This is an optimization exercise on Yosys and OpenROAD, whose aim is small area, not a production implementation.
Only simulation tests tie the RTL to the original design; equivalence was not proved.
Not every run is shown, and edits may drop behaviour that the tests do not exercise.
Power and IR drop assume default switching activity. No driver is modelled on the clock port, so clocking that relies on it looks cheaper here than on a real chip.

Figure 1. Gate families picked out (run 1).
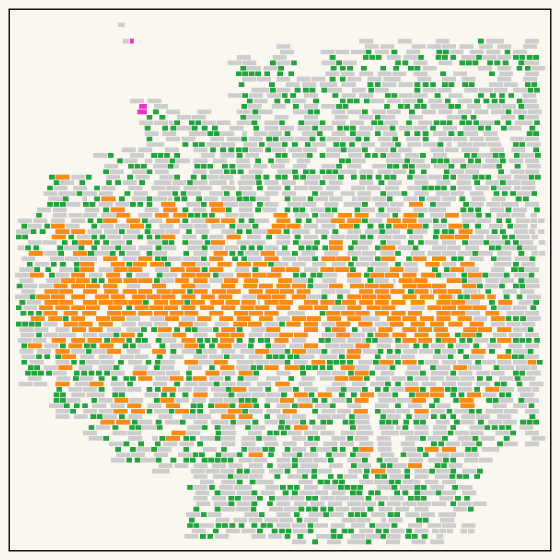
Figure 2. Pin map (run 1).
Pins as bars across the die edge, other pins in grey.
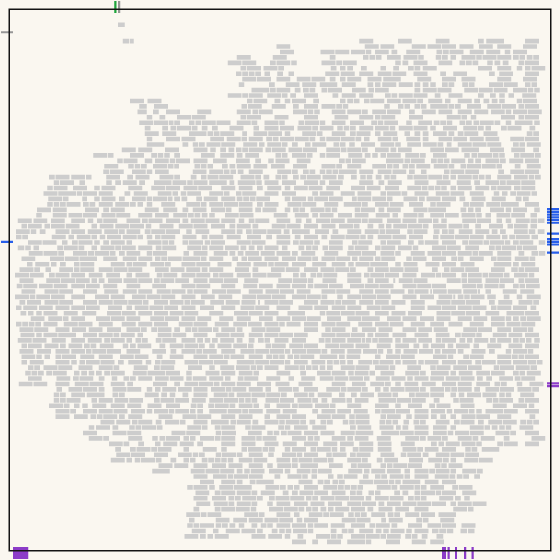
Figure 3. Cell sizes after repair (run 1).
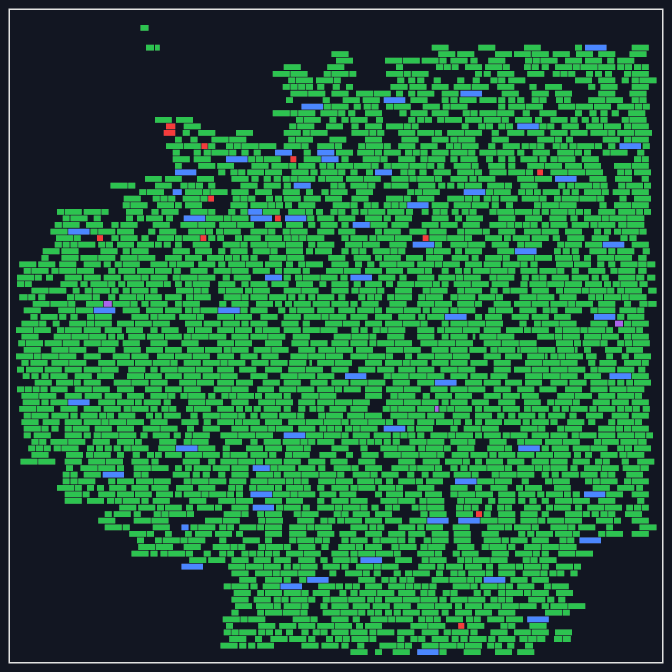
==> flow/design.v, too long to show whole: its modules and the start of the top module <==
// module ML_hold: 7 lines
// module Delay2n: 23 lines
// module ML_fa: 7 lines
// module Multiplierless_Correlator: 1245 lines
module Multiplierless_Correlator #(parameter FBIT = 7) (
	input clk, rst,
	input ena,
	input [15:0] CR_in,
	output reg [4+FBIT:0] CR_out
);
  // ...
==> flow/run.sh <==
#!/bin/bash
# synth_recipe.tcl (not shown) runs the flow's synth.tcl, then flattens the netlist and writes it again
# the make line also repeats each setting of config.mk as NAME=value (left out here)
make -C /OpenROAD-flow-scripts/flow DESIGN_CONFIG=/design/flow/config.mk WORK_HOME=/design/flow/orfs CLKGATE_MAP_FILE= SYNTH_SCRIPT=/design/flow/synth_recipe.tcl finish
==> flow/config.mk <==
export PLATFORM = sky130hd
export DESIGN_NAME = Multiplierless_Correlator
export DESIGN_NICKNAME = Multiplierless_Correlator
export VERILOG_FILES = /design/flow/design.v
export SDC_FILE = /design/flow/constraint.sdc
export NUM_CORES = 4
export LEC_CHECK = 0
export CAP_MARGIN = 0
export CORE_MARGIN = 2
export CORE_UTILIZATION = 60
export CTS_BUF_LIST = sky130_fd_sc_hd__clkbuf_16
export CTS_CLUSTER_DIAMETER = 100
export CTS_CLUSTER_SIZE = 28
export PLACE_DENSITY = 0.8
export SLEW_MARGIN = 0
export SYNTH_HIERARCHICAL = 1
==> flow/constraint.sdc <==
create_clock -name core_clock -period 10.0 [get_ports {clk}]
set_input_delay 2.0000 -clock core_clock [delete_from_list [all_inputs] [get_ports {clk}]]
set_output_delay 2.0000 -clock core_clock [all_outputs]
set_load 0.01 [all_outputs]
==> flow_summary.ini, run 1 <==
[layout]
syn_to_final_growth_pct = -0.06784
drive_gt1_share_pct = 2.682
largest_register_ffs = 12
finalNonFillerCells = 3625
nFillCells = 5162
diodes = 0
design_area_mm2 = 0.04238
fin_nets = 3098
seq_area_mm2 = 0.02200
multi_input_area_mm2 = 0.01755

[floorplan]
fp.dieW_um = 269.9
num_io_pins = 31
core_mm2 = 0.07003
die_y_um = 269.9
std_cell_rows = 97
dieArea_mm2 = 0.07282
start_util_pct = 60.55

[yosys]
yosysMostFrequentCell = dfxtp_1
synth_cell_types = 9
synth-seq-area-share_pct = 51.88
synth_area_mm2 = 0.04241
yosysTopAreaCellShare_pct = 51.88
yosys_warnings = 7
yosys.area.top_type = dfxtp_1
ys_ff_latch = 1099
synth-edff-count = 0
synth_common_cells = 1099 x dfxtp_1, 1088 x a22o_1, 396 x fa_1
avgSynthCellArea_um2 = 14.89
synthCells = 2847
yosys-top-cells-area = dfxtp_1 52%, a22o_1 22%, fa_1 19%
synth_ff_type = dfxtp_1
async_reset_ff_share_pct = 0

[sta]
tightestPinTransition_ps = 1185
maxSlewViolCount = 0
skew_ps = 35.65
timing.final.crit_share_pct = 85.01
fin_crit_ps = 8501
fmax_mhz = 117.6
slew_headroom_pct = 20.84
tns_ps = 0
rsz0062_at_grt = no
finalHoldViolCount = 0
setup_viol = 0

[job]
maxCapViolCount = 0

[worst_setup_path]
slowest_delay_ps = 540
crit_fanout = 3
cp_data_arrival_time_ps = 9020
crit_chain = fa_1, fa_1, fa_1, fa_1, fa_1, fa_1, fa_1, fa_1, fa_1, fa_1, fa_1, fa_1, fa_1, fa_1, fa_1, fa_1, fa_1, a22o_2
critPathSlowestCell = fa_1
critPathLaunchType = flop
crit_required_ps = 10520
r2r_slack_ps = 1500
timing.critical_path.mode_cell = fa_1
critPathKind = reg2reg
worst_r2r_path_depth = 18
cp-end-kind = flop

[cts]
clkSinkCount = 1099
cts_setup_buffers = 0
cts_root_buf = clkbuf_16
cts_tree = done
h-tree-depth = 2
numCtsBuffers = 45
clk_latency_ps = 630
cts_resized = 0
clockBufferDepth = 3
clk_pin_slew_ps = 100
cts_hold_buf = 0

[power]
p_seq_share_pct = 65.3
p_sw_w = 0.001449
swShare_pct = 21.55
pwr-share-comb_pct = 3.1
p_int_w = 0.005272
p_leak_nw = 17.83
p_clk_share_pct = 31.6
power.density_mw_per_mm2 = 158.6
peakVddDrop_mv = 0.1374

[global_route]
grt_pass1_wl_um = 119500
grt_usage_pct = 19.85
grt_max_degree = 245
antenna_found_initial = 0
grt-ovfl-total = 0
grt_pass1_vias = 22370

[drt]
routed_wl_um = 71570
drt-initial-drc-count = 1676
vias = 21940
route.detailed.drc = 0
detail_route.vias_per_cell = 6.052
drt_first_pass_iters = 5
ant_nets = 0
wl_per_cell_um = 19.74

[place]
place_area_mm2 = 0.04116
dp.cells = 3574
numPortBuffers = 22
dp_hpwl_um = 47780
gp_congestion = 0.9030

[hold_path]
holdPathStages = 1
min-delay-path-class = reg2reg

[run_status]
status = no timing/DRC/antenna violations
About Figure 1:
legend:
  green:
    family: non-inverting ao/oa cells
    cells: 1090
    where: spread over the die
  magenta:
    family: nor cells
    cells: 3
  orange:
    family: fa/ha/maj cells
    cells: 398

About Figure 2:
legend:
  blue:
    port: `CR_out`
    pins: 12
    direction: output
    edge: 11 east, 1 west
  purple:
    port: `CR_in`
    pins: 16
    direction: input
    edge: 14 south, 2 east
  green:
    port: `ena`
    pins: 1
    direction: input
    edge: north

About Figure 3:
legend:
  red:
    size: x3 and x4
    cells: 12
    share: 0.45%
  blue:
    size: x6 and larger
    cells: 57
    share: 2.1%
  purple:
    size: x2
    cells: 3
    share: 0.11%
  green:
    size: x1 and smaller
    cells: 2613
    share: 97%

==> run 1: per-stage QoR <==
| step | hold WS (ps) | power, W | utilization (%) | setup WS (ps) |
|---|---|---|---|---|
| finish | 467.1 | 0.006721 | 60.51 | 1499 |
| global route | 486.4 | 0.006945 | 60.51 | 1270 |
| CTS | 470.2 | 0.006774 | 60.51 | 1442 |
| detailed placement | 453.7 | 0.004697 | 58.78 | 1555 |
| global placement | 452.5 | 0.004691 | 58.78 | 1585 |
| floorplan | 440.5 | 0.004760 | - | 2049 |
==> run 1: power by group through the flow <==
stage / sequential, W / clock, W / combinational (W)
after floorplan: 0.00449 / 0 / 0.000268
after global placement: 0.00449 / 0 / 0.000199
after detailed placement: 0.00449 / 0 / 0.000204
after CTS: 0.00439 / 0.00218 / 0.000205
after global routing: 0.00440 / 0.00232 / 0.000226
final: 0.00439 / 0.00212 / 0.000207
==> run 1: metal layers <==
| metal | global-route usage [%] | up-vias | share of wire, % |
|---|---|---|---|
| met5 | 0 | - | 0 |
| met4 | 7.266 | 0 | 3.7 |
| met3 | 3.129 | 121 | 3.6 |
| met2 | 31.68 | 338 | 48 |
| met1 | 27.64 | 11250 | 45 |
| li1 | - | 10230 | - |
==> run 1: worst max-delay path, delay by kind of cell, from the launching register on <==
family	cells	cell delay (ps)
flip-flops	1	430
AO/OA/AOI/OAI	1	260
adder cells (fa/ha/maj)	17	7700
==> run 1: cell type report <==
class                      instances  share of cell area (%)
tap                              940                   2.775
timing repair buffer              39                   1.027
multi-input combinational       1496                   41.42
clock buffer                      46                   2.716
clock inverter                     5                  0.1447
sequential                      1099                   51.92
==> run 1: cells in the final DEF, fill, tap and decap left out, drive strengths merged <==
cell type,count
nor2,1
inv,3
clkinv,2
clkdlybuf4s50,22
nor2b,2
clkbuf,46
conb,5
a22o,1090
ha,2
buf,17
fa,396
dfxtp,1099
==> run 1: logic make-up (layout without fill, tap and decap cells) <==
kind of cell / after synthesis / after routing / share of synthesized area [%]
other: 1 / 5 / 0.008843
adders and majority gates: 398 / 398 / 18.75
and+or+nand+nor: 3 / 3 / 0.03834
AOI/OAI and AO/OA: 1090 / 1090 / 22.52
DFF: 1099 / 1099 / 51.88
buffers and inverters: 256 / 90 / 6.798
Figure 4. Cell classes on the final placement (run 1).
Fill, decap, tap and diode cells in grey.
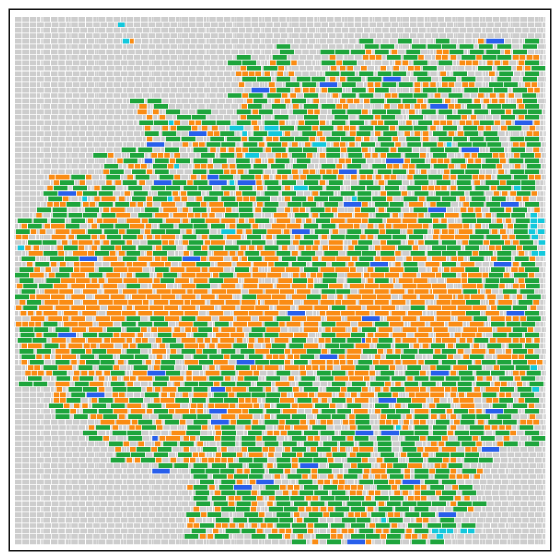

==> inputs of run 2 (changes only) <==
--- a/flow/config.mk
+++ b/flow/config.mk
@@ -9,8 +9,7 @@
 export CORE_MARGIN = 2
 export CORE_UTILIZATION = 60
 export CTS_BUF_LIST = sky130_fd_sc_hd__clkbuf_16
-export CTS_CLUSTER_DIAMETER = 100
-export CTS_CLUSTER_SIZE = 28
-export PLACE_DENSITY = 0.8
+export CTS_CLUSTER_DIAMETER = 110
+export CTS_CLUSTER_SIZE = 30
 export SLEW_MARGIN = 0
 export SYNTH_HIERARCHICAL = 1
Figure 5. Cell classes on the final placement (run 2).
Fill, decap, tap and diode cells in grey.
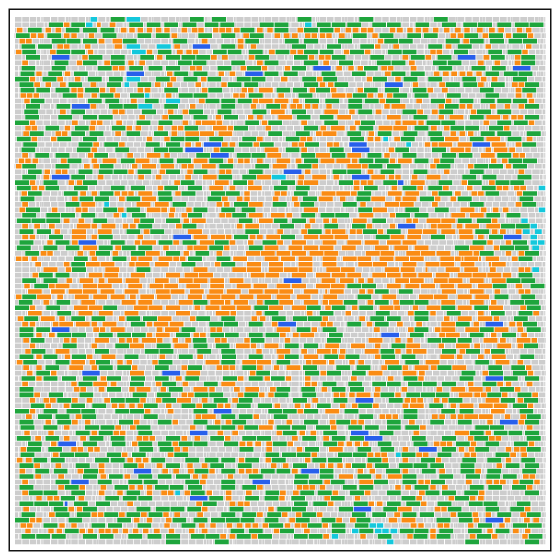
legend:
  orange:
    class: remaining logic cells
    cells: 1496
  cyan:
    class: remaining buffers and delay cells
    cells: 38
  green:
    class: registers
    cells: 1099
  blue:
    class: clock drivers and dummy loads
    cells: 47

Figure 6. The routed nets (run 2).
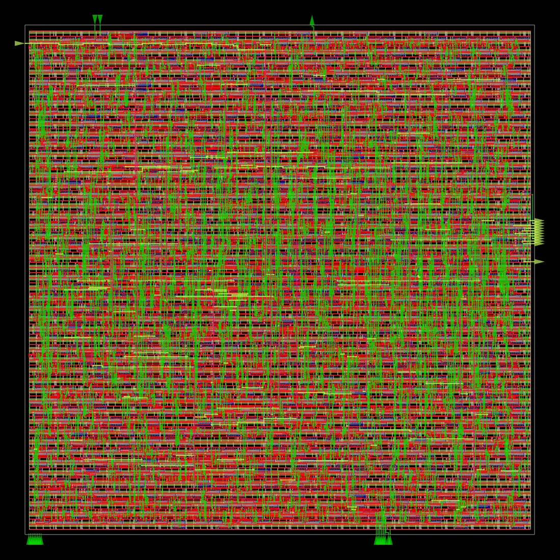
vias: 21590
WL/cell: 20.31 um
met2 wire len: 35540 um

Figure 7. Pin map (run 2).
Pins as bars across the die edge, other pins in grey.
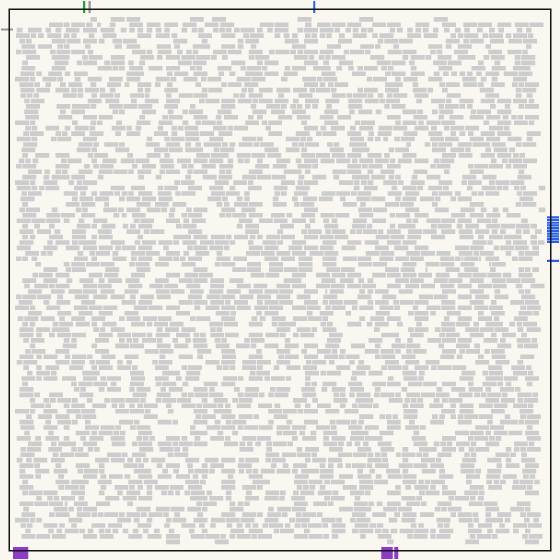
legend:
  purple:
    port: `CR_in`
    pins: 16
    direction: input
    edge: south
  green:
    port: `ena`
    pins: 1
    direction: input
    edge: north
  blue:
    port: `CR_out`
    pins: 12
    direction: output
    edge: 11 east, 1 north
all pins by edge: 16 south, 11 east, 3 north, 1 west

==> run 2 against run 1 <==
Core utilization decreased by 0.096 points. Non-clock buffer count decreased by 1. Synthesized cell count unchanged. Area after synthesis unchanged. Highest routed layer unchanged. Critical path depth unchanged. Design area decreased by 0.16%. Die area unchanged. Register-to-register slack improved by 30 ps.
==> flow_summary.ini, run 2 <==
[yosys]
avgSynthCellArea_um2 = 14.89
yosys.area.top_type = dfxtp_1
yosysTopAreaCellShare_pct = 51.88
synth_common_cells = 1099 x dfxtp_1, 1088 x a22o_1, 396 x fa_1
ys_ff_latch = 1099
synth-edff-count = 0
async_reset_ff_share_pct = 0
synthCells = 2847
synth_cell_types = 9
synth-seq-area-share_pct = 51.88
yosys_warnings = 7
yosysMostFrequentCell = dfxtp_1
yosys-top-cells-area = dfxtp_1 52%, a22o_1 22%, fa_1 19%
synth_ff_type = dfxtp_1
synth_area_mm2 = 0.04241

[global_route]
grt_max_degree = 214
grt-ovfl-total = 0
grt_usage_pct = 20.35
grt_pass1_wl_um = 121100
antenna_found_initial = 0
grt_pass1_vias = 21740

[layout]
syn_to_final_growth_pct = -0.2273
fin_nets = 3094
final_cell_mix = 1099 x dfxtp_1, 1088 x a22o_1, 396 x fa_1
layout_commonest_cell = dfxtp_1
drive_gt1_share_pct = 2.500
finalNonFillerCells = 3620
postLayoutCoreUtil_pct = 60.42
largest_register_ffs = 12
diodes = 0

[worst_setup_path]
r2r_slack_ps = 1530
critPathKind = reg2reg
worst_r2r_path_depth = 18
critPathLaunchType = flop
crit_fanout = 3
cp_data_arrival_time_ps = 8990
crit_required_ps = 10520
cp-end-kind = flop

[cts]
cts_setup_buffers = 0
clkSinkCount = 1099
clk_pin_slew_ps = 110
clk_latency_ps = 610
h-tree-depth = 2
numCtsBuffers = 42
cts_tree = done
cts_resized = 0
cts_root_buf = clkbuf_16
clockBufferDepth = 3
cts_hold_buf = 0

[power]
peakVddDrop_mv = 0.1582
p_leak_nw = 17.80
power_w = 0.006688
power.density_mw_per_mm2 = 158.1

[sta]
maxSlewViolCount = 0
timing.final.crit_share_pct = 84.70
fmax_mhz = 118.1
fin_crit_ps = 8470
slew_headroom_pct = 30.39
setup_viol = 0
finalHoldViolCount = 0
hold_slack_ps = 481.0
tightestPinTransition_ps = 1044
skew_ps = 22.39
rsz0062_at_grt = no
tns_ps = 0

[drt]
route.detailed.drc = 0
detail_route.vias_per_cell = 5.964
drt-initial-drc-count = 1648
routed_wl_um = 73510
ant_nets = 0
drt_first_pass_iters = 7

[floorplan]
core_mm2 = 0.07003
start_util_pct = 60.55
std_cell_rows = 97
die_y_um = 269.9
num_io_pins = 31
fp.dieW_um = 269.9
dieArea_mm2 = 0.07282

[place]
dp_hpwl_um = 48620
numPortBuffers = 22
gp_congestion = 0.8449
dp.cells = 3573

[job]
maxCapViolCount = 0

[hold_path]
holdPathStages = 1
min-delay-path-class = reg2reg

[run_status]
status = no timing/DRC/antenna violations
[run 2: cell count changes in the layout (fill, tap and decap cells not counted), sizes merged]
| cell | previous run | this run |
|---|---|---|
| inv | 3 | 1 |
| buf | 17 | 16 |
| clkbuf | 46 | 45 |
| clkinv | 2 | 1 |
[run 2: cell type report]
| cell class | count | area (um2) |
|---|---|---|
| Fill cell | 5478 | 27720 |
| Clock buffer | 45 | 1126 |
| Multi-Input combinational cell | 1496 | 17550 |
| Clock inverter | 2 | 13.76 |
| Timing Repair Buffer | 38 | 440.4 |
| Tap cell | 940 | 1176 |
| Sequential cell | 1099 | 22000 |
[run 2: kinds of logic after synthesis]
| logic type | Yosys count | share of synthesized area (%) |
|---|---|---|
| DFF | 1099 | 51.88 |
| AOI/OAI and AO/OA | 1090 | 22.52 |
| and+or+nand+nor | 3 | 0.03834 |
| other | 1 | 0.008843 |
| adders and majority gates | 398 | 18.75 |
| buffers and inverters | 256 | 6.798 |
[run 2: per-stage QoR]
stage          cell area, um2  setup slack [ps]
3_3_place_gp            41170              1535
3_5_place_dp            41170              1453
4_1_cts                 42310              1451
5_1_grt                 42310              1320
2_1_floorplan           42430              2049
6_report                42310              1530
[run 2: per-layer routing]
metal	global-route usage (%)	wire length, um	vias to the layer above
li1	-	-	10240
met1	29.23	34420	11060
met2	33.21	35540	211
met3	2.383	1871	71
met4	5.044	1672	0
met5	0	0	-
[run 2: worst max-delay path, stage by stage (launching register included)]
cell and delay, ps:
dfxtp_1 420, fa_1 470, fa_1 500, fa_1 550, fa_1 470, fa_1 490
fa_1 410, fa_1 550, fa_1 440, fa_1 450, fa_1 400, fa_1 400
fa_1 430, fa_1 400, fa_1 400, fa_1 390, fa_1 390, fa_1 530
a22o_2 280
[run 2: where the power goes]
| part | switching, W | leakage (nW) | internal (W) |
|---|---|---|---|
| registers | 0.00000826 | 8.85 | 0.00438 |
| logic | 0.000159 | 8.38 | 0.0000460 |
| clock network | 0.00128 | 0.563 | 0.000815 |
Figure 8. Gate families picked out (run 2).
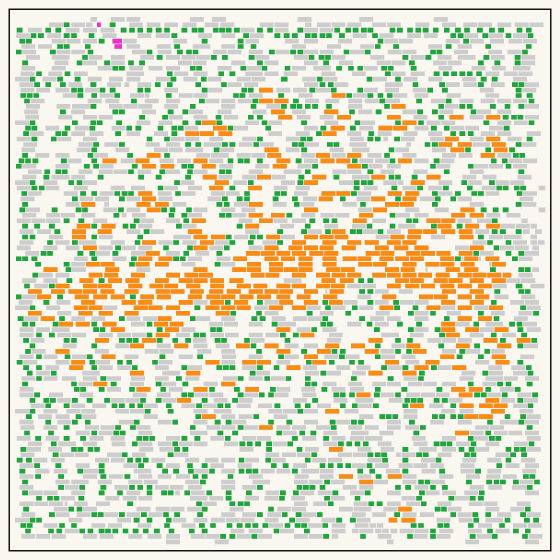

==> inputs of run 3 (changes only) <==
==> flow/flow/run.sh (new file) <==
#!/bin/bash
# The standard layout (standard.sh), with the smallest buffer on the ports.
set -euo pipefail
bash standard.sh "BUFFER_PORTS_ARGS=-buffer_cell sky130_fd_sc_hd__buf_1" finish > standard_flow.log 2>&1
==> flow/standard.sh (new file) <==
#!/bin/bash
# synth_recipe.tcl (not shown) runs the flow's synth.tcl, then flattens the netlist and writes it again
# the make line also repeats each setting of config.mk as NAME=value (left out here)
make -C /OpenROAD-flow-scripts/flow DESIGN_CONFIG=/design/flow/config.mk WORK_HOME=/design/flow/orfs CLKGATE_MAP_FILE= SYNTH_SCRIPT=/design/flow/synth_recipe.tcl "${@:-finish}"
removed: flow/run.sh
Figure 9. Gate families picked out (run 3).
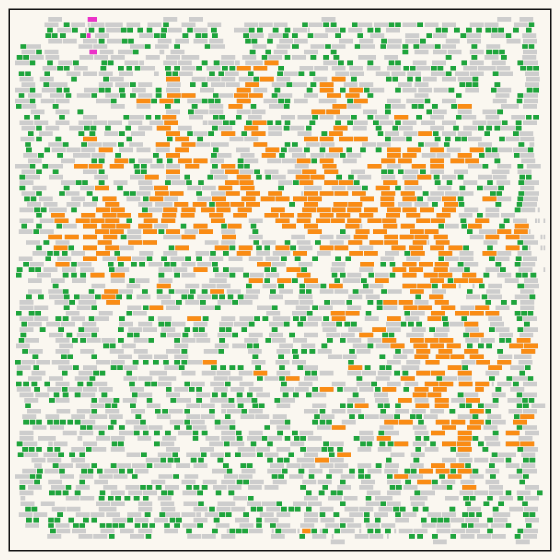
legend:
  magenta:
    family: nor cells
    cells: 3
  green:
    family: non-inverting ao/oa cells
    cells: 1090
    where: spread over the die
  orange:
    family: fa/ha/maj cells
    cells: 398

Figure 10. The routed nets (run 3).
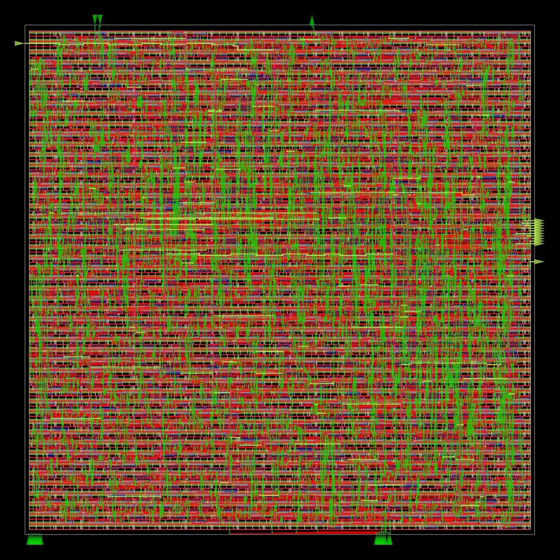
met2 wire len: 33560 um
final WL: 72580 um
DRT met1 WL: 35780 um
gr usage total: 20.14%

Figure 11. Cell sizes after repair (run 3).
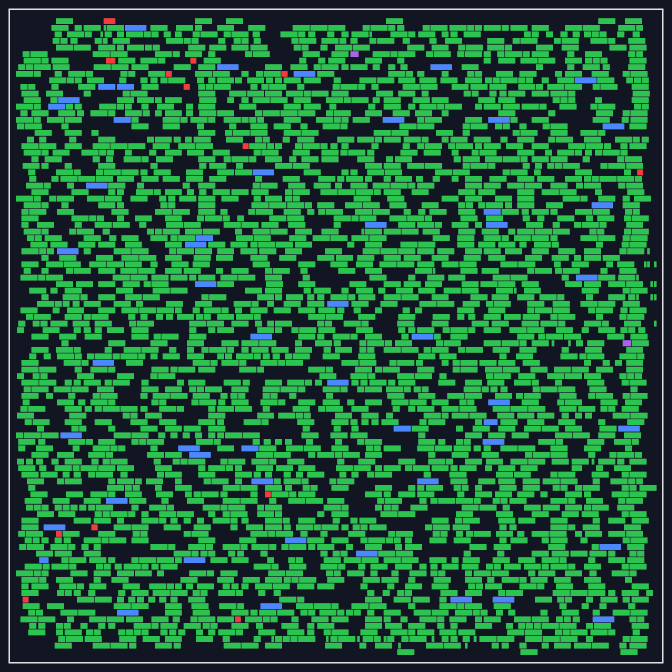
legend:
  red:
    size: x3 and x4
    cells: 13
    share: 0.48%
  purple:
    size: x2
    cells: 2
    share: 0.075%
  green:
    size: x1 and smaller
    cells: 2614
    share: 98%
  blue:
    size: x6 and larger
    cells: 52
    share: 1.9%

==> run 3 against run 2 <==
Sequential cell count stayed put. Total power is 0.32% lower. Non-clock buffer count is 1 higher. Count of clock-buffer cells in the layout is 3 lower. Cell count hardly changed. Sequential share of layout area is 0.21 points higher. Design area is 0.41% lower. Worst setup slack better by 25 ps. Combinational power is 4% lower. Maximum frequency is 0.29% higher. Global-route usage is 0.21 points lower. First-iteration DRC count is 5.2% higher. Critical endpoint unchanged. Highest routed layer unchanged.
==> flow_summary.ini, run 3 <==
[cts]
clk_latency_ps = 640
cts_hold_buf = 0
numCtsBuffers = 42
cts_resized = 0
cts_tree = done
h-tree-depth = 2
clk_pin_slew_ps = 110
clkSinkCount = 1099
cts_setup_buffers = 0
clockBufferDepth = 3
cts_root_buf = clkbuf_16

[yosys]
yosys-top-cells-area = dfxtp_1 52%, a22o_1 22%, fa_1 19%
yosys.area.top_type = dfxtp_1
synth_ff_type = dfxtp_1
synth-edff-count = 0
synth-seq-area-share_pct = 51.88
async_reset_ff_share_pct = 0
yosys_warnings = 7
avgSynthCellArea_um2 = 14.89
synthCells = 2847
synth_area_mm2 = 0.04241
yosysMostFrequentCell = dfxtp_1
ys_ff_latch = 1099
synth_common_cells = 1099 x dfxtp_1, 1088 x a22o_1, 396 x fa_1
synth_cell_types = 9
yosysTopAreaCellShare_pct = 51.88

[place]
numPortBuffers = 22
place_area_mm2 = 0.04101
dp_hpwl_um = 47870
gp_congestion = 0.8448

[floorplan]
std_cell_rows = 97
num_io_pins = 31
fp.dieW_um = 269.9
dieArea_mm2 = 0.07282
start_util_pct = 60.55
core_mm2 = 0.07003
die_y_um = 269.9

[drt]
drt_first_pass_iters = 5
route.detailed.drc = 0
ant_nets = 0
drt-initial-drc-count = 1733
detail_route.vias_per_cell = 5.981
vias = 21660
wl_per_cell_um = 20.05

[global_route]
grt_max_degree = 234
grt-ovfl-total = 0
grt_pass1_wl_um = 120600
grt_pass1_vias = 21850
antenna_found_initial = 0

[layout]
multi_input_area_mm2 = 0.01755
layout_commonest_cell = dfxtp_1
largest_register_ffs = 12
design_area_mm2 = 0.04214
syn_to_final_growth_pct = -0.6343
final_cell_mix = 1099 x dfxtp_1, 1088 x a22o_1, 396 x fa_1
seq_area_mm2 = 0.02200
nFillCells = 5448
fin_nets = 3095
diodes = 0
postLayoutCoreUtil_pct = 60.17
drive_gt1_share_pct = 2.499

[sta]
timing.final.crit_share_pct = 84.45
setup_viol = 0
slew_headroom_pct = 24.56
tns_ps = 0
tightestPinTransition_ps = 1132
skew_ps = 21.36
rsz0062_at_grt = no
fmax_mhz = 118.4
finalHoldViolCount = 0
maxSlewViolCount = 0
fin_crit_ps = 8445
hold_slack_ps = 479.6

[worst_setup_path]
slowest_delay_ps = 570
worst_r2r_path_depth = 18
worst-path-stages = 18
critical_path_buf_inv_count = 0
critPathSlowestCell = fa_1
critPathLaunchType = flop
cp-end-kind = flop
timing.critical_path.mode_cell = fa_1
critPathKind = reg2reg
crit_required_ps = 10530
r2r_slack_ps = 1550
crit_family = adder cells
cp_data_arrival_time_ps = 8970
crit_fanout = 3
crit_chain = fa_1, fa_1, fa_1, fa_1, fa_1, fa_1, fa_1, fa_1, fa_1, fa_1, fa_1, fa_1, fa_1, fa_1, fa_1, fa_1, fa_1, a22o_2

[power]
peakVddDrop_mv = 0.1600
p_seq_share_pct = 65.9
p_int_w = 0.005202
p_sw_w = 0.001464
pwr-share-comb_pct = 2.9
swShare_pct = 21.96
power.density_mw_per_mm2 = 158.2
p_clk_share_pct = 31.2
power_w = 0.006666
p_leak_nw = 17.73

[hold_path]
holdPathStages = 1
min-delay-path-class = reg2reg

[run_status]
status = no timing/DRC/antenna violations

[job]
maxCapViolCount = 0
run 3: cell families (layout without fill, tap and decap cells):
kind of cell,Yosys count,after routing,synth area share [%]
DFF,1099,1099,51.88
and+or+nand+nor,3,3,0.03834
adders and majority gates,398,398,18.75
AOI/OAI and AO/OA,1090,1090,22.52
buffers and inverters,256,86,6.798
other,1,5,0.008843
run 3: metrics by stage:
step / setup slack, ps / cells
after global placement: 1504 / 3574
final: 1555 / 3621
after detailed placement: 1472 / 3574
after CTS: 1453 / 3621
after floorplan: 2049 / 2851
after global routing: 1304 / 3621
run 3: area by class of cell:
type	count	area share [%]
tap	940	2.791
clock inverter	5	0.1693
timing repair buffer	39	0.6770
multi-input combinational	1496	41.65
sequential	1099	52.21
clock buffer	42	2.494
run 3: metal layers:
metal | share of wire [%] | vias up | GRT usage (%)
met4 | 2.1 | 0 | 4.591
li1 | - | 10240 | -
met3 | 2.4 | 70 | 2.240
met2 | 46 | 189 | 31.63
met1 | 49 | 11160 | 30.26
met5 | 0 | - | 0
run 3: worst reg2reg max path, cell delays in order, from the launching register on:
cell	delay [ps]
dfxtp_1	420
fa_1	480
fa_1	490
fa_1	520
fa_1	470
fa_1	570
fa_1	460
fa_1	410
fa_1	490
fa_1	440
fa_1	410
fa_1	390
fa_1	390
fa_1	400
fa_1	400
fa_1	410
fa_1	390
fa_1	520
a22o_2	280
run 3: power by group through the flow:
| stage | clock, W | sequential, W | combinational [W] |
|---|---|---|---|
| floorplan | 0 | 0.00449 | 0.000268 |
| global placement | 0 | 0.00449 | 0.000192 |
| detailed placement | 0 | 0.00449 | 0.000197 |
| CTS | 0.00215 | 0.00439 | 0.000198 |
| global route | 0.00231 | 0.00440 | 0.000218 |
| finish | 0.00208 | 0.00439 | 0.000196 |
Figure 12. Pin map (run 3).
Pins as bars across the die edge, other pins in grey.
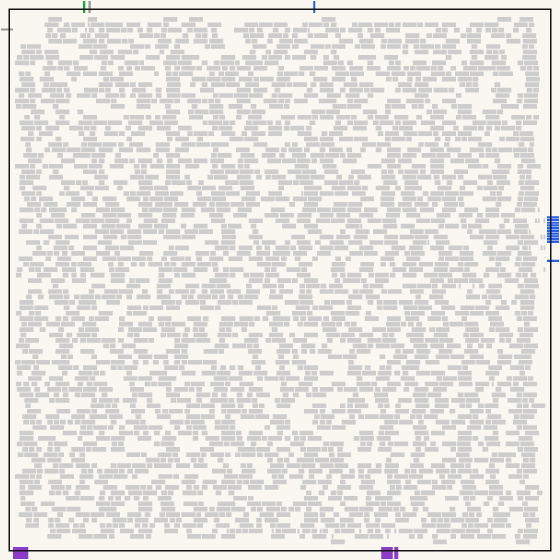

==> inputs of run 4 (changes only) <==
==> flow/run.sh (new file) <==
#!/bin/bash
# synth_recipe.tcl (not shown) runs the flow's synth.tcl, then flattens the netlist and writes it again
# the make line also repeats each setting of config.mk as NAME=value (left out here)
make -C /OpenROAD-flow-scripts/flow DESIGN_CONFIG=/design/flow/config.mk WORK_HOME=/design/flow/orfs CLKGATE_MAP_FILE= SYNTH_SCRIPT=/design/flow/synth_recipe.tcl finish
==> flow/config.mk (replaced) <==
export PLATFORM = sky130hd
export DESIGN_NAME = Multiplierless_Correlator
export DESIGN_NICKNAME = Multiplierless_Correlator
export VERILOG_FILES = /design/flow/design.v
export SDC_FILE = /design/flow/constraint.sdc
export NUM_CORES = 4
export LEC_CHECK = 0
export CAP_MARGIN = 20
export CORE_MARGIN = 2
export CORE_UTILIZATION = 60
export CTS_BUF_LIST = sky130_fd_sc_hd__clkbuf_16
export CTS_CLUSTER_DIAMETER = 100
export CTS_CLUSTER_SIZE = 28
export SLEW_MARGIN = 20
export SYNTH_HIERARCHICAL = 1
removed: flow/flow/run.sh
removed: flow/standard.sh
Figure 13. Pin map (run 4).
Pins as bars across the die edge, other pins in grey.
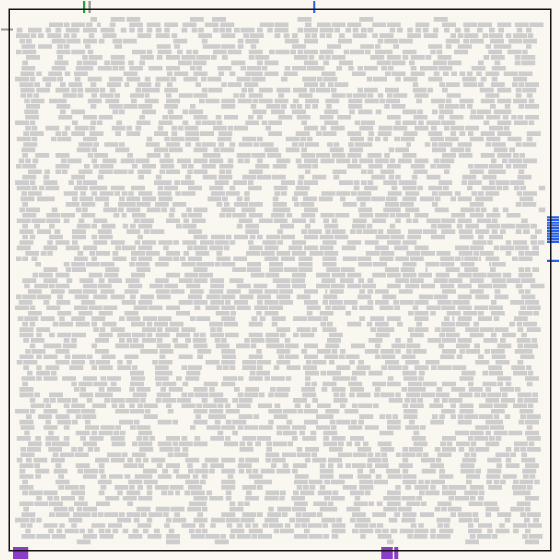
legend:
  green:
    port: `ena`
    pins: 1
    direction: input
    edge: north
  blue:
    port: `CR_out`
    pins: 12
    direction: output
    edge: 11 east, 1 north
  purple:
    port: `CR_in`
    pins: 16
    direction: input
    edge: south

Figure 14. Cell classes on the final placement (run 4).
Fill, decap, tap and diode cells in grey.
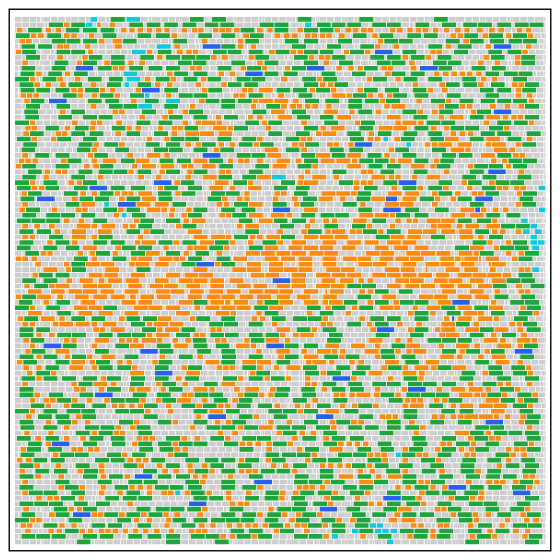
legend:
  green:
    class: registers
    cells: 1099
  orange:
    class: remaining logic cells
    cells: 1496
  blue:
    class: clock drivers and dummy loads
    cells: 48
  cyan:
    class: remaining buffers and delay cells
    cells: 38

Figure 15. The routed nets (run 4).
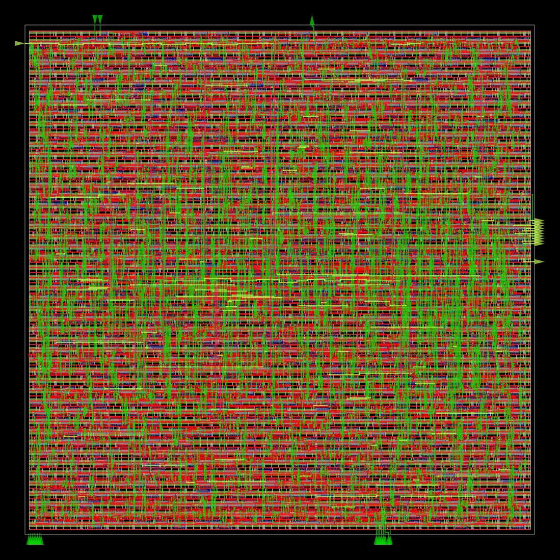
gr usage total: 20.41%
met2 wire len: 35830 um
vias: 21560
DRT met1 WL: 34460 um

==> run 4 against run 3 <==
Still clean. Worst setup slack worse by 35 ps. Design area up 0.44%. Combinational power up 5%. Maximum frequency down 0.41%. Sequential share of layout area down 0.23 points. Routed wire length up 1.6%. Via count down 0.43%.
==> flow_summary.ini, run 4 <==
[yosys]
yosys-top-cells-area = dfxtp_1 52%, a22o_1 22%, fa_1 19%
synth-seq-area-share_pct = 51.88
avgSynthCellArea_um2 = 14.89
synth_ff_type = dfxtp_1
synthCells = 2847
yosys.area.top_type = dfxtp_1
synth-edff-count = 0
synth_common_cells = 1099 x dfxtp_1, 1088 x a22o_1, 396 x fa_1
yosysMostFrequentCell = dfxtp_1
ys_ff_latch = 1099
synth_area_mm2 = 0.04241
yosys_warnings = 7
yosysTopAreaCellShare_pct = 51.88
synth_cell_types = 9
async_reset_ff_share_pct = 0

[sta]
rsz0062_at_grt = no
finalHoldViolCount = 0
tightestPinTransition_ps = 1066
setup_viol = 0
skew_ps = 19.14
fin_crit_ps = 8480
fmax_mhz = 117.9
tns_ps = 0
timing.final.crit_share_pct = 84.80
maxSlewViolCount = 0
hold_slack_ps = 480.2
slew_headroom_pct = 28.91

[cts]
clk_latency_ps = 620
numCtsBuffers = 45
cts_resized = 0
clk_pin_slew_ps = 100
cts_hold_buf = 0
h-tree-depth = 2
cts_root_buf = clkbuf_16
clockBufferDepth = 3
cts_tree = done
cts_setup_buffers = 0
clkSinkCount = 1099

[layout]
layout_commonest_cell = dfxtp_1
diodes = 0
final_cell_mix = 1099 x dfxtp_1, 1088 x a22o_1, 396 x fa_1
design_area_mm2 = 0.04232
nFillCells = 5471
syn_to_final_growth_pct = -0.1947
fin_nets = 3097
multi_input_area_mm2 = 0.01755
drive_gt1_share_pct = 2.499
seq_area_mm2 = 0.02200
largest_register_ffs = 12
postLayoutCoreUtil_pct = 60.44

[drt]
route.detailed.drc = 0
drt-initial-drc-count = 1648
wl_per_cell_um = 20.36
drt_first_pass_iters = 7
routed_wl_um = 73730
ant_nets = 0
detail_route.vias_per_cell = 5.955

[floorplan]
die_y_um = 269.9
dieArea_mm2 = 0.07282
std_cell_rows = 97
fp.dieW_um = 269.9
start_util_pct = 60.55
num_io_pins = 31
core_mm2 = 0.07003

[power]
power.density_mw_per_mm2 = 158.4
p_leak_nw = 17.80
p_int_w = 0.005250
swShare_pct = 21.71
peakVddDrop_mv = 0.1441
pwr-share-comb_pct = 3.1
p_clk_share_pct = 31.4
p_sw_w = 0.001456
power_w = 0.006705
p_seq_share_pct = 65.5

[place]
dp_hpwl_um = 48620
place_area_mm2 = 0.04117
numPortBuffers = 22
gp_congestion = 0.8449

[worst_setup_path]
worst_r2r_path_depth = 18
crit_fanout = 3
crit_chain = fa_1, fa_1, fa_1, fa_1, fa_1, fa_1, fa_1, fa_1, fa_1, fa_1, fa_1, fa_1, fa_1, fa_1, fa_1, fa_1, fa_1, a22o_2
cp-end-kind = flop
cp_data_arrival_time_ps = 8990
slowest_delay_ps = 550
r2r_slack_ps = 1520
critPathKind = reg2reg
critPathLaunchType = flop
timing.critical_path.mode_cell = fa_1
critPathSlowestCell = fa_1
crit_required_ps = 10510

[global_route]
grt_pass1_vias = 21790
grt-ovfl-total = 0
grt_pass1_wl_um = 121200
grt_max_degree = 214
antenna_found_initial = 0

[job]
maxCapViolCount = 0

[hold_path]
holdPathStages = 1
min-delay-path-class = reg2reg

[run_status]
status = no timing/DRC/antenna violations
run 4: cell counts after synthesis:
Identical to the previous run, type by type.
run 4: layout make-up:
cell class | instances | share of cell area (%)
tap | 940 | 2.779
sequential | 1099 | 51.98
clock inverter | 3 | 0.06504
clock buffer | 45 | 2.661
multi-input combinational | 1496 | 41.47
timing repair buffer | 38 | 1.041
run 4: critical path, delay by kind of cell (launching register included):
kind                       cells  cell delay, ps
adders and majority gates     17            7680
AOI/OAI and AO/OA              1             290
DFF                            1             420
run 4: logic make-up after synthesis:
kind of cell	synth area share (%)
other	0.008843
flip-flops	51.88
adder cells (fa/ha/maj)	18.75
AO/OA/AOI/OAI	22.52
AND/OR/NAND/NOR	0.03834
buffers and inverters	6.798
run 4: routing by layer:
| metal | global-route usage (%) | vias to the layer above | wire length [um] |
|---|---|---|---|
| met2 | 33.53 | 216 | 35830 |
| met3 | 2.418 | 70 | 1967 |
| met5 | 0 | - | 0 |
| li1 | - | 10230 | - |
| met4 | 4.956 | 0 | 1468 |
| met1 | 29.13 | 11040 | 34460 |
run 4: power by group through the flow:
stage          Sequential [W]  Clock, W  Combinational, W
6_report              0.00439   0.00211          0.000206
5_1_grt               0.00440   0.00233          0.000226
4_1_cts               0.00439   0.00219          0.000207
3_5_place_dp          0.00449         0          0.000206
3_3_place_gp          0.00449         0          0.000201
2_1_floorplan         0.00449         0          0.000268
run 4: metrics by stage:
stage,setup slack [ps],cells
floorplan,2049,2851
global placement,1535,3573
detailed placement,1453,3573
CTS,1434,3621
global route,1298,3621
finish,1520,3621
Figure 16. Gate families picked out (run 4).
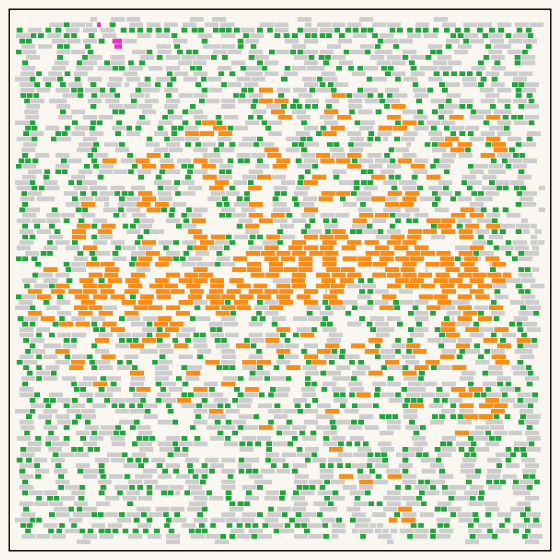

==> inputs of run 5 (changes only) <==
==> flow/flow/run.sh (new file) <==
#!/bin/bash
# The standard layout (standard.sh), with the smallest buffer on the ports and
# clock tree settings: clkbuf_16 leaves, clkbuf_8 root, no dummy loads.
set -euo pipefail
bash standard.sh "BUFFER_PORTS_ARGS=-buffer_cell sky130_fd_sc_hd__buf_1" \
  "CTS_ARGS=-sink_clustering_enable -repair_clock_nets -sink_clustering_size 30 -sink_clustering_max_diameter 110 -buf_list sky130_fd_sc_hd__clkbuf_16 -root_buf sky130_fd_sc_hd__clkbuf_8 -dont_use_dummy_load" \
  finish > standard_flow.log 2>&1
==> flow/standard.sh (new file) <==
#!/bin/bash
# synth_recipe.tcl (not shown) runs the flow's synth.tcl, then flattens the netlist and writes it again
# the make line also repeats each setting of config.mk as NAME=value (left out here)
make -C /OpenROAD-flow-scripts/flow DESIGN_CONFIG=/design/flow/config.mk WORK_HOME=/design/flow/orfs CLKGATE_MAP_FILE= SYNTH_SCRIPT=/design/flow/synth_recipe.tcl "${@:-finish}"
==> flow/config.mk (replaced) <==
export PLATFORM = sky130hd
export DESIGN_NAME = Multiplierless_Correlator
export DESIGN_NICKNAME = Multiplierless_Correlator
export VERILOG_FILES = /design/flow/design.v
export SDC_FILE = /design/flow/constraint.sdc
export NUM_CORES = 4
export LEC_CHECK = 0
export CAP_MARGIN = 0
export CORE_MARGIN = 2
export CORE_UTILIZATION = 60
export CTS_BUF_LIST = sky130_fd_sc_hd__clkbuf_16
export CTS_CLUSTER_DIAMETER = 110
export CTS_CLUSTER_SIZE = 30
export SLEW_MARGIN = 0
export SYNTH_HIERARCHICAL = 1
removed: flow/run.sh
Figure 17. Gate families picked out (run 5).
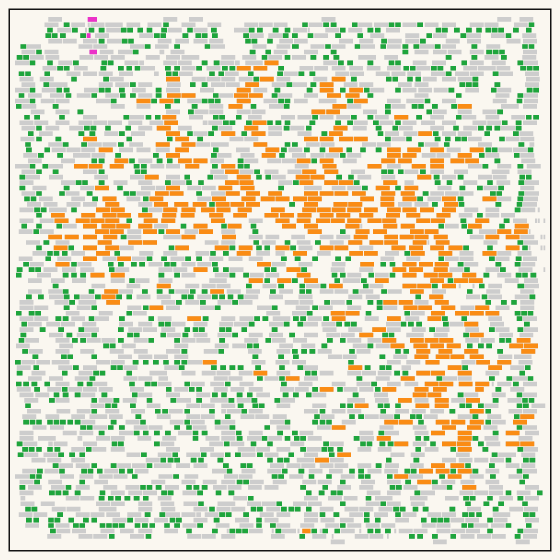
legend:
  orange:
    family: fa/ha/maj cells
    cells: 398
  green:
    family: non-inverting ao/oa cells
    cells: 1090
    where: spread over the die
  magenta:
    family: nor cells
    cells: 3

Figure 18. Cell sizes after repair (run 5).
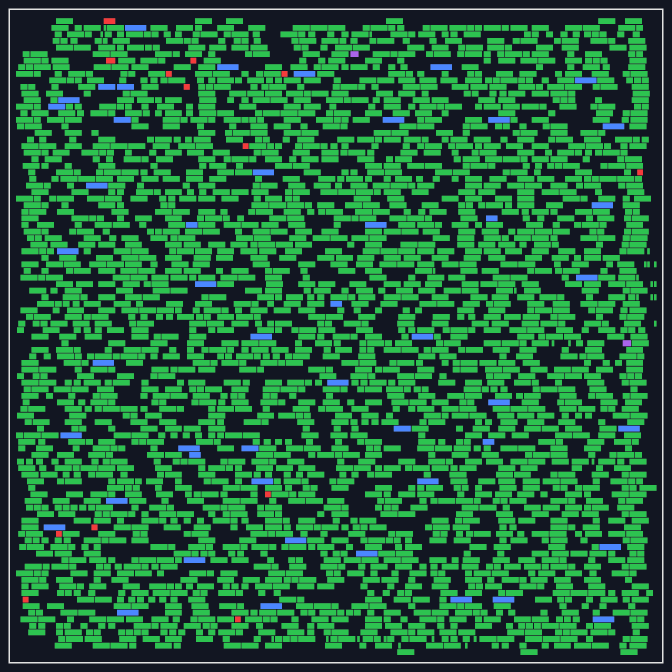
legend:
  purple:
    size: x2
    cells: 2
    share: 0.075%
  blue:
    size: x6 and larger
    cells: 48
    share: 1.8%
  green:
    size: x1 and smaller
    cells: 2613
    share: 98%
  red:
    size: x3 and x4
    cells: 13
    share: 0.49%

==> run 5 against run 4 <==
Still clean. Highest routed layer unchanged. Critical path depth unchanged. Total power is 2.3% lower. Sequential power hardly changed. Combinational power fell by 4%. Clock power down 7%. Cell count fell by 0.11%. Design area down 0.74%. Global-route usage shrank 0.28 points. Largest power group unchanged.
==> flow_summary.ini, run 5 <==
[global_route]
grt_max_degree = 234
grt_pass1_vias = 21820
grt_pass1_wl_um = 120500
grt-ovfl-total = 0
antenna_found_initial = 1
grt_usage_pct = 20.13

[layout]
layout_commonest_cell = dfxtp_1
drive_gt1_share_pct = 2.354
syn_to_final_growth_pct = -0.9295
fin_nets = 3095
final_cell_mix = 1099 x dfxtp_1, 1088 x a22o_1, 396 x fa_1
largest_register_ffs = 12

[floorplan]
fp.dieW_um = 269.9
dieArea_mm2 = 0.07282
core_mm2 = 0.07003
std_cell_rows = 97
start_util_pct = 60.55
die_y_um = 269.9
num_io_pins = 31

[worst_setup_path]
crit_required_ps = 10590
cp_data_arrival_time_ps = 9060
critPathLaunchType = flop
worst_r2r_path_depth = 18
cp-end-kind = flop
r2r_slack_ps = 1530
critPathKind = reg2reg
crit_fanout = 3

[job]
maxCapViolCount = 0

[cts]
h-tree-depth = 2
clk_latency_ps = 760
clk_pin_slew_ps = 110
clockBufferDepth = 3
clkSinkCount = 1099
cts_tree = done
cts_setup_buffers = 0
cts_hold_buf = 0
cts_resized = 0
cts_root_buf = clkbuf_8
numCtsBuffers = 42

[power]
power.density_mw_per_mm2 = 155.9
peakVddDrop_mv = 0.1505
p_leak_nw = 17.67

[sta]
setup_viol = 0
timing.final.crit_share_pct = 84.73
fin_crit_ps = 8473
tightestPinTransition_ps = 1083
maxSlewViolCount = 0
rsz0062_at_grt = no
finalHoldViolCount = 0
tns_ps = 0
fmax_mhz = 118.0
slew_headroom_pct = 27.80
fin_ws_ps = 1527
skew_ps = 89.55

[yosys]
async_reset_ff_share_pct = 0
ys_ff_latch = 1099
yosys.area.top_type = dfxtp_1
synthCells = 2847
synth-seq-area-share_pct = 51.88
yosys_warnings = 7
synth_cell_types = 9
yosys-top-cells-area = dfxtp_1 52%, a22o_1 22%, fa_1 19%
yosysMostFrequentCell = dfxtp_1
synth_common_cells = 1099 x dfxtp_1, 1088 x a22o_1, 396 x fa_1
synth_area_mm2 = 0.04241
avgSynthCellArea_um2 = 14.89
yosysTopAreaCellShare_pct = 51.88
synth_ff_type = dfxtp_1
synth-edff-count = 0

[hold_path]
holdPathStages = 1
min-delay-path-class = reg2reg

[run_status]
status = no timing/DRC/antenna violations

[place]
place_ws_ps = 1472
dp_hpwl_um = 47870
gp_congestion = 0.8448
numPortBuffers = 22

[drt]
drt-initial-drc-count = 1726
routed_wl_um = 72470
wl_per_cell_um = 20.04
vias = 21670
route.detailed.drc = 0
drt_first_pass_iters = 7
ant_nets = 0
detail_route.vias_per_cell = 5.991
Figure 19. Cell classes on the final placement (run 5).
Fill, decap, tap and diode cells in grey.
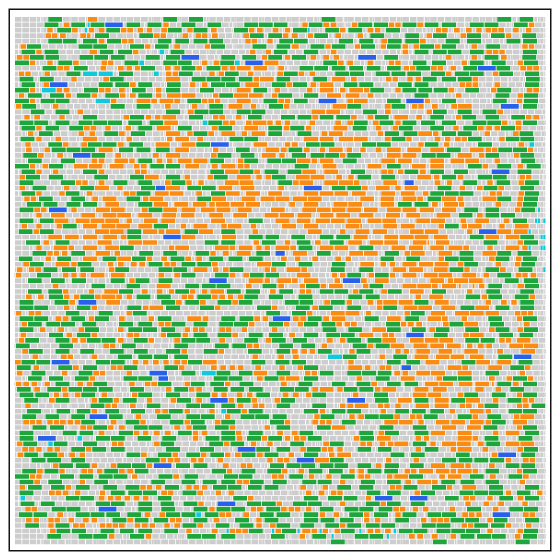
legend:
  cyan:
    class: remaining buffers and delay cells
    cells: 39
  orange:
    class: remaining logic cells
    cells: 1496
  green:
    class: registers
    cells: 1099
  blue:
    class: clock-net drivers
    cells: 42

==> run 5: cell counts after synthesis <==
No cell type changed its count.
==> run 5: critical path: stages (launching register included) <==
cell	delay, ps
dfxtp_1	420
fa_1	480
fa_1	490
fa_1	520
fa_1	470
fa_1	580
fa_1	460
fa_1	410
fa_1	490
fa_1	440
fa_1	410
fa_1	390
fa_1	390
fa_1	400
fa_1	400
fa_1	400
fa_1	390
fa_1	520
a22o_2	280
==> run 5: per-stage QoR <==
stage	std cells	utilization, %	hold WS [ps]	instance area [um2]	total power, W
after floorplan	2851	-	440.5	42430	0.004760
after global placement	3574	58.57	451.0	41010	0.004685
after detailed placement	3574	58.57	453.7	41010	0.004690
after CTS	3616	59.99	417.3	42010	0.006633
after global routing	3617	59.99	443.5	42010	0.006808
final	3617	59.99	426.4	42010	0.006550
==> run 5: layout make-up <==
type                    count  area [um2]
repair buffers             39       285.3
well taps                 940        1176
diodes                      1       2.502
flip-flops and latches   1099       22000
multi-input cells        1496       17550
clock buffers              42       994.7
fillers                  5460       28020
==> run 5: per-layer routing <==
layer	GRT usage (%)	vias to the layer above	part of all wire [%]
met5	0	-	0
met4	4.532	0	2.1
met3	2.276	72	2.4
met2	31.57	193	46
met1	30.26	11170	49
li1	-	10240	-
==> run 5: report_power, final <==
| part | switching, W | internal, W |
|---|---|---|
| clock network | 0.00125 | 0.000709 |
| registers | 0.00000817 | 0.00438 |
| logic | 0.000158 | 0.0000388 |
| total | 0.00142 | 0.00513 |
==> run 5: kinds of logic (layout without fill, tap and decap cells) <==
group,count (synthesis),count (layout),synth area share (%)
flip-flops,1099,1099,51.88
AO/OA/AOI/OAI,1090,1090,22.52
adder cells (fa/ha/maj),398,398,18.75
buffers and inverters,256,81,6.798
AND/OR/NAND/NOR,3,3,0.03834
other,1,6,0.008843
Figure 20. The routed nets (run 5).
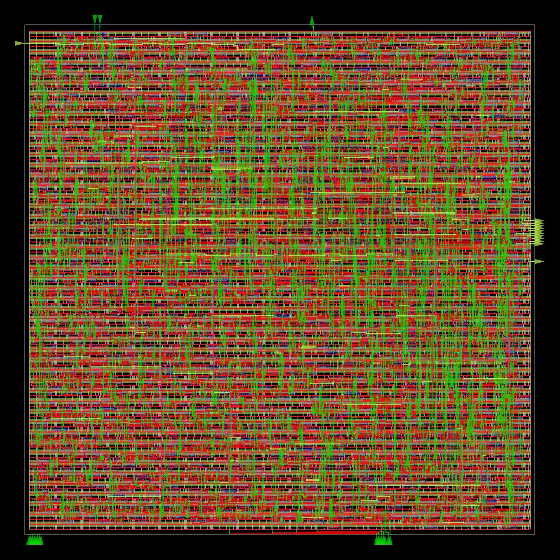

==> inputs of run 6 (changes only) <==
--- a/flow/design.v
+++ b/flow/design.v
@@ -1008,19 +1008,34 @@
 ML_fa u_fa373 (.a(c364), .b(s371), .c(c365), .s(s373), .co(c373));
 ML_fa u_fa374 (.a(c366), .b(s372), .c(c367), .s(s374), .co(c374));
 ML_fa u_fa375 (.a(s373), .b(c368), .c(s374), .s(s375), .co(c375));
-ML_fa u_fa376 (.a(c370), .b(c371), .c(c372), .s(s376), .co(c376));
-ML_fa u_fa377 (.a(c373), .b(s376), .c(c374), .s(s377), .co(c377));
+assign s376 = c370 ^ c371 ^ c372;
+assign s377 = c373 ^ s376 ^ c374;
 wire [11:0] r0 = {c375, c369, c355, s355, c279, c233, s233, c142, s142, s98, s57, s21};
 wire [11:0] r1 = {s377, s375, s369, 1'b0, s325, s279, 1'b0, s187, 1'b0, 1'b0, 1'b0, s22};
-wire [12:0] rc;
 wire [11:0] y;
-assign rc[0] = 1'b0;
-assign y[0] = r0[0] ^ r1[0];
-assign rc[1] = r0[0] & r1[0];
-genvar gi;
-generate for (gi = 1; gi < 12; gi = gi + 1) begin: rca
-	ML_fa u_fa (.a(r0[gi]), .b(r1[gi]), .c(rc[gi]), .s(y[gi]), .co(rc[gi+1]));
-end endgenerate
+assign y[0] = s21 ^ s22;
+wire yc0 = s21 & s22;
+assign y[1] = s57 ^ yc0;
+wire yc1 = s57 & yc0;
+assign y[2] = s98 ^ yc1;
+wire yc2 = s98 & yc1;
+assign y[3] = s142 ^ yc2;
+wire yc3 = s142 & yc2;
+wire yc4;
+ML_fa u_yfa4 (.a(c142), .b(s187), .c(yc3), .s(y[4]), .co(yc4));
+assign y[5] = s233 ^ yc4;
+wire yc5 = s233 & yc4;
+wire yc6;
+ML_fa u_yfa6 (.a(c233), .b(s279), .c(yc5), .s(y[6]), .co(yc6));
+wire yc7;
+ML_fa u_yfa7 (.a(c279), .b(s325), .c(yc6), .s(y[7]), .co(yc7));
+assign y[8] = s355 ^ yc7;
+wire yc8 = s355 & yc7;
+wire yc9;
+ML_fa u_yfa9 (.a(c355), .b(s369), .c(yc8), .s(y[9]), .co(yc9));
+wire yc10;
+ML_fa u_yfa10 (.a(c369), .b(s375), .c(yc9), .s(y[10]), .co(yc10));
+assign y[11] = c375 ^ s377 ^ yc10;
 always @(posedge clk) begin
 	CR_out <= CR_out_d;
 end
Figure 21. The routed nets (run 6).
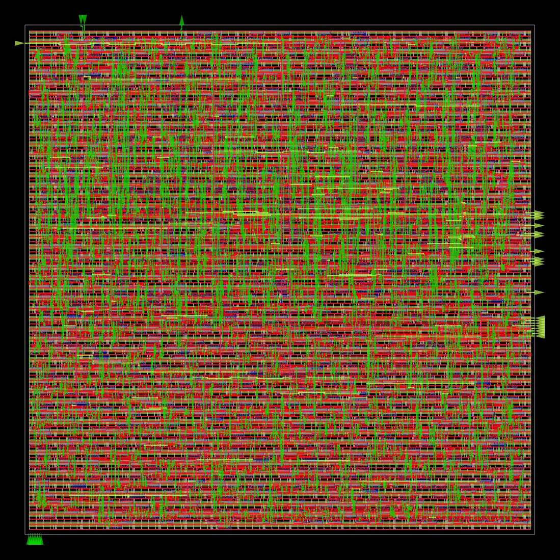
met2 wire len: 32820 um
top routing layer in use: met4
gr usage total: 19.43%
final WL: 70000 um
met3 WL: 1885 um

Figure 22. Gate families picked out (run 6).
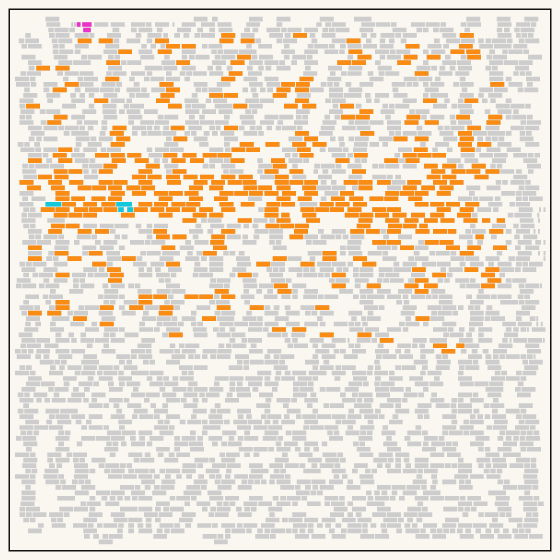
legend:
  cyan:
    family: xor and xnor cells
    cells: 4
  magenta:
    family: nor cells
    cells: 3
  orange:
    family: fa/ha/maj cells
    cells: 395

Figure 23. Cell classes on the final placement (run 6).
Fill, decap, tap and diode cells in grey.
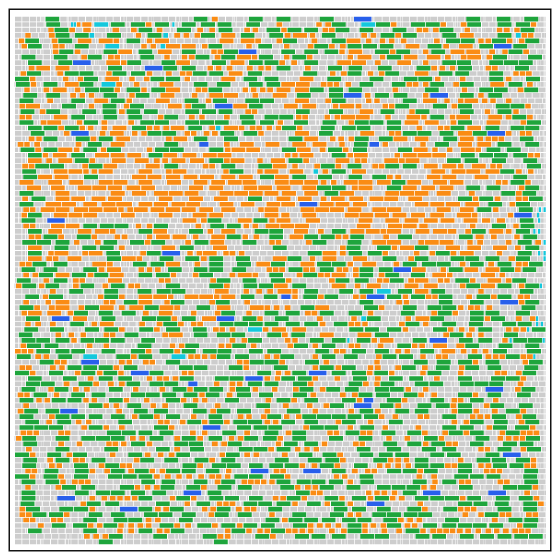
legend:
  green:
    class: registers
    cells: 1099
  blue:
    class: clock-net drivers
    cells: 42
  cyan:
    class: remaining buffers and delay cells
    cells: 37
  orange:
    class: remaining logic cells
    cells: 1492

==> run 6 against run 5 <==
Still clean. Sequential share of layout area is 0.055 points higher. Area after synthesis hardly changed. Maximum frequency rose by 5.8%. Routed wire length fell by 3.4%. Largest power group unchanged. Combinational power fell by 7%.
==> flow_summary.ini, run 6 <==
[drt]
ant_nets = 0
wl_per_cell_um = 19.38
detail_route.vias_per_cell = 5.928
vias = 21410
drt-initial-drc-count = 1675
drt_first_pass_iters = 5
route.detailed.drc = 0

[floorplan]
dieArea_mm2 = 0.07275
num_io_pins = 31
core_mm2 = 0.07003
fp.dieW_um = 269.7
start_util_pct = 60.50
die_y_um = 269.7
std_cell_rows = 97

[cts]
cts_root_buf = clkbuf_8
cts_setup_buffers = 0
clk_latency_ps = 740
h-tree-depth = 2
cts_tree = done
clockBufferDepth = 3
cts_hold_buf = 0
clk_pin_slew_ps = 110
cts_resized = 0
clkSinkCount = 1099
numCtsBuffers = 42

[yosys]
synth-edff-count = 0
yosysTopAreaCellShare_pct = 51.93
synth_common_cells = 1099 x dfxtp_1, 1088 x a22o_1, 388 x fa_1
yosys.area.top_type = dfxtp_1
avgSynthCellArea_um2 = 14.88
yosysMostFrequentCell = dfxtp_1
synth_ff_type = dfxtp_1
yosys-top-cells-area = dfxtp_1 52%, a22o_1 22%, fa_1 18%
synth_area_mm2 = 0.04237
synth-seq-area-share_pct = 51.93
synth_cell_types = 10
synthCells = 2847
yosys_warnings = 7
async_reset_ff_share_pct = 0
ys_ff_latch = 1099

[power]
peakVddDrop_mv = 0.1245
power.density_mw_per_mm2 = 155.5
p_leak_nw = 17.65

[place]
place_ws_ps = 2045
dp_hpwl_um = 45450
dp.cells = 3568
gp_congestion = 0.8676
numPortBuffers = 22

[layout]
finalNonFillerCells = 3611
layout_commonest_cell = dfxtp_1
nFillCells = 5527
largest_register_ffs = 12
postLayoutCoreUtil_pct = 59.93
fin_nets = 3086
final_cell_mix = 1099 x dfxtp_1, 1088 x a22o_1, 388 x fa_1
drive_gt1_share_pct = 2.285
syn_to_final_growth_pct = -0.9420

[global_route]
grt-ovfl-total = 0
grt_max_degree = 249
antenna_found_initial = 1
grt_pass1_vias = 21460
grt_pass1_wl_um = 117200

[worst_setup_path]
crit_required_ps = 10570
cp-end-kind = flop
r2r_slack_ps = 1990
critPathKind = reg2reg
worst_r2r_path_depth = 19
crit_fanout = 2
critPathLaunchType = flop
cp_data_arrival_time_ps = 8580

[sta]
rsz0062_at_grt = no
skew_ps = 75.88
setup_viol = 0
tightestPinTransition_ps = 1136
finalHoldViolCount = 0
fin_crit_ps = 8012
timing.final.crit_share_pct = 80.12
fmax_mhz = 124.8
slew_headroom_pct = 24.27
tns_ps = 0
maxSlewViolCount = 0
fin_ws_ps = 1988

[hold_path]
holdPathStages = 1
min-delay-path-class = reg2reg

[job]
maxCapViolCount = 0

[run_status]
status = no timing/DRC/antenna violations
## run 6: cell count changes after synthesis, sizes merged
cell and change:
conb -1, fa -8, xnor2 +2, xnor3 +2, ha +5
## run 6: worst max-delay path: stages, from the launching register on
cell and delay (ps):
dfxtp_1 340, ha_1 210, fa_1 610, fa_1 470, fa_1 410, fa_1 450, fa_1 430, fa_1 440
fa_1 480, fa_1 540, fa_1 420, ha_1 220, fa_1 450, fa_1 410, ha_1 210, fa_1 430
fa_1 420, xnor2_1 150, xnor3_1 480, a22o_2 280
## run 6: per-layer routing
layer	track usage [%]	part of all wire, %	up-vias
met5	0	0	-
met3	2.538	2.7	69
met2	30.39	47	204
li1	-	-	10220
met1	29.12	49	10910
met4	4.167	1.9	0
## run 6: logic make-up (layout without fill, tap and decap cells)
family	Yosys count	count (layout)	share of synthesized area [%]
xor+xnor	4	4	0.1477
flops	1099	1099	51.93
fa+ha+maj	395	395	18.54
other cells	0	1	0
simple gates	3	3	0.03838
compound gates	1090	1090	22.54
buf+inv	256	79	6.804
## run 6: final cells by class
| cell class | instances | area (um2) | area share [%] |
|---|---|---|---|
| Antenna cell | 1 | 2.502 | 0.005963 |
| Clock buffer | 42 | 994.7 | 2.370 |
| Multi-Input combinational cell | 1492 | 17500 | 41.69 |
| Sequential cell | 1099 | 22000 | 52.42 |
| Tap cell | 940 | 1176 | 2.802 |
| Timing Repair Buffer | 37 | 295.3 | 0.7036 |
## run 6: power breakdown
part	leakage [nW]	switching (W)	internal, W
combinational	8.31	0.000150	0.0000329
clock	0.492	0.00124	0.000709
sequential	8.85	0.00000756	0.00438
total	17.7	0.00140	0.00513
## run 6: stage by stage
step,total power [W],area [um2],hold slack (ps)
after floorplan,0.004750,42370,440.5
after global placement,0.004670,40970,450.8
after detailed placement,0.004674,40970,453.7
after CTS,0.006612,41970,432.6
after global routing,0.006786,41970,440.6
final,0.006526,41970,441.6
Figure 24. Cell sizes after repair (run 6).
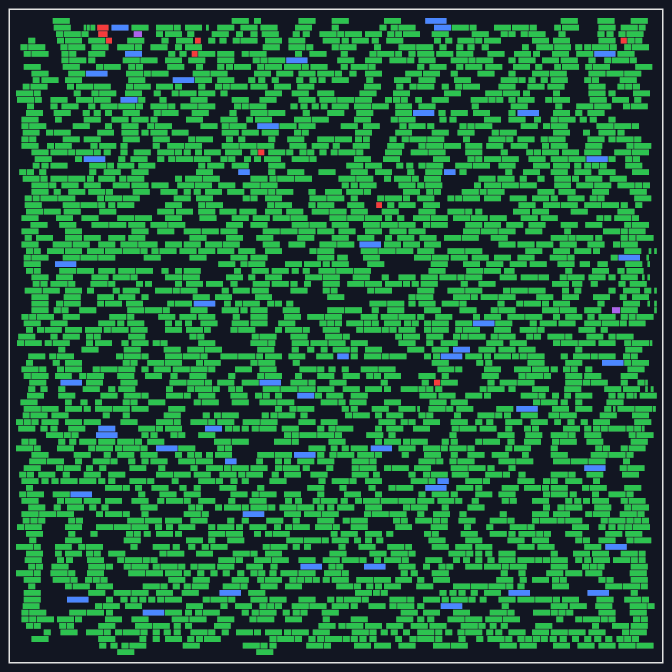

==> inputs of run 7 (changes only) <==
==> flow/flow/run.sh (replaced) <==
#!/bin/bash
# The standard layout (standard.sh), with the smallest buffer on the ports and
# clock tree settings: clkbuf_16 leaves, clkbuf_8 root, no dummy loads.
set -euo pipefail
bash standard.sh "BUFFER_PORTS_ARGS=-buffer_cell sky130_fd_sc_hd__buf_1" \
  "CTS_ARGS=-sink_clustering_enable -repair_clock_nets -sink_clustering_size 33 -sink_clustering_max_diameter 80 -buf_list sky130_fd_sc_hd__clkbuf_16 -root_buf sky130_fd_sc_hd__clkbuf_8 -dont_use_dummy_load" \
  finish > standard_flow.log 2>&1
--- a/flow/config.mk
+++ b/flow/config.mk
@@ -11,5 +11,6 @@
 export CTS_BUF_LIST = sky130_fd_sc_hd__clkbuf_16
 export CTS_CLUSTER_DIAMETER = 110
 export CTS_CLUSTER_SIZE = 30
+export PLACE_DENSITY = 0.9
 export SLEW_MARGIN = 0
 export SYNTH_HIERARCHICAL = 1
Figure 25. Cell sizes after repair (run 7).
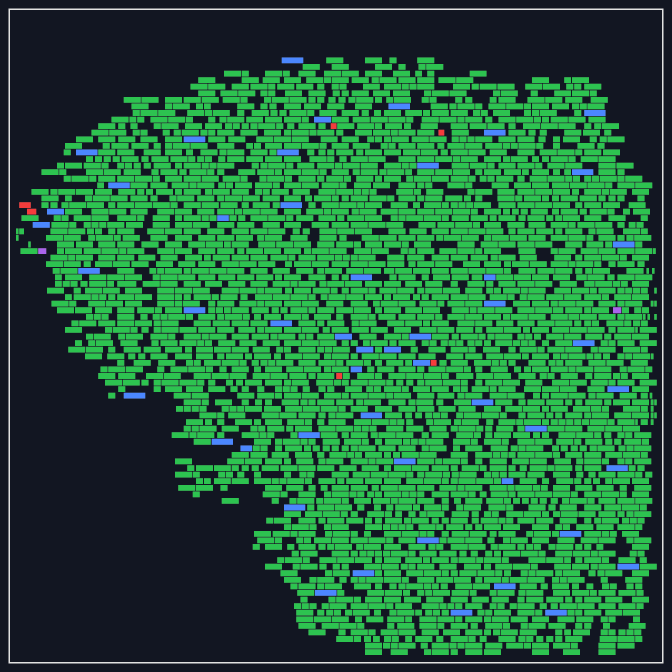
legend:
  red:
    size: x3 and x4
    cells: 6
    share: 0.23%
  green:
    size: x1 and smaller
    cells: 2609
    share: 98%
  purple:
    size: x2
    cells: 2
    share: 0.075%
  blue:
    size: x6 and larger
    cells: 49
    share: 1.8%

Figure 26. Cell classes on the final placement (run 7).
Fill, decap, tap and diode cells in grey.
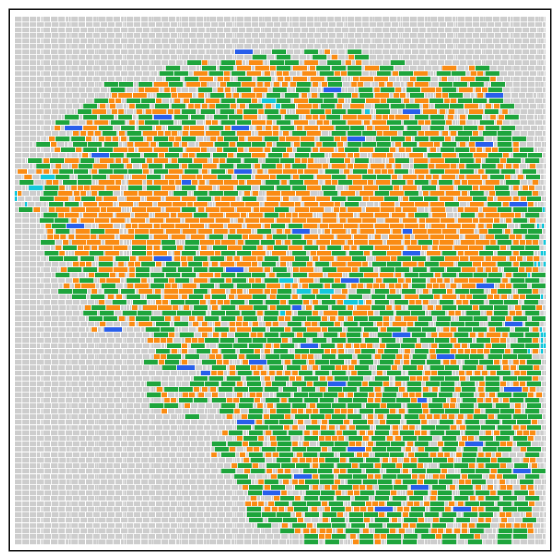
legend:
  cyan:
    class: remaining buffers and delay cells
    cells: 33
  orange:
    class: remaining logic cells
    cells: 1492
  blue:
    class: clock-net drivers
    cells: 42
  green:
    class: registers
    cells: 1099

Figure 27. The routed nets (run 7).
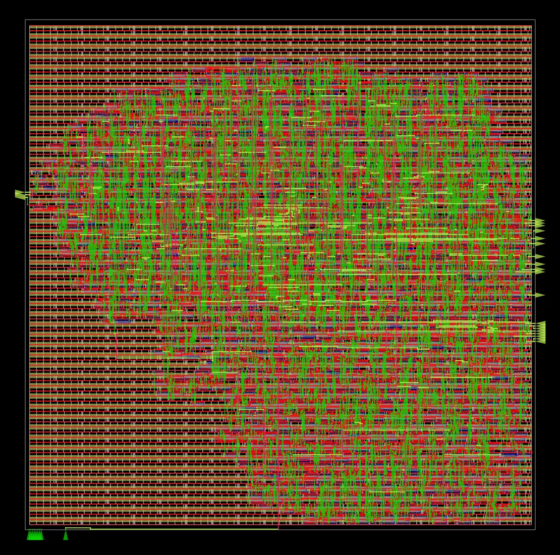
WL/cell: 21.13 um
met3 WL: 3084 um
DRT met1 WL: 32120 um
met2 wire len: 37760 um

==> run 7 against run 6 <==
Cell count is 0.11% lower. Clock skew is 110 ps higher. Routed wire length is 8.9% higher. Critical endpoint unchanged. Clock power hardly changed. First-iteration DRC count is 13% higher. Via count is 5.6% higher. Register-to-register slack worse by 140 ps. Still clean on timing, DRC and antenna. Core utilization is 0.061 points lower. Global-route usage is 1.4 points higher. Sequential share of layout area is 0.053 points higher. Synthesized cell count stayed put.
==> flow_summary.ini, run 7 <==
[run_status]
status = no timing/DRC/antenna violations

[place]
dp.cells = 3564
numPortBuffers = 22
dp_hpwl_um = 49070
place_area_mm2 = 0.04093

[cts]
cts_setup_buffers = 0
clkSinkCount = 1099
clk_latency_ps = 790
cts_root_buf = clkbuf_8
numCtsBuffers = 42
h-tree-depth = 2
clk_pin_slew_ps = 120
cts_hold_buf = 0
clockBufferDepth = 3

[worst_setup_path]
cp-end-kind = flop
timing.critical_path.mode_cell = fa_1
critical_path_buf_inv_count = 0
slowest_delay_ps = 570
worst_r2r_path_depth = 19
critPathKind = reg2reg
crit_fanout = 3
crit_chain = fa_1, fa_1, fa_1, fa_1, fa_1, fa_1, fa_1, fa_1, ha_1, fa_1, ha_1, fa_1, fa_1, ha_1, fa_1, fa_1, xnor2_1, xnor3_1, a22o_2
crit_family = adder cells
r2r_slack_ps = 1850
critPathSlowestCell = fa_1
worst-path-stages = 19

[power]
peakVddDrop_mv = 0.1506
p_leak_nw = 17.63

[yosys]
ys_ff_latch = 1099
synthCells = 2847
yosys-top-cells-area = dfxtp_1 52%, a22o_1 22%, fa_1 18%
yosys.area.top_type = dfxtp_1
synth_common_cells = 1099 x dfxtp_1, 1088 x a22o_1, 388 x fa_1
synth_cell_types = 10
avgSynthCellArea_um2 = 14.88
yosys_warnings = 7
synth-seq-area-share_pct = 51.93
yosysTopAreaCellShare_pct = 51.93
synth_area_mm2 = 0.04237
async_reset_ff_share_pct = 0
yosysMostFrequentCell = dfxtp_1
synth_ff_type = dfxtp_1

[layout]
drive_gt1_share_pct = 2.138
final_cell_mix = 1099 x dfxtp_1, 1088 x a22o_1, 388 x fa_1
largest_register_ffs = 12
fin_nets = 3082
layout_commonest_cell = dfxtp_1
design_area_mm2 = 0.04193
nFillCells = 4965
finalNonFillerCells = 3607

[sta]
hold_slack_ps = 308.9
slew_headroom_pct = 12.88
fmax_mhz = 122.7
maxSlewViolCount = 0
tightestPinTransition_ps = 1307
rsz0062_at_grt = no
skew_ps = 189.1
tns_ps = 0
setup_viol = 0

[drt]
vias = 22600
routed_wl_um = 76200
ant_nets = 0
route.detailed.drc = 0
detail_route.vias_per_cell = 6.265

[global_route]
grt-ovfl-total = 0
grt_pass1_wl_um = 125400
grt_max_degree = 296
grt_pass1_vias = 23550

[floorplan]
core_mm2 = 0.07003
std_cell_rows = 97

[job]
maxCapViolCount = 0

[hold_path]
holdPathStages = 1
min-delay-path-class = reg2reg
## run 7: cell types whose count changed in the layout (fill, tap and decap cells not counted)
cell | before | now
buf_4 | 7 | 4
buf_12 | 8 | 7
## run 7: where the power goes
group / internal (W) / switching, W
registers: 0.00438 / 0.00000735
clock network: 0.000708 / 0.00125
logic: 0.0000315 / 0.000149
total: 0.00512 / 0.00140
## run 7: per-layer routing
layer	track usage (%)	routed length [um]
met3	2.779	3084
met4	8.772	3240
met5	0	0
met2	34.90	37760
met1	27.38	32120
## run 7: worst reg2reg max path, delay by kind of cell (launching register included)
kind | cells | cell delay, ps
xor gates and xnor gates | 2 | 690
DFF | 1 | 360
AOI/OAI and AO/OA | 1 | 280
adders and majority gates | 16 | 6640
## run 7: per-stage QoR
step	power, W	utilization (%)	setup WS [ps]
detailed placement	0.004666	58.44	1999
floorplan	0.004750	-	2618
finish	0.006525	59.87	1853
CTS	0.006554	59.87	1856
global route	0.006710	59.87	1618
global placement	0.004657	58.44	2093
## run 7: cells by family after synthesis
| group | Yosys count | synth area share, % |
|---|---|---|
| AOI/OAI and AO/OA | 1090 | 22.54 |
| xor gates and xnor gates | 4 | 0.1477 |
| adders and majority gates | 395 | 18.54 |
| buffers and inverters | 256 | 6.804 |
| DFF | 1099 | 51.93 |
| and+or+nand+nor | 3 | 0.03838 |
## run 7: layout make-up
| class | instances | area, um2 | area share (%) |
|---|---|---|---|
| sequential | 1099 | 22000 | 52.48 |
| multi-input combinational | 1492 | 17500 | 41.74 |
| tap | 940 | 1176 | 2.805 |
| clock buffer | 42 | 994.7 | 2.373 |
| timing repair buffer | 33 | 252.7 | 0.6028 |
| antenna | 1 | 2.502 | 0.005969 |
Figure 28. Pin map (run 7).
Pins as bars across the die edge, other pins in grey.
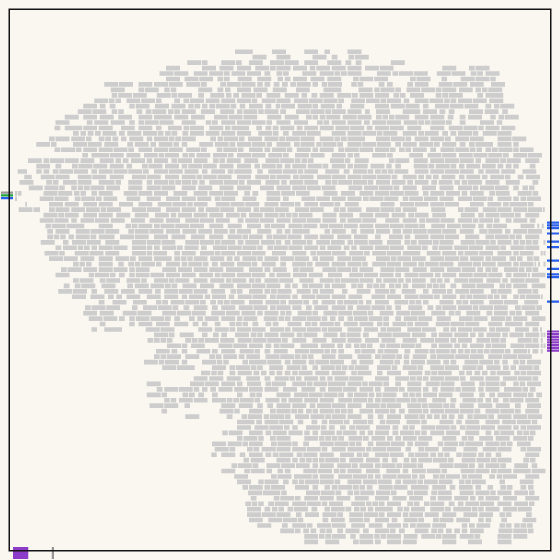

==> inputs of run 8 (changes only) <==
==> flow/flow/run.sh (replaced) <==
#!/bin/bash
# The standard layout (standard.sh), with the smallest buffer on the ports and
# clock tree settings: clkbuf_16 leaves, clkbuf_8 root and tree buffers, no dummy loads.
set -euo pipefail
bash standard.sh "BUFFER_PORTS_ARGS=-buffer_cell sky130_fd_sc_hd__buf_1" \
  "CTS_ARGS=-sink_clustering_enable -repair_clock_nets -sink_clustering_size 30 -sink_clustering_max_diameter 110 -buf_list sky130_fd_sc_hd__clkbuf_16 -root_buf sky130_fd_sc_hd__clkbuf_8 -tree_buf sky130_fd_sc_hd__clkbuf_8 -dont_use_dummy_load" \
  finish > standard_flow.log 2>&1
--- a/flow/config.mk
+++ b/flow/config.mk
@@ -11,6 +11,5 @@
 export CTS_BUF_LIST = sky130_fd_sc_hd__clkbuf_16
 export CTS_CLUSTER_DIAMETER = 110
 export CTS_CLUSTER_SIZE = 30
-export PLACE_DENSITY = 0.9
 export SLEW_MARGIN = 0
 export SYNTH_HIERARCHICAL = 1
Figure 29. Pin map (run 8).
Pins as bars across the die edge, other pins in grey.
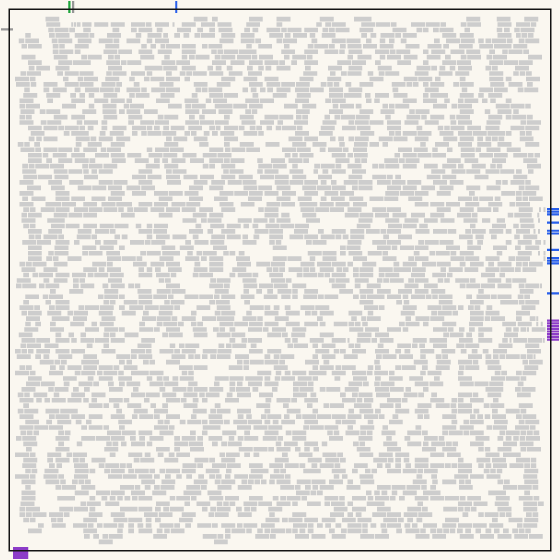
legend:
  green:
    port: `ena`
    pins: 1
    direction: input
    edge: north
  purple:
    port: `CR_in`
    pins: 16
    direction: input
    edge: 8 south, 8 east
  blue:
    port: `CR_out`
    pins: 12
    direction: output
    edge: 11 east, 1 north

==> run 8 against run 7 <==
Count of clock-buffer cells in the layout did not move. Total power about the same. First-iteration DRC count down 11%. Area after synthesis stayed put. Global-route usage decreased by 1.4 points. Critical endpoint unchanged. Design area grew 0.10%. Clock skew fell by 110 ps. Synthesized cell count unchanged. Sequential cell count unchanged. Via count down 5.3%. Combinational power is essentially flat. Routed wire length fell by 8.1%.
==> flow_summary.ini, run 8 <==
[run_status]
status = no timing/DRC/antenna violations

[layout]
seq_area_mm2 = 0.02200
fin_nets = 3086
drive_gt1_share_pct = 2.285
nFillCells = 5527
final_cell_mix = 1099 x dfxtp_1, 1088 x a22o_1, 388 x fa_1
multi_input_area_mm2 = 0.01750
postLayoutCoreUtil_pct = 59.93
layout_commonest_cell = dfxtp_1
finalNonFillerCells = 3611
largest_register_ffs = 12

[place]
gp_congestion = 0.8676
numPortBuffers = 22
dp_hpwl_um = 45450
dp.cells = 3568

[cts]
cts_tree = done
h-tree-depth = 2
cts_root_buf = clkbuf_8
clkSinkCount = 1099
clk_latency_ps = 740
cts_hold_buf = 0
clk_pin_slew_ps = 110
cts_setup_buffers = 0
clockBufferDepth = 3
numCtsBuffers = 42
cts_resized = 0

[sta]
setup_viol = 0
tightestPinTransition_ps = 1136
maxSlewViolCount = 0
fmax_mhz = 124.8
skew_ps = 75.88
fin_crit_ps = 8012
tns_ps = 0
rsz0062_at_grt = no
slew_headroom_pct = 24.27

[yosys]
synth-edff-count = 0
ys_ff_latch = 1099
synth-seq-area-share_pct = 51.93
yosys-top-cells-area = dfxtp_1 52%, a22o_1 22%, fa_1 18%
synth_common_cells = 1099 x dfxtp_1, 1088 x a22o_1, 388 x fa_1
async_reset_ff_share_pct = 0
yosysTopAreaCellShare_pct = 51.93
yosys_warnings = 7
avgSynthCellArea_um2 = 14.88
synth_area_mm2 = 0.04237
yosysMostFrequentCell = dfxtp_1
synthCells = 2847
yosys.area.top_type = dfxtp_1
synth_cell_types = 10
synth_ff_type = dfxtp_1

[hold_path]
min-delay-path-class = reg2reg
holdPathStages = 1

[power]
peakVddDrop_mv = 0.1245
power_w = 0.006526
p_leak_nw = 17.65

[drt]
route.detailed.drc = 0
detail_route.vias_per_cell = 5.928
ant_nets = 0
routed_wl_um = 70000
vias = 21410
wl_per_cell_um = 19.38

[worst_setup_path]
slowest_delay_ps = 610
crit_fanout = 2
timing.critical_path.mode_cell = fa_1
worst_r2r_path_depth = 19
crit_chain = ha_1, fa_1, fa_1, fa_1, fa_1, fa_1, fa_1, fa_1, fa_1, fa_1, ha_1, fa_1, fa_1, ha_1, fa_1, fa_1, xnor2_1, xnor3_1, a22o_2
cp-end-kind = flop
r2r_slack_ps = 1990
critPathKind = reg2reg
critPathSlowestCell = fa_1

[global_route]
antenna_found_initial = 1
grt_pass1_wl_um = 117200
grt_max_degree = 249
grt-ovfl-total = 0
grt_pass1_vias = 21460
grt_usage_pct = 19.43

[floorplan]
std_cell_rows = 97
core_mm2 = 0.07003
dieArea_mm2 = 0.07275

[job]
maxCapViolCount = 0
run 8: cell counts after synthesis:
No cell type changed its count.
run 8: layer usage:
metal,up-vias,GRT usage [%],share of wire (%)
met2,204,30.39,47
met1,10910,29.12,49
li1,10220,-,-
met5,-,0,0
met4,0,4.167,1.9
met3,69,2.538,2.7
run 8: logic make-up (layout without fill, tap and decap cells):
| family | count (synthesis) | in the layout | synth area share [%] |
|---|---|---|---|
| XOR/XNOR | 4 | 4 | 0.1477 |
| other | 0 | 1 | 0 |
| flip-flops | 1099 | 1099 | 51.93 |
| adder cells (fa/ha/maj) | 395 | 395 | 18.54 |
| buffers and inverters | 256 | 79 | 6.804 |
| AND/OR/NAND/NOR | 3 | 3 | 0.03838 |
| AO/OA/AOI/OAI | 1090 | 1090 | 22.54 |
run 8: cell type report:
class                      count  area share [%]
sequential                  1099           52.42
multi-input combinational   1492           41.69
tap                          940           2.802
clock buffer                  42           2.370
timing repair buffer          37          0.7036
antenna                        1        0.005963
run 8: critical path: cells and delay by family (launching register included):
kind | cells | cell delay [ps]
adder cells (fa/ha/maj) | 16 | 6600
flip-flops | 1 | 340
AO/OA/AOI/OAI | 1 | 280
XOR/XNOR | 2 | 630
run 8: through the flow:
stage | setup WS [ps] | hold WS (ps) | area, um2
final | 1988 | 441.6 | 41970
after global routing | 1739 | 440.6 | 41970
after CTS | 1928 | 432.6 | 41970
after detailed placement | 2045 | 453.7 | 40970
after global placement | 2069 | 450.8 | 40970
after floorplan | 2618 | 440.5 | 42370
run 8: power breakdown:
group	leakage (nW)	total, W	internal (W)	switching (W)
Combinational	8.31	0.000183	0.0000329	0.000150
Sequential	8.85	0.00439	0.00438	0.00000756
Clock	0.492	0.00195	0.000709	0.00124
Total	17.7	0.00653	0.00513	0.00140

==> separate check: timing with driven ports <==
The flow's constraints put no driver on any port. The routed layouts listed below were extracted and timed again, unchanged, in two steps.
Step 1 sets driving cells, clkbuf_16 on the clock port and buf_2 on the other inputs (assumed; they add their load-dependent delay and slew).
Step 2 adds t to the input delays and takes it off the output delays; t is the mean of the earliest and latest rising clock arrival at the registers after step 1. Input paths then give back, and output paths get back, about the clock's delay inside the block.
Three values: ideal, step 1, step 2; two values: the first two.
| run | t (ns) | slack for setup (ns) | worst setup path at the end |
|---|---|---|---|
| run 1 | 0.675 | 1.499 / 1.499 / 1.499 | register to register |
| run 2 | 0.672 | 1.530 / 1.530 / 1.530 | register to register |
| run 3 | 0.688 | 1.555 / 1.555 / 1.555 | register to register |
| run 4 | 0.679 | 1.520 / 1.520 / 1.520 | register to register |
| run 5 | 0.778 | 1.527 / 1.527 / 1.527 | register to register |
| run 6 | 0.762 | 1.988 / 1.988 / 1.988 | register to register |
| run 7 | 0.736 | 1.853 / 1.853 / 1.853 | register to register |
| run 8 | 0.762 | 1.988 / 1.988 / 1.988 | register to register |
After both steps setup and hold are still met in every run listed.
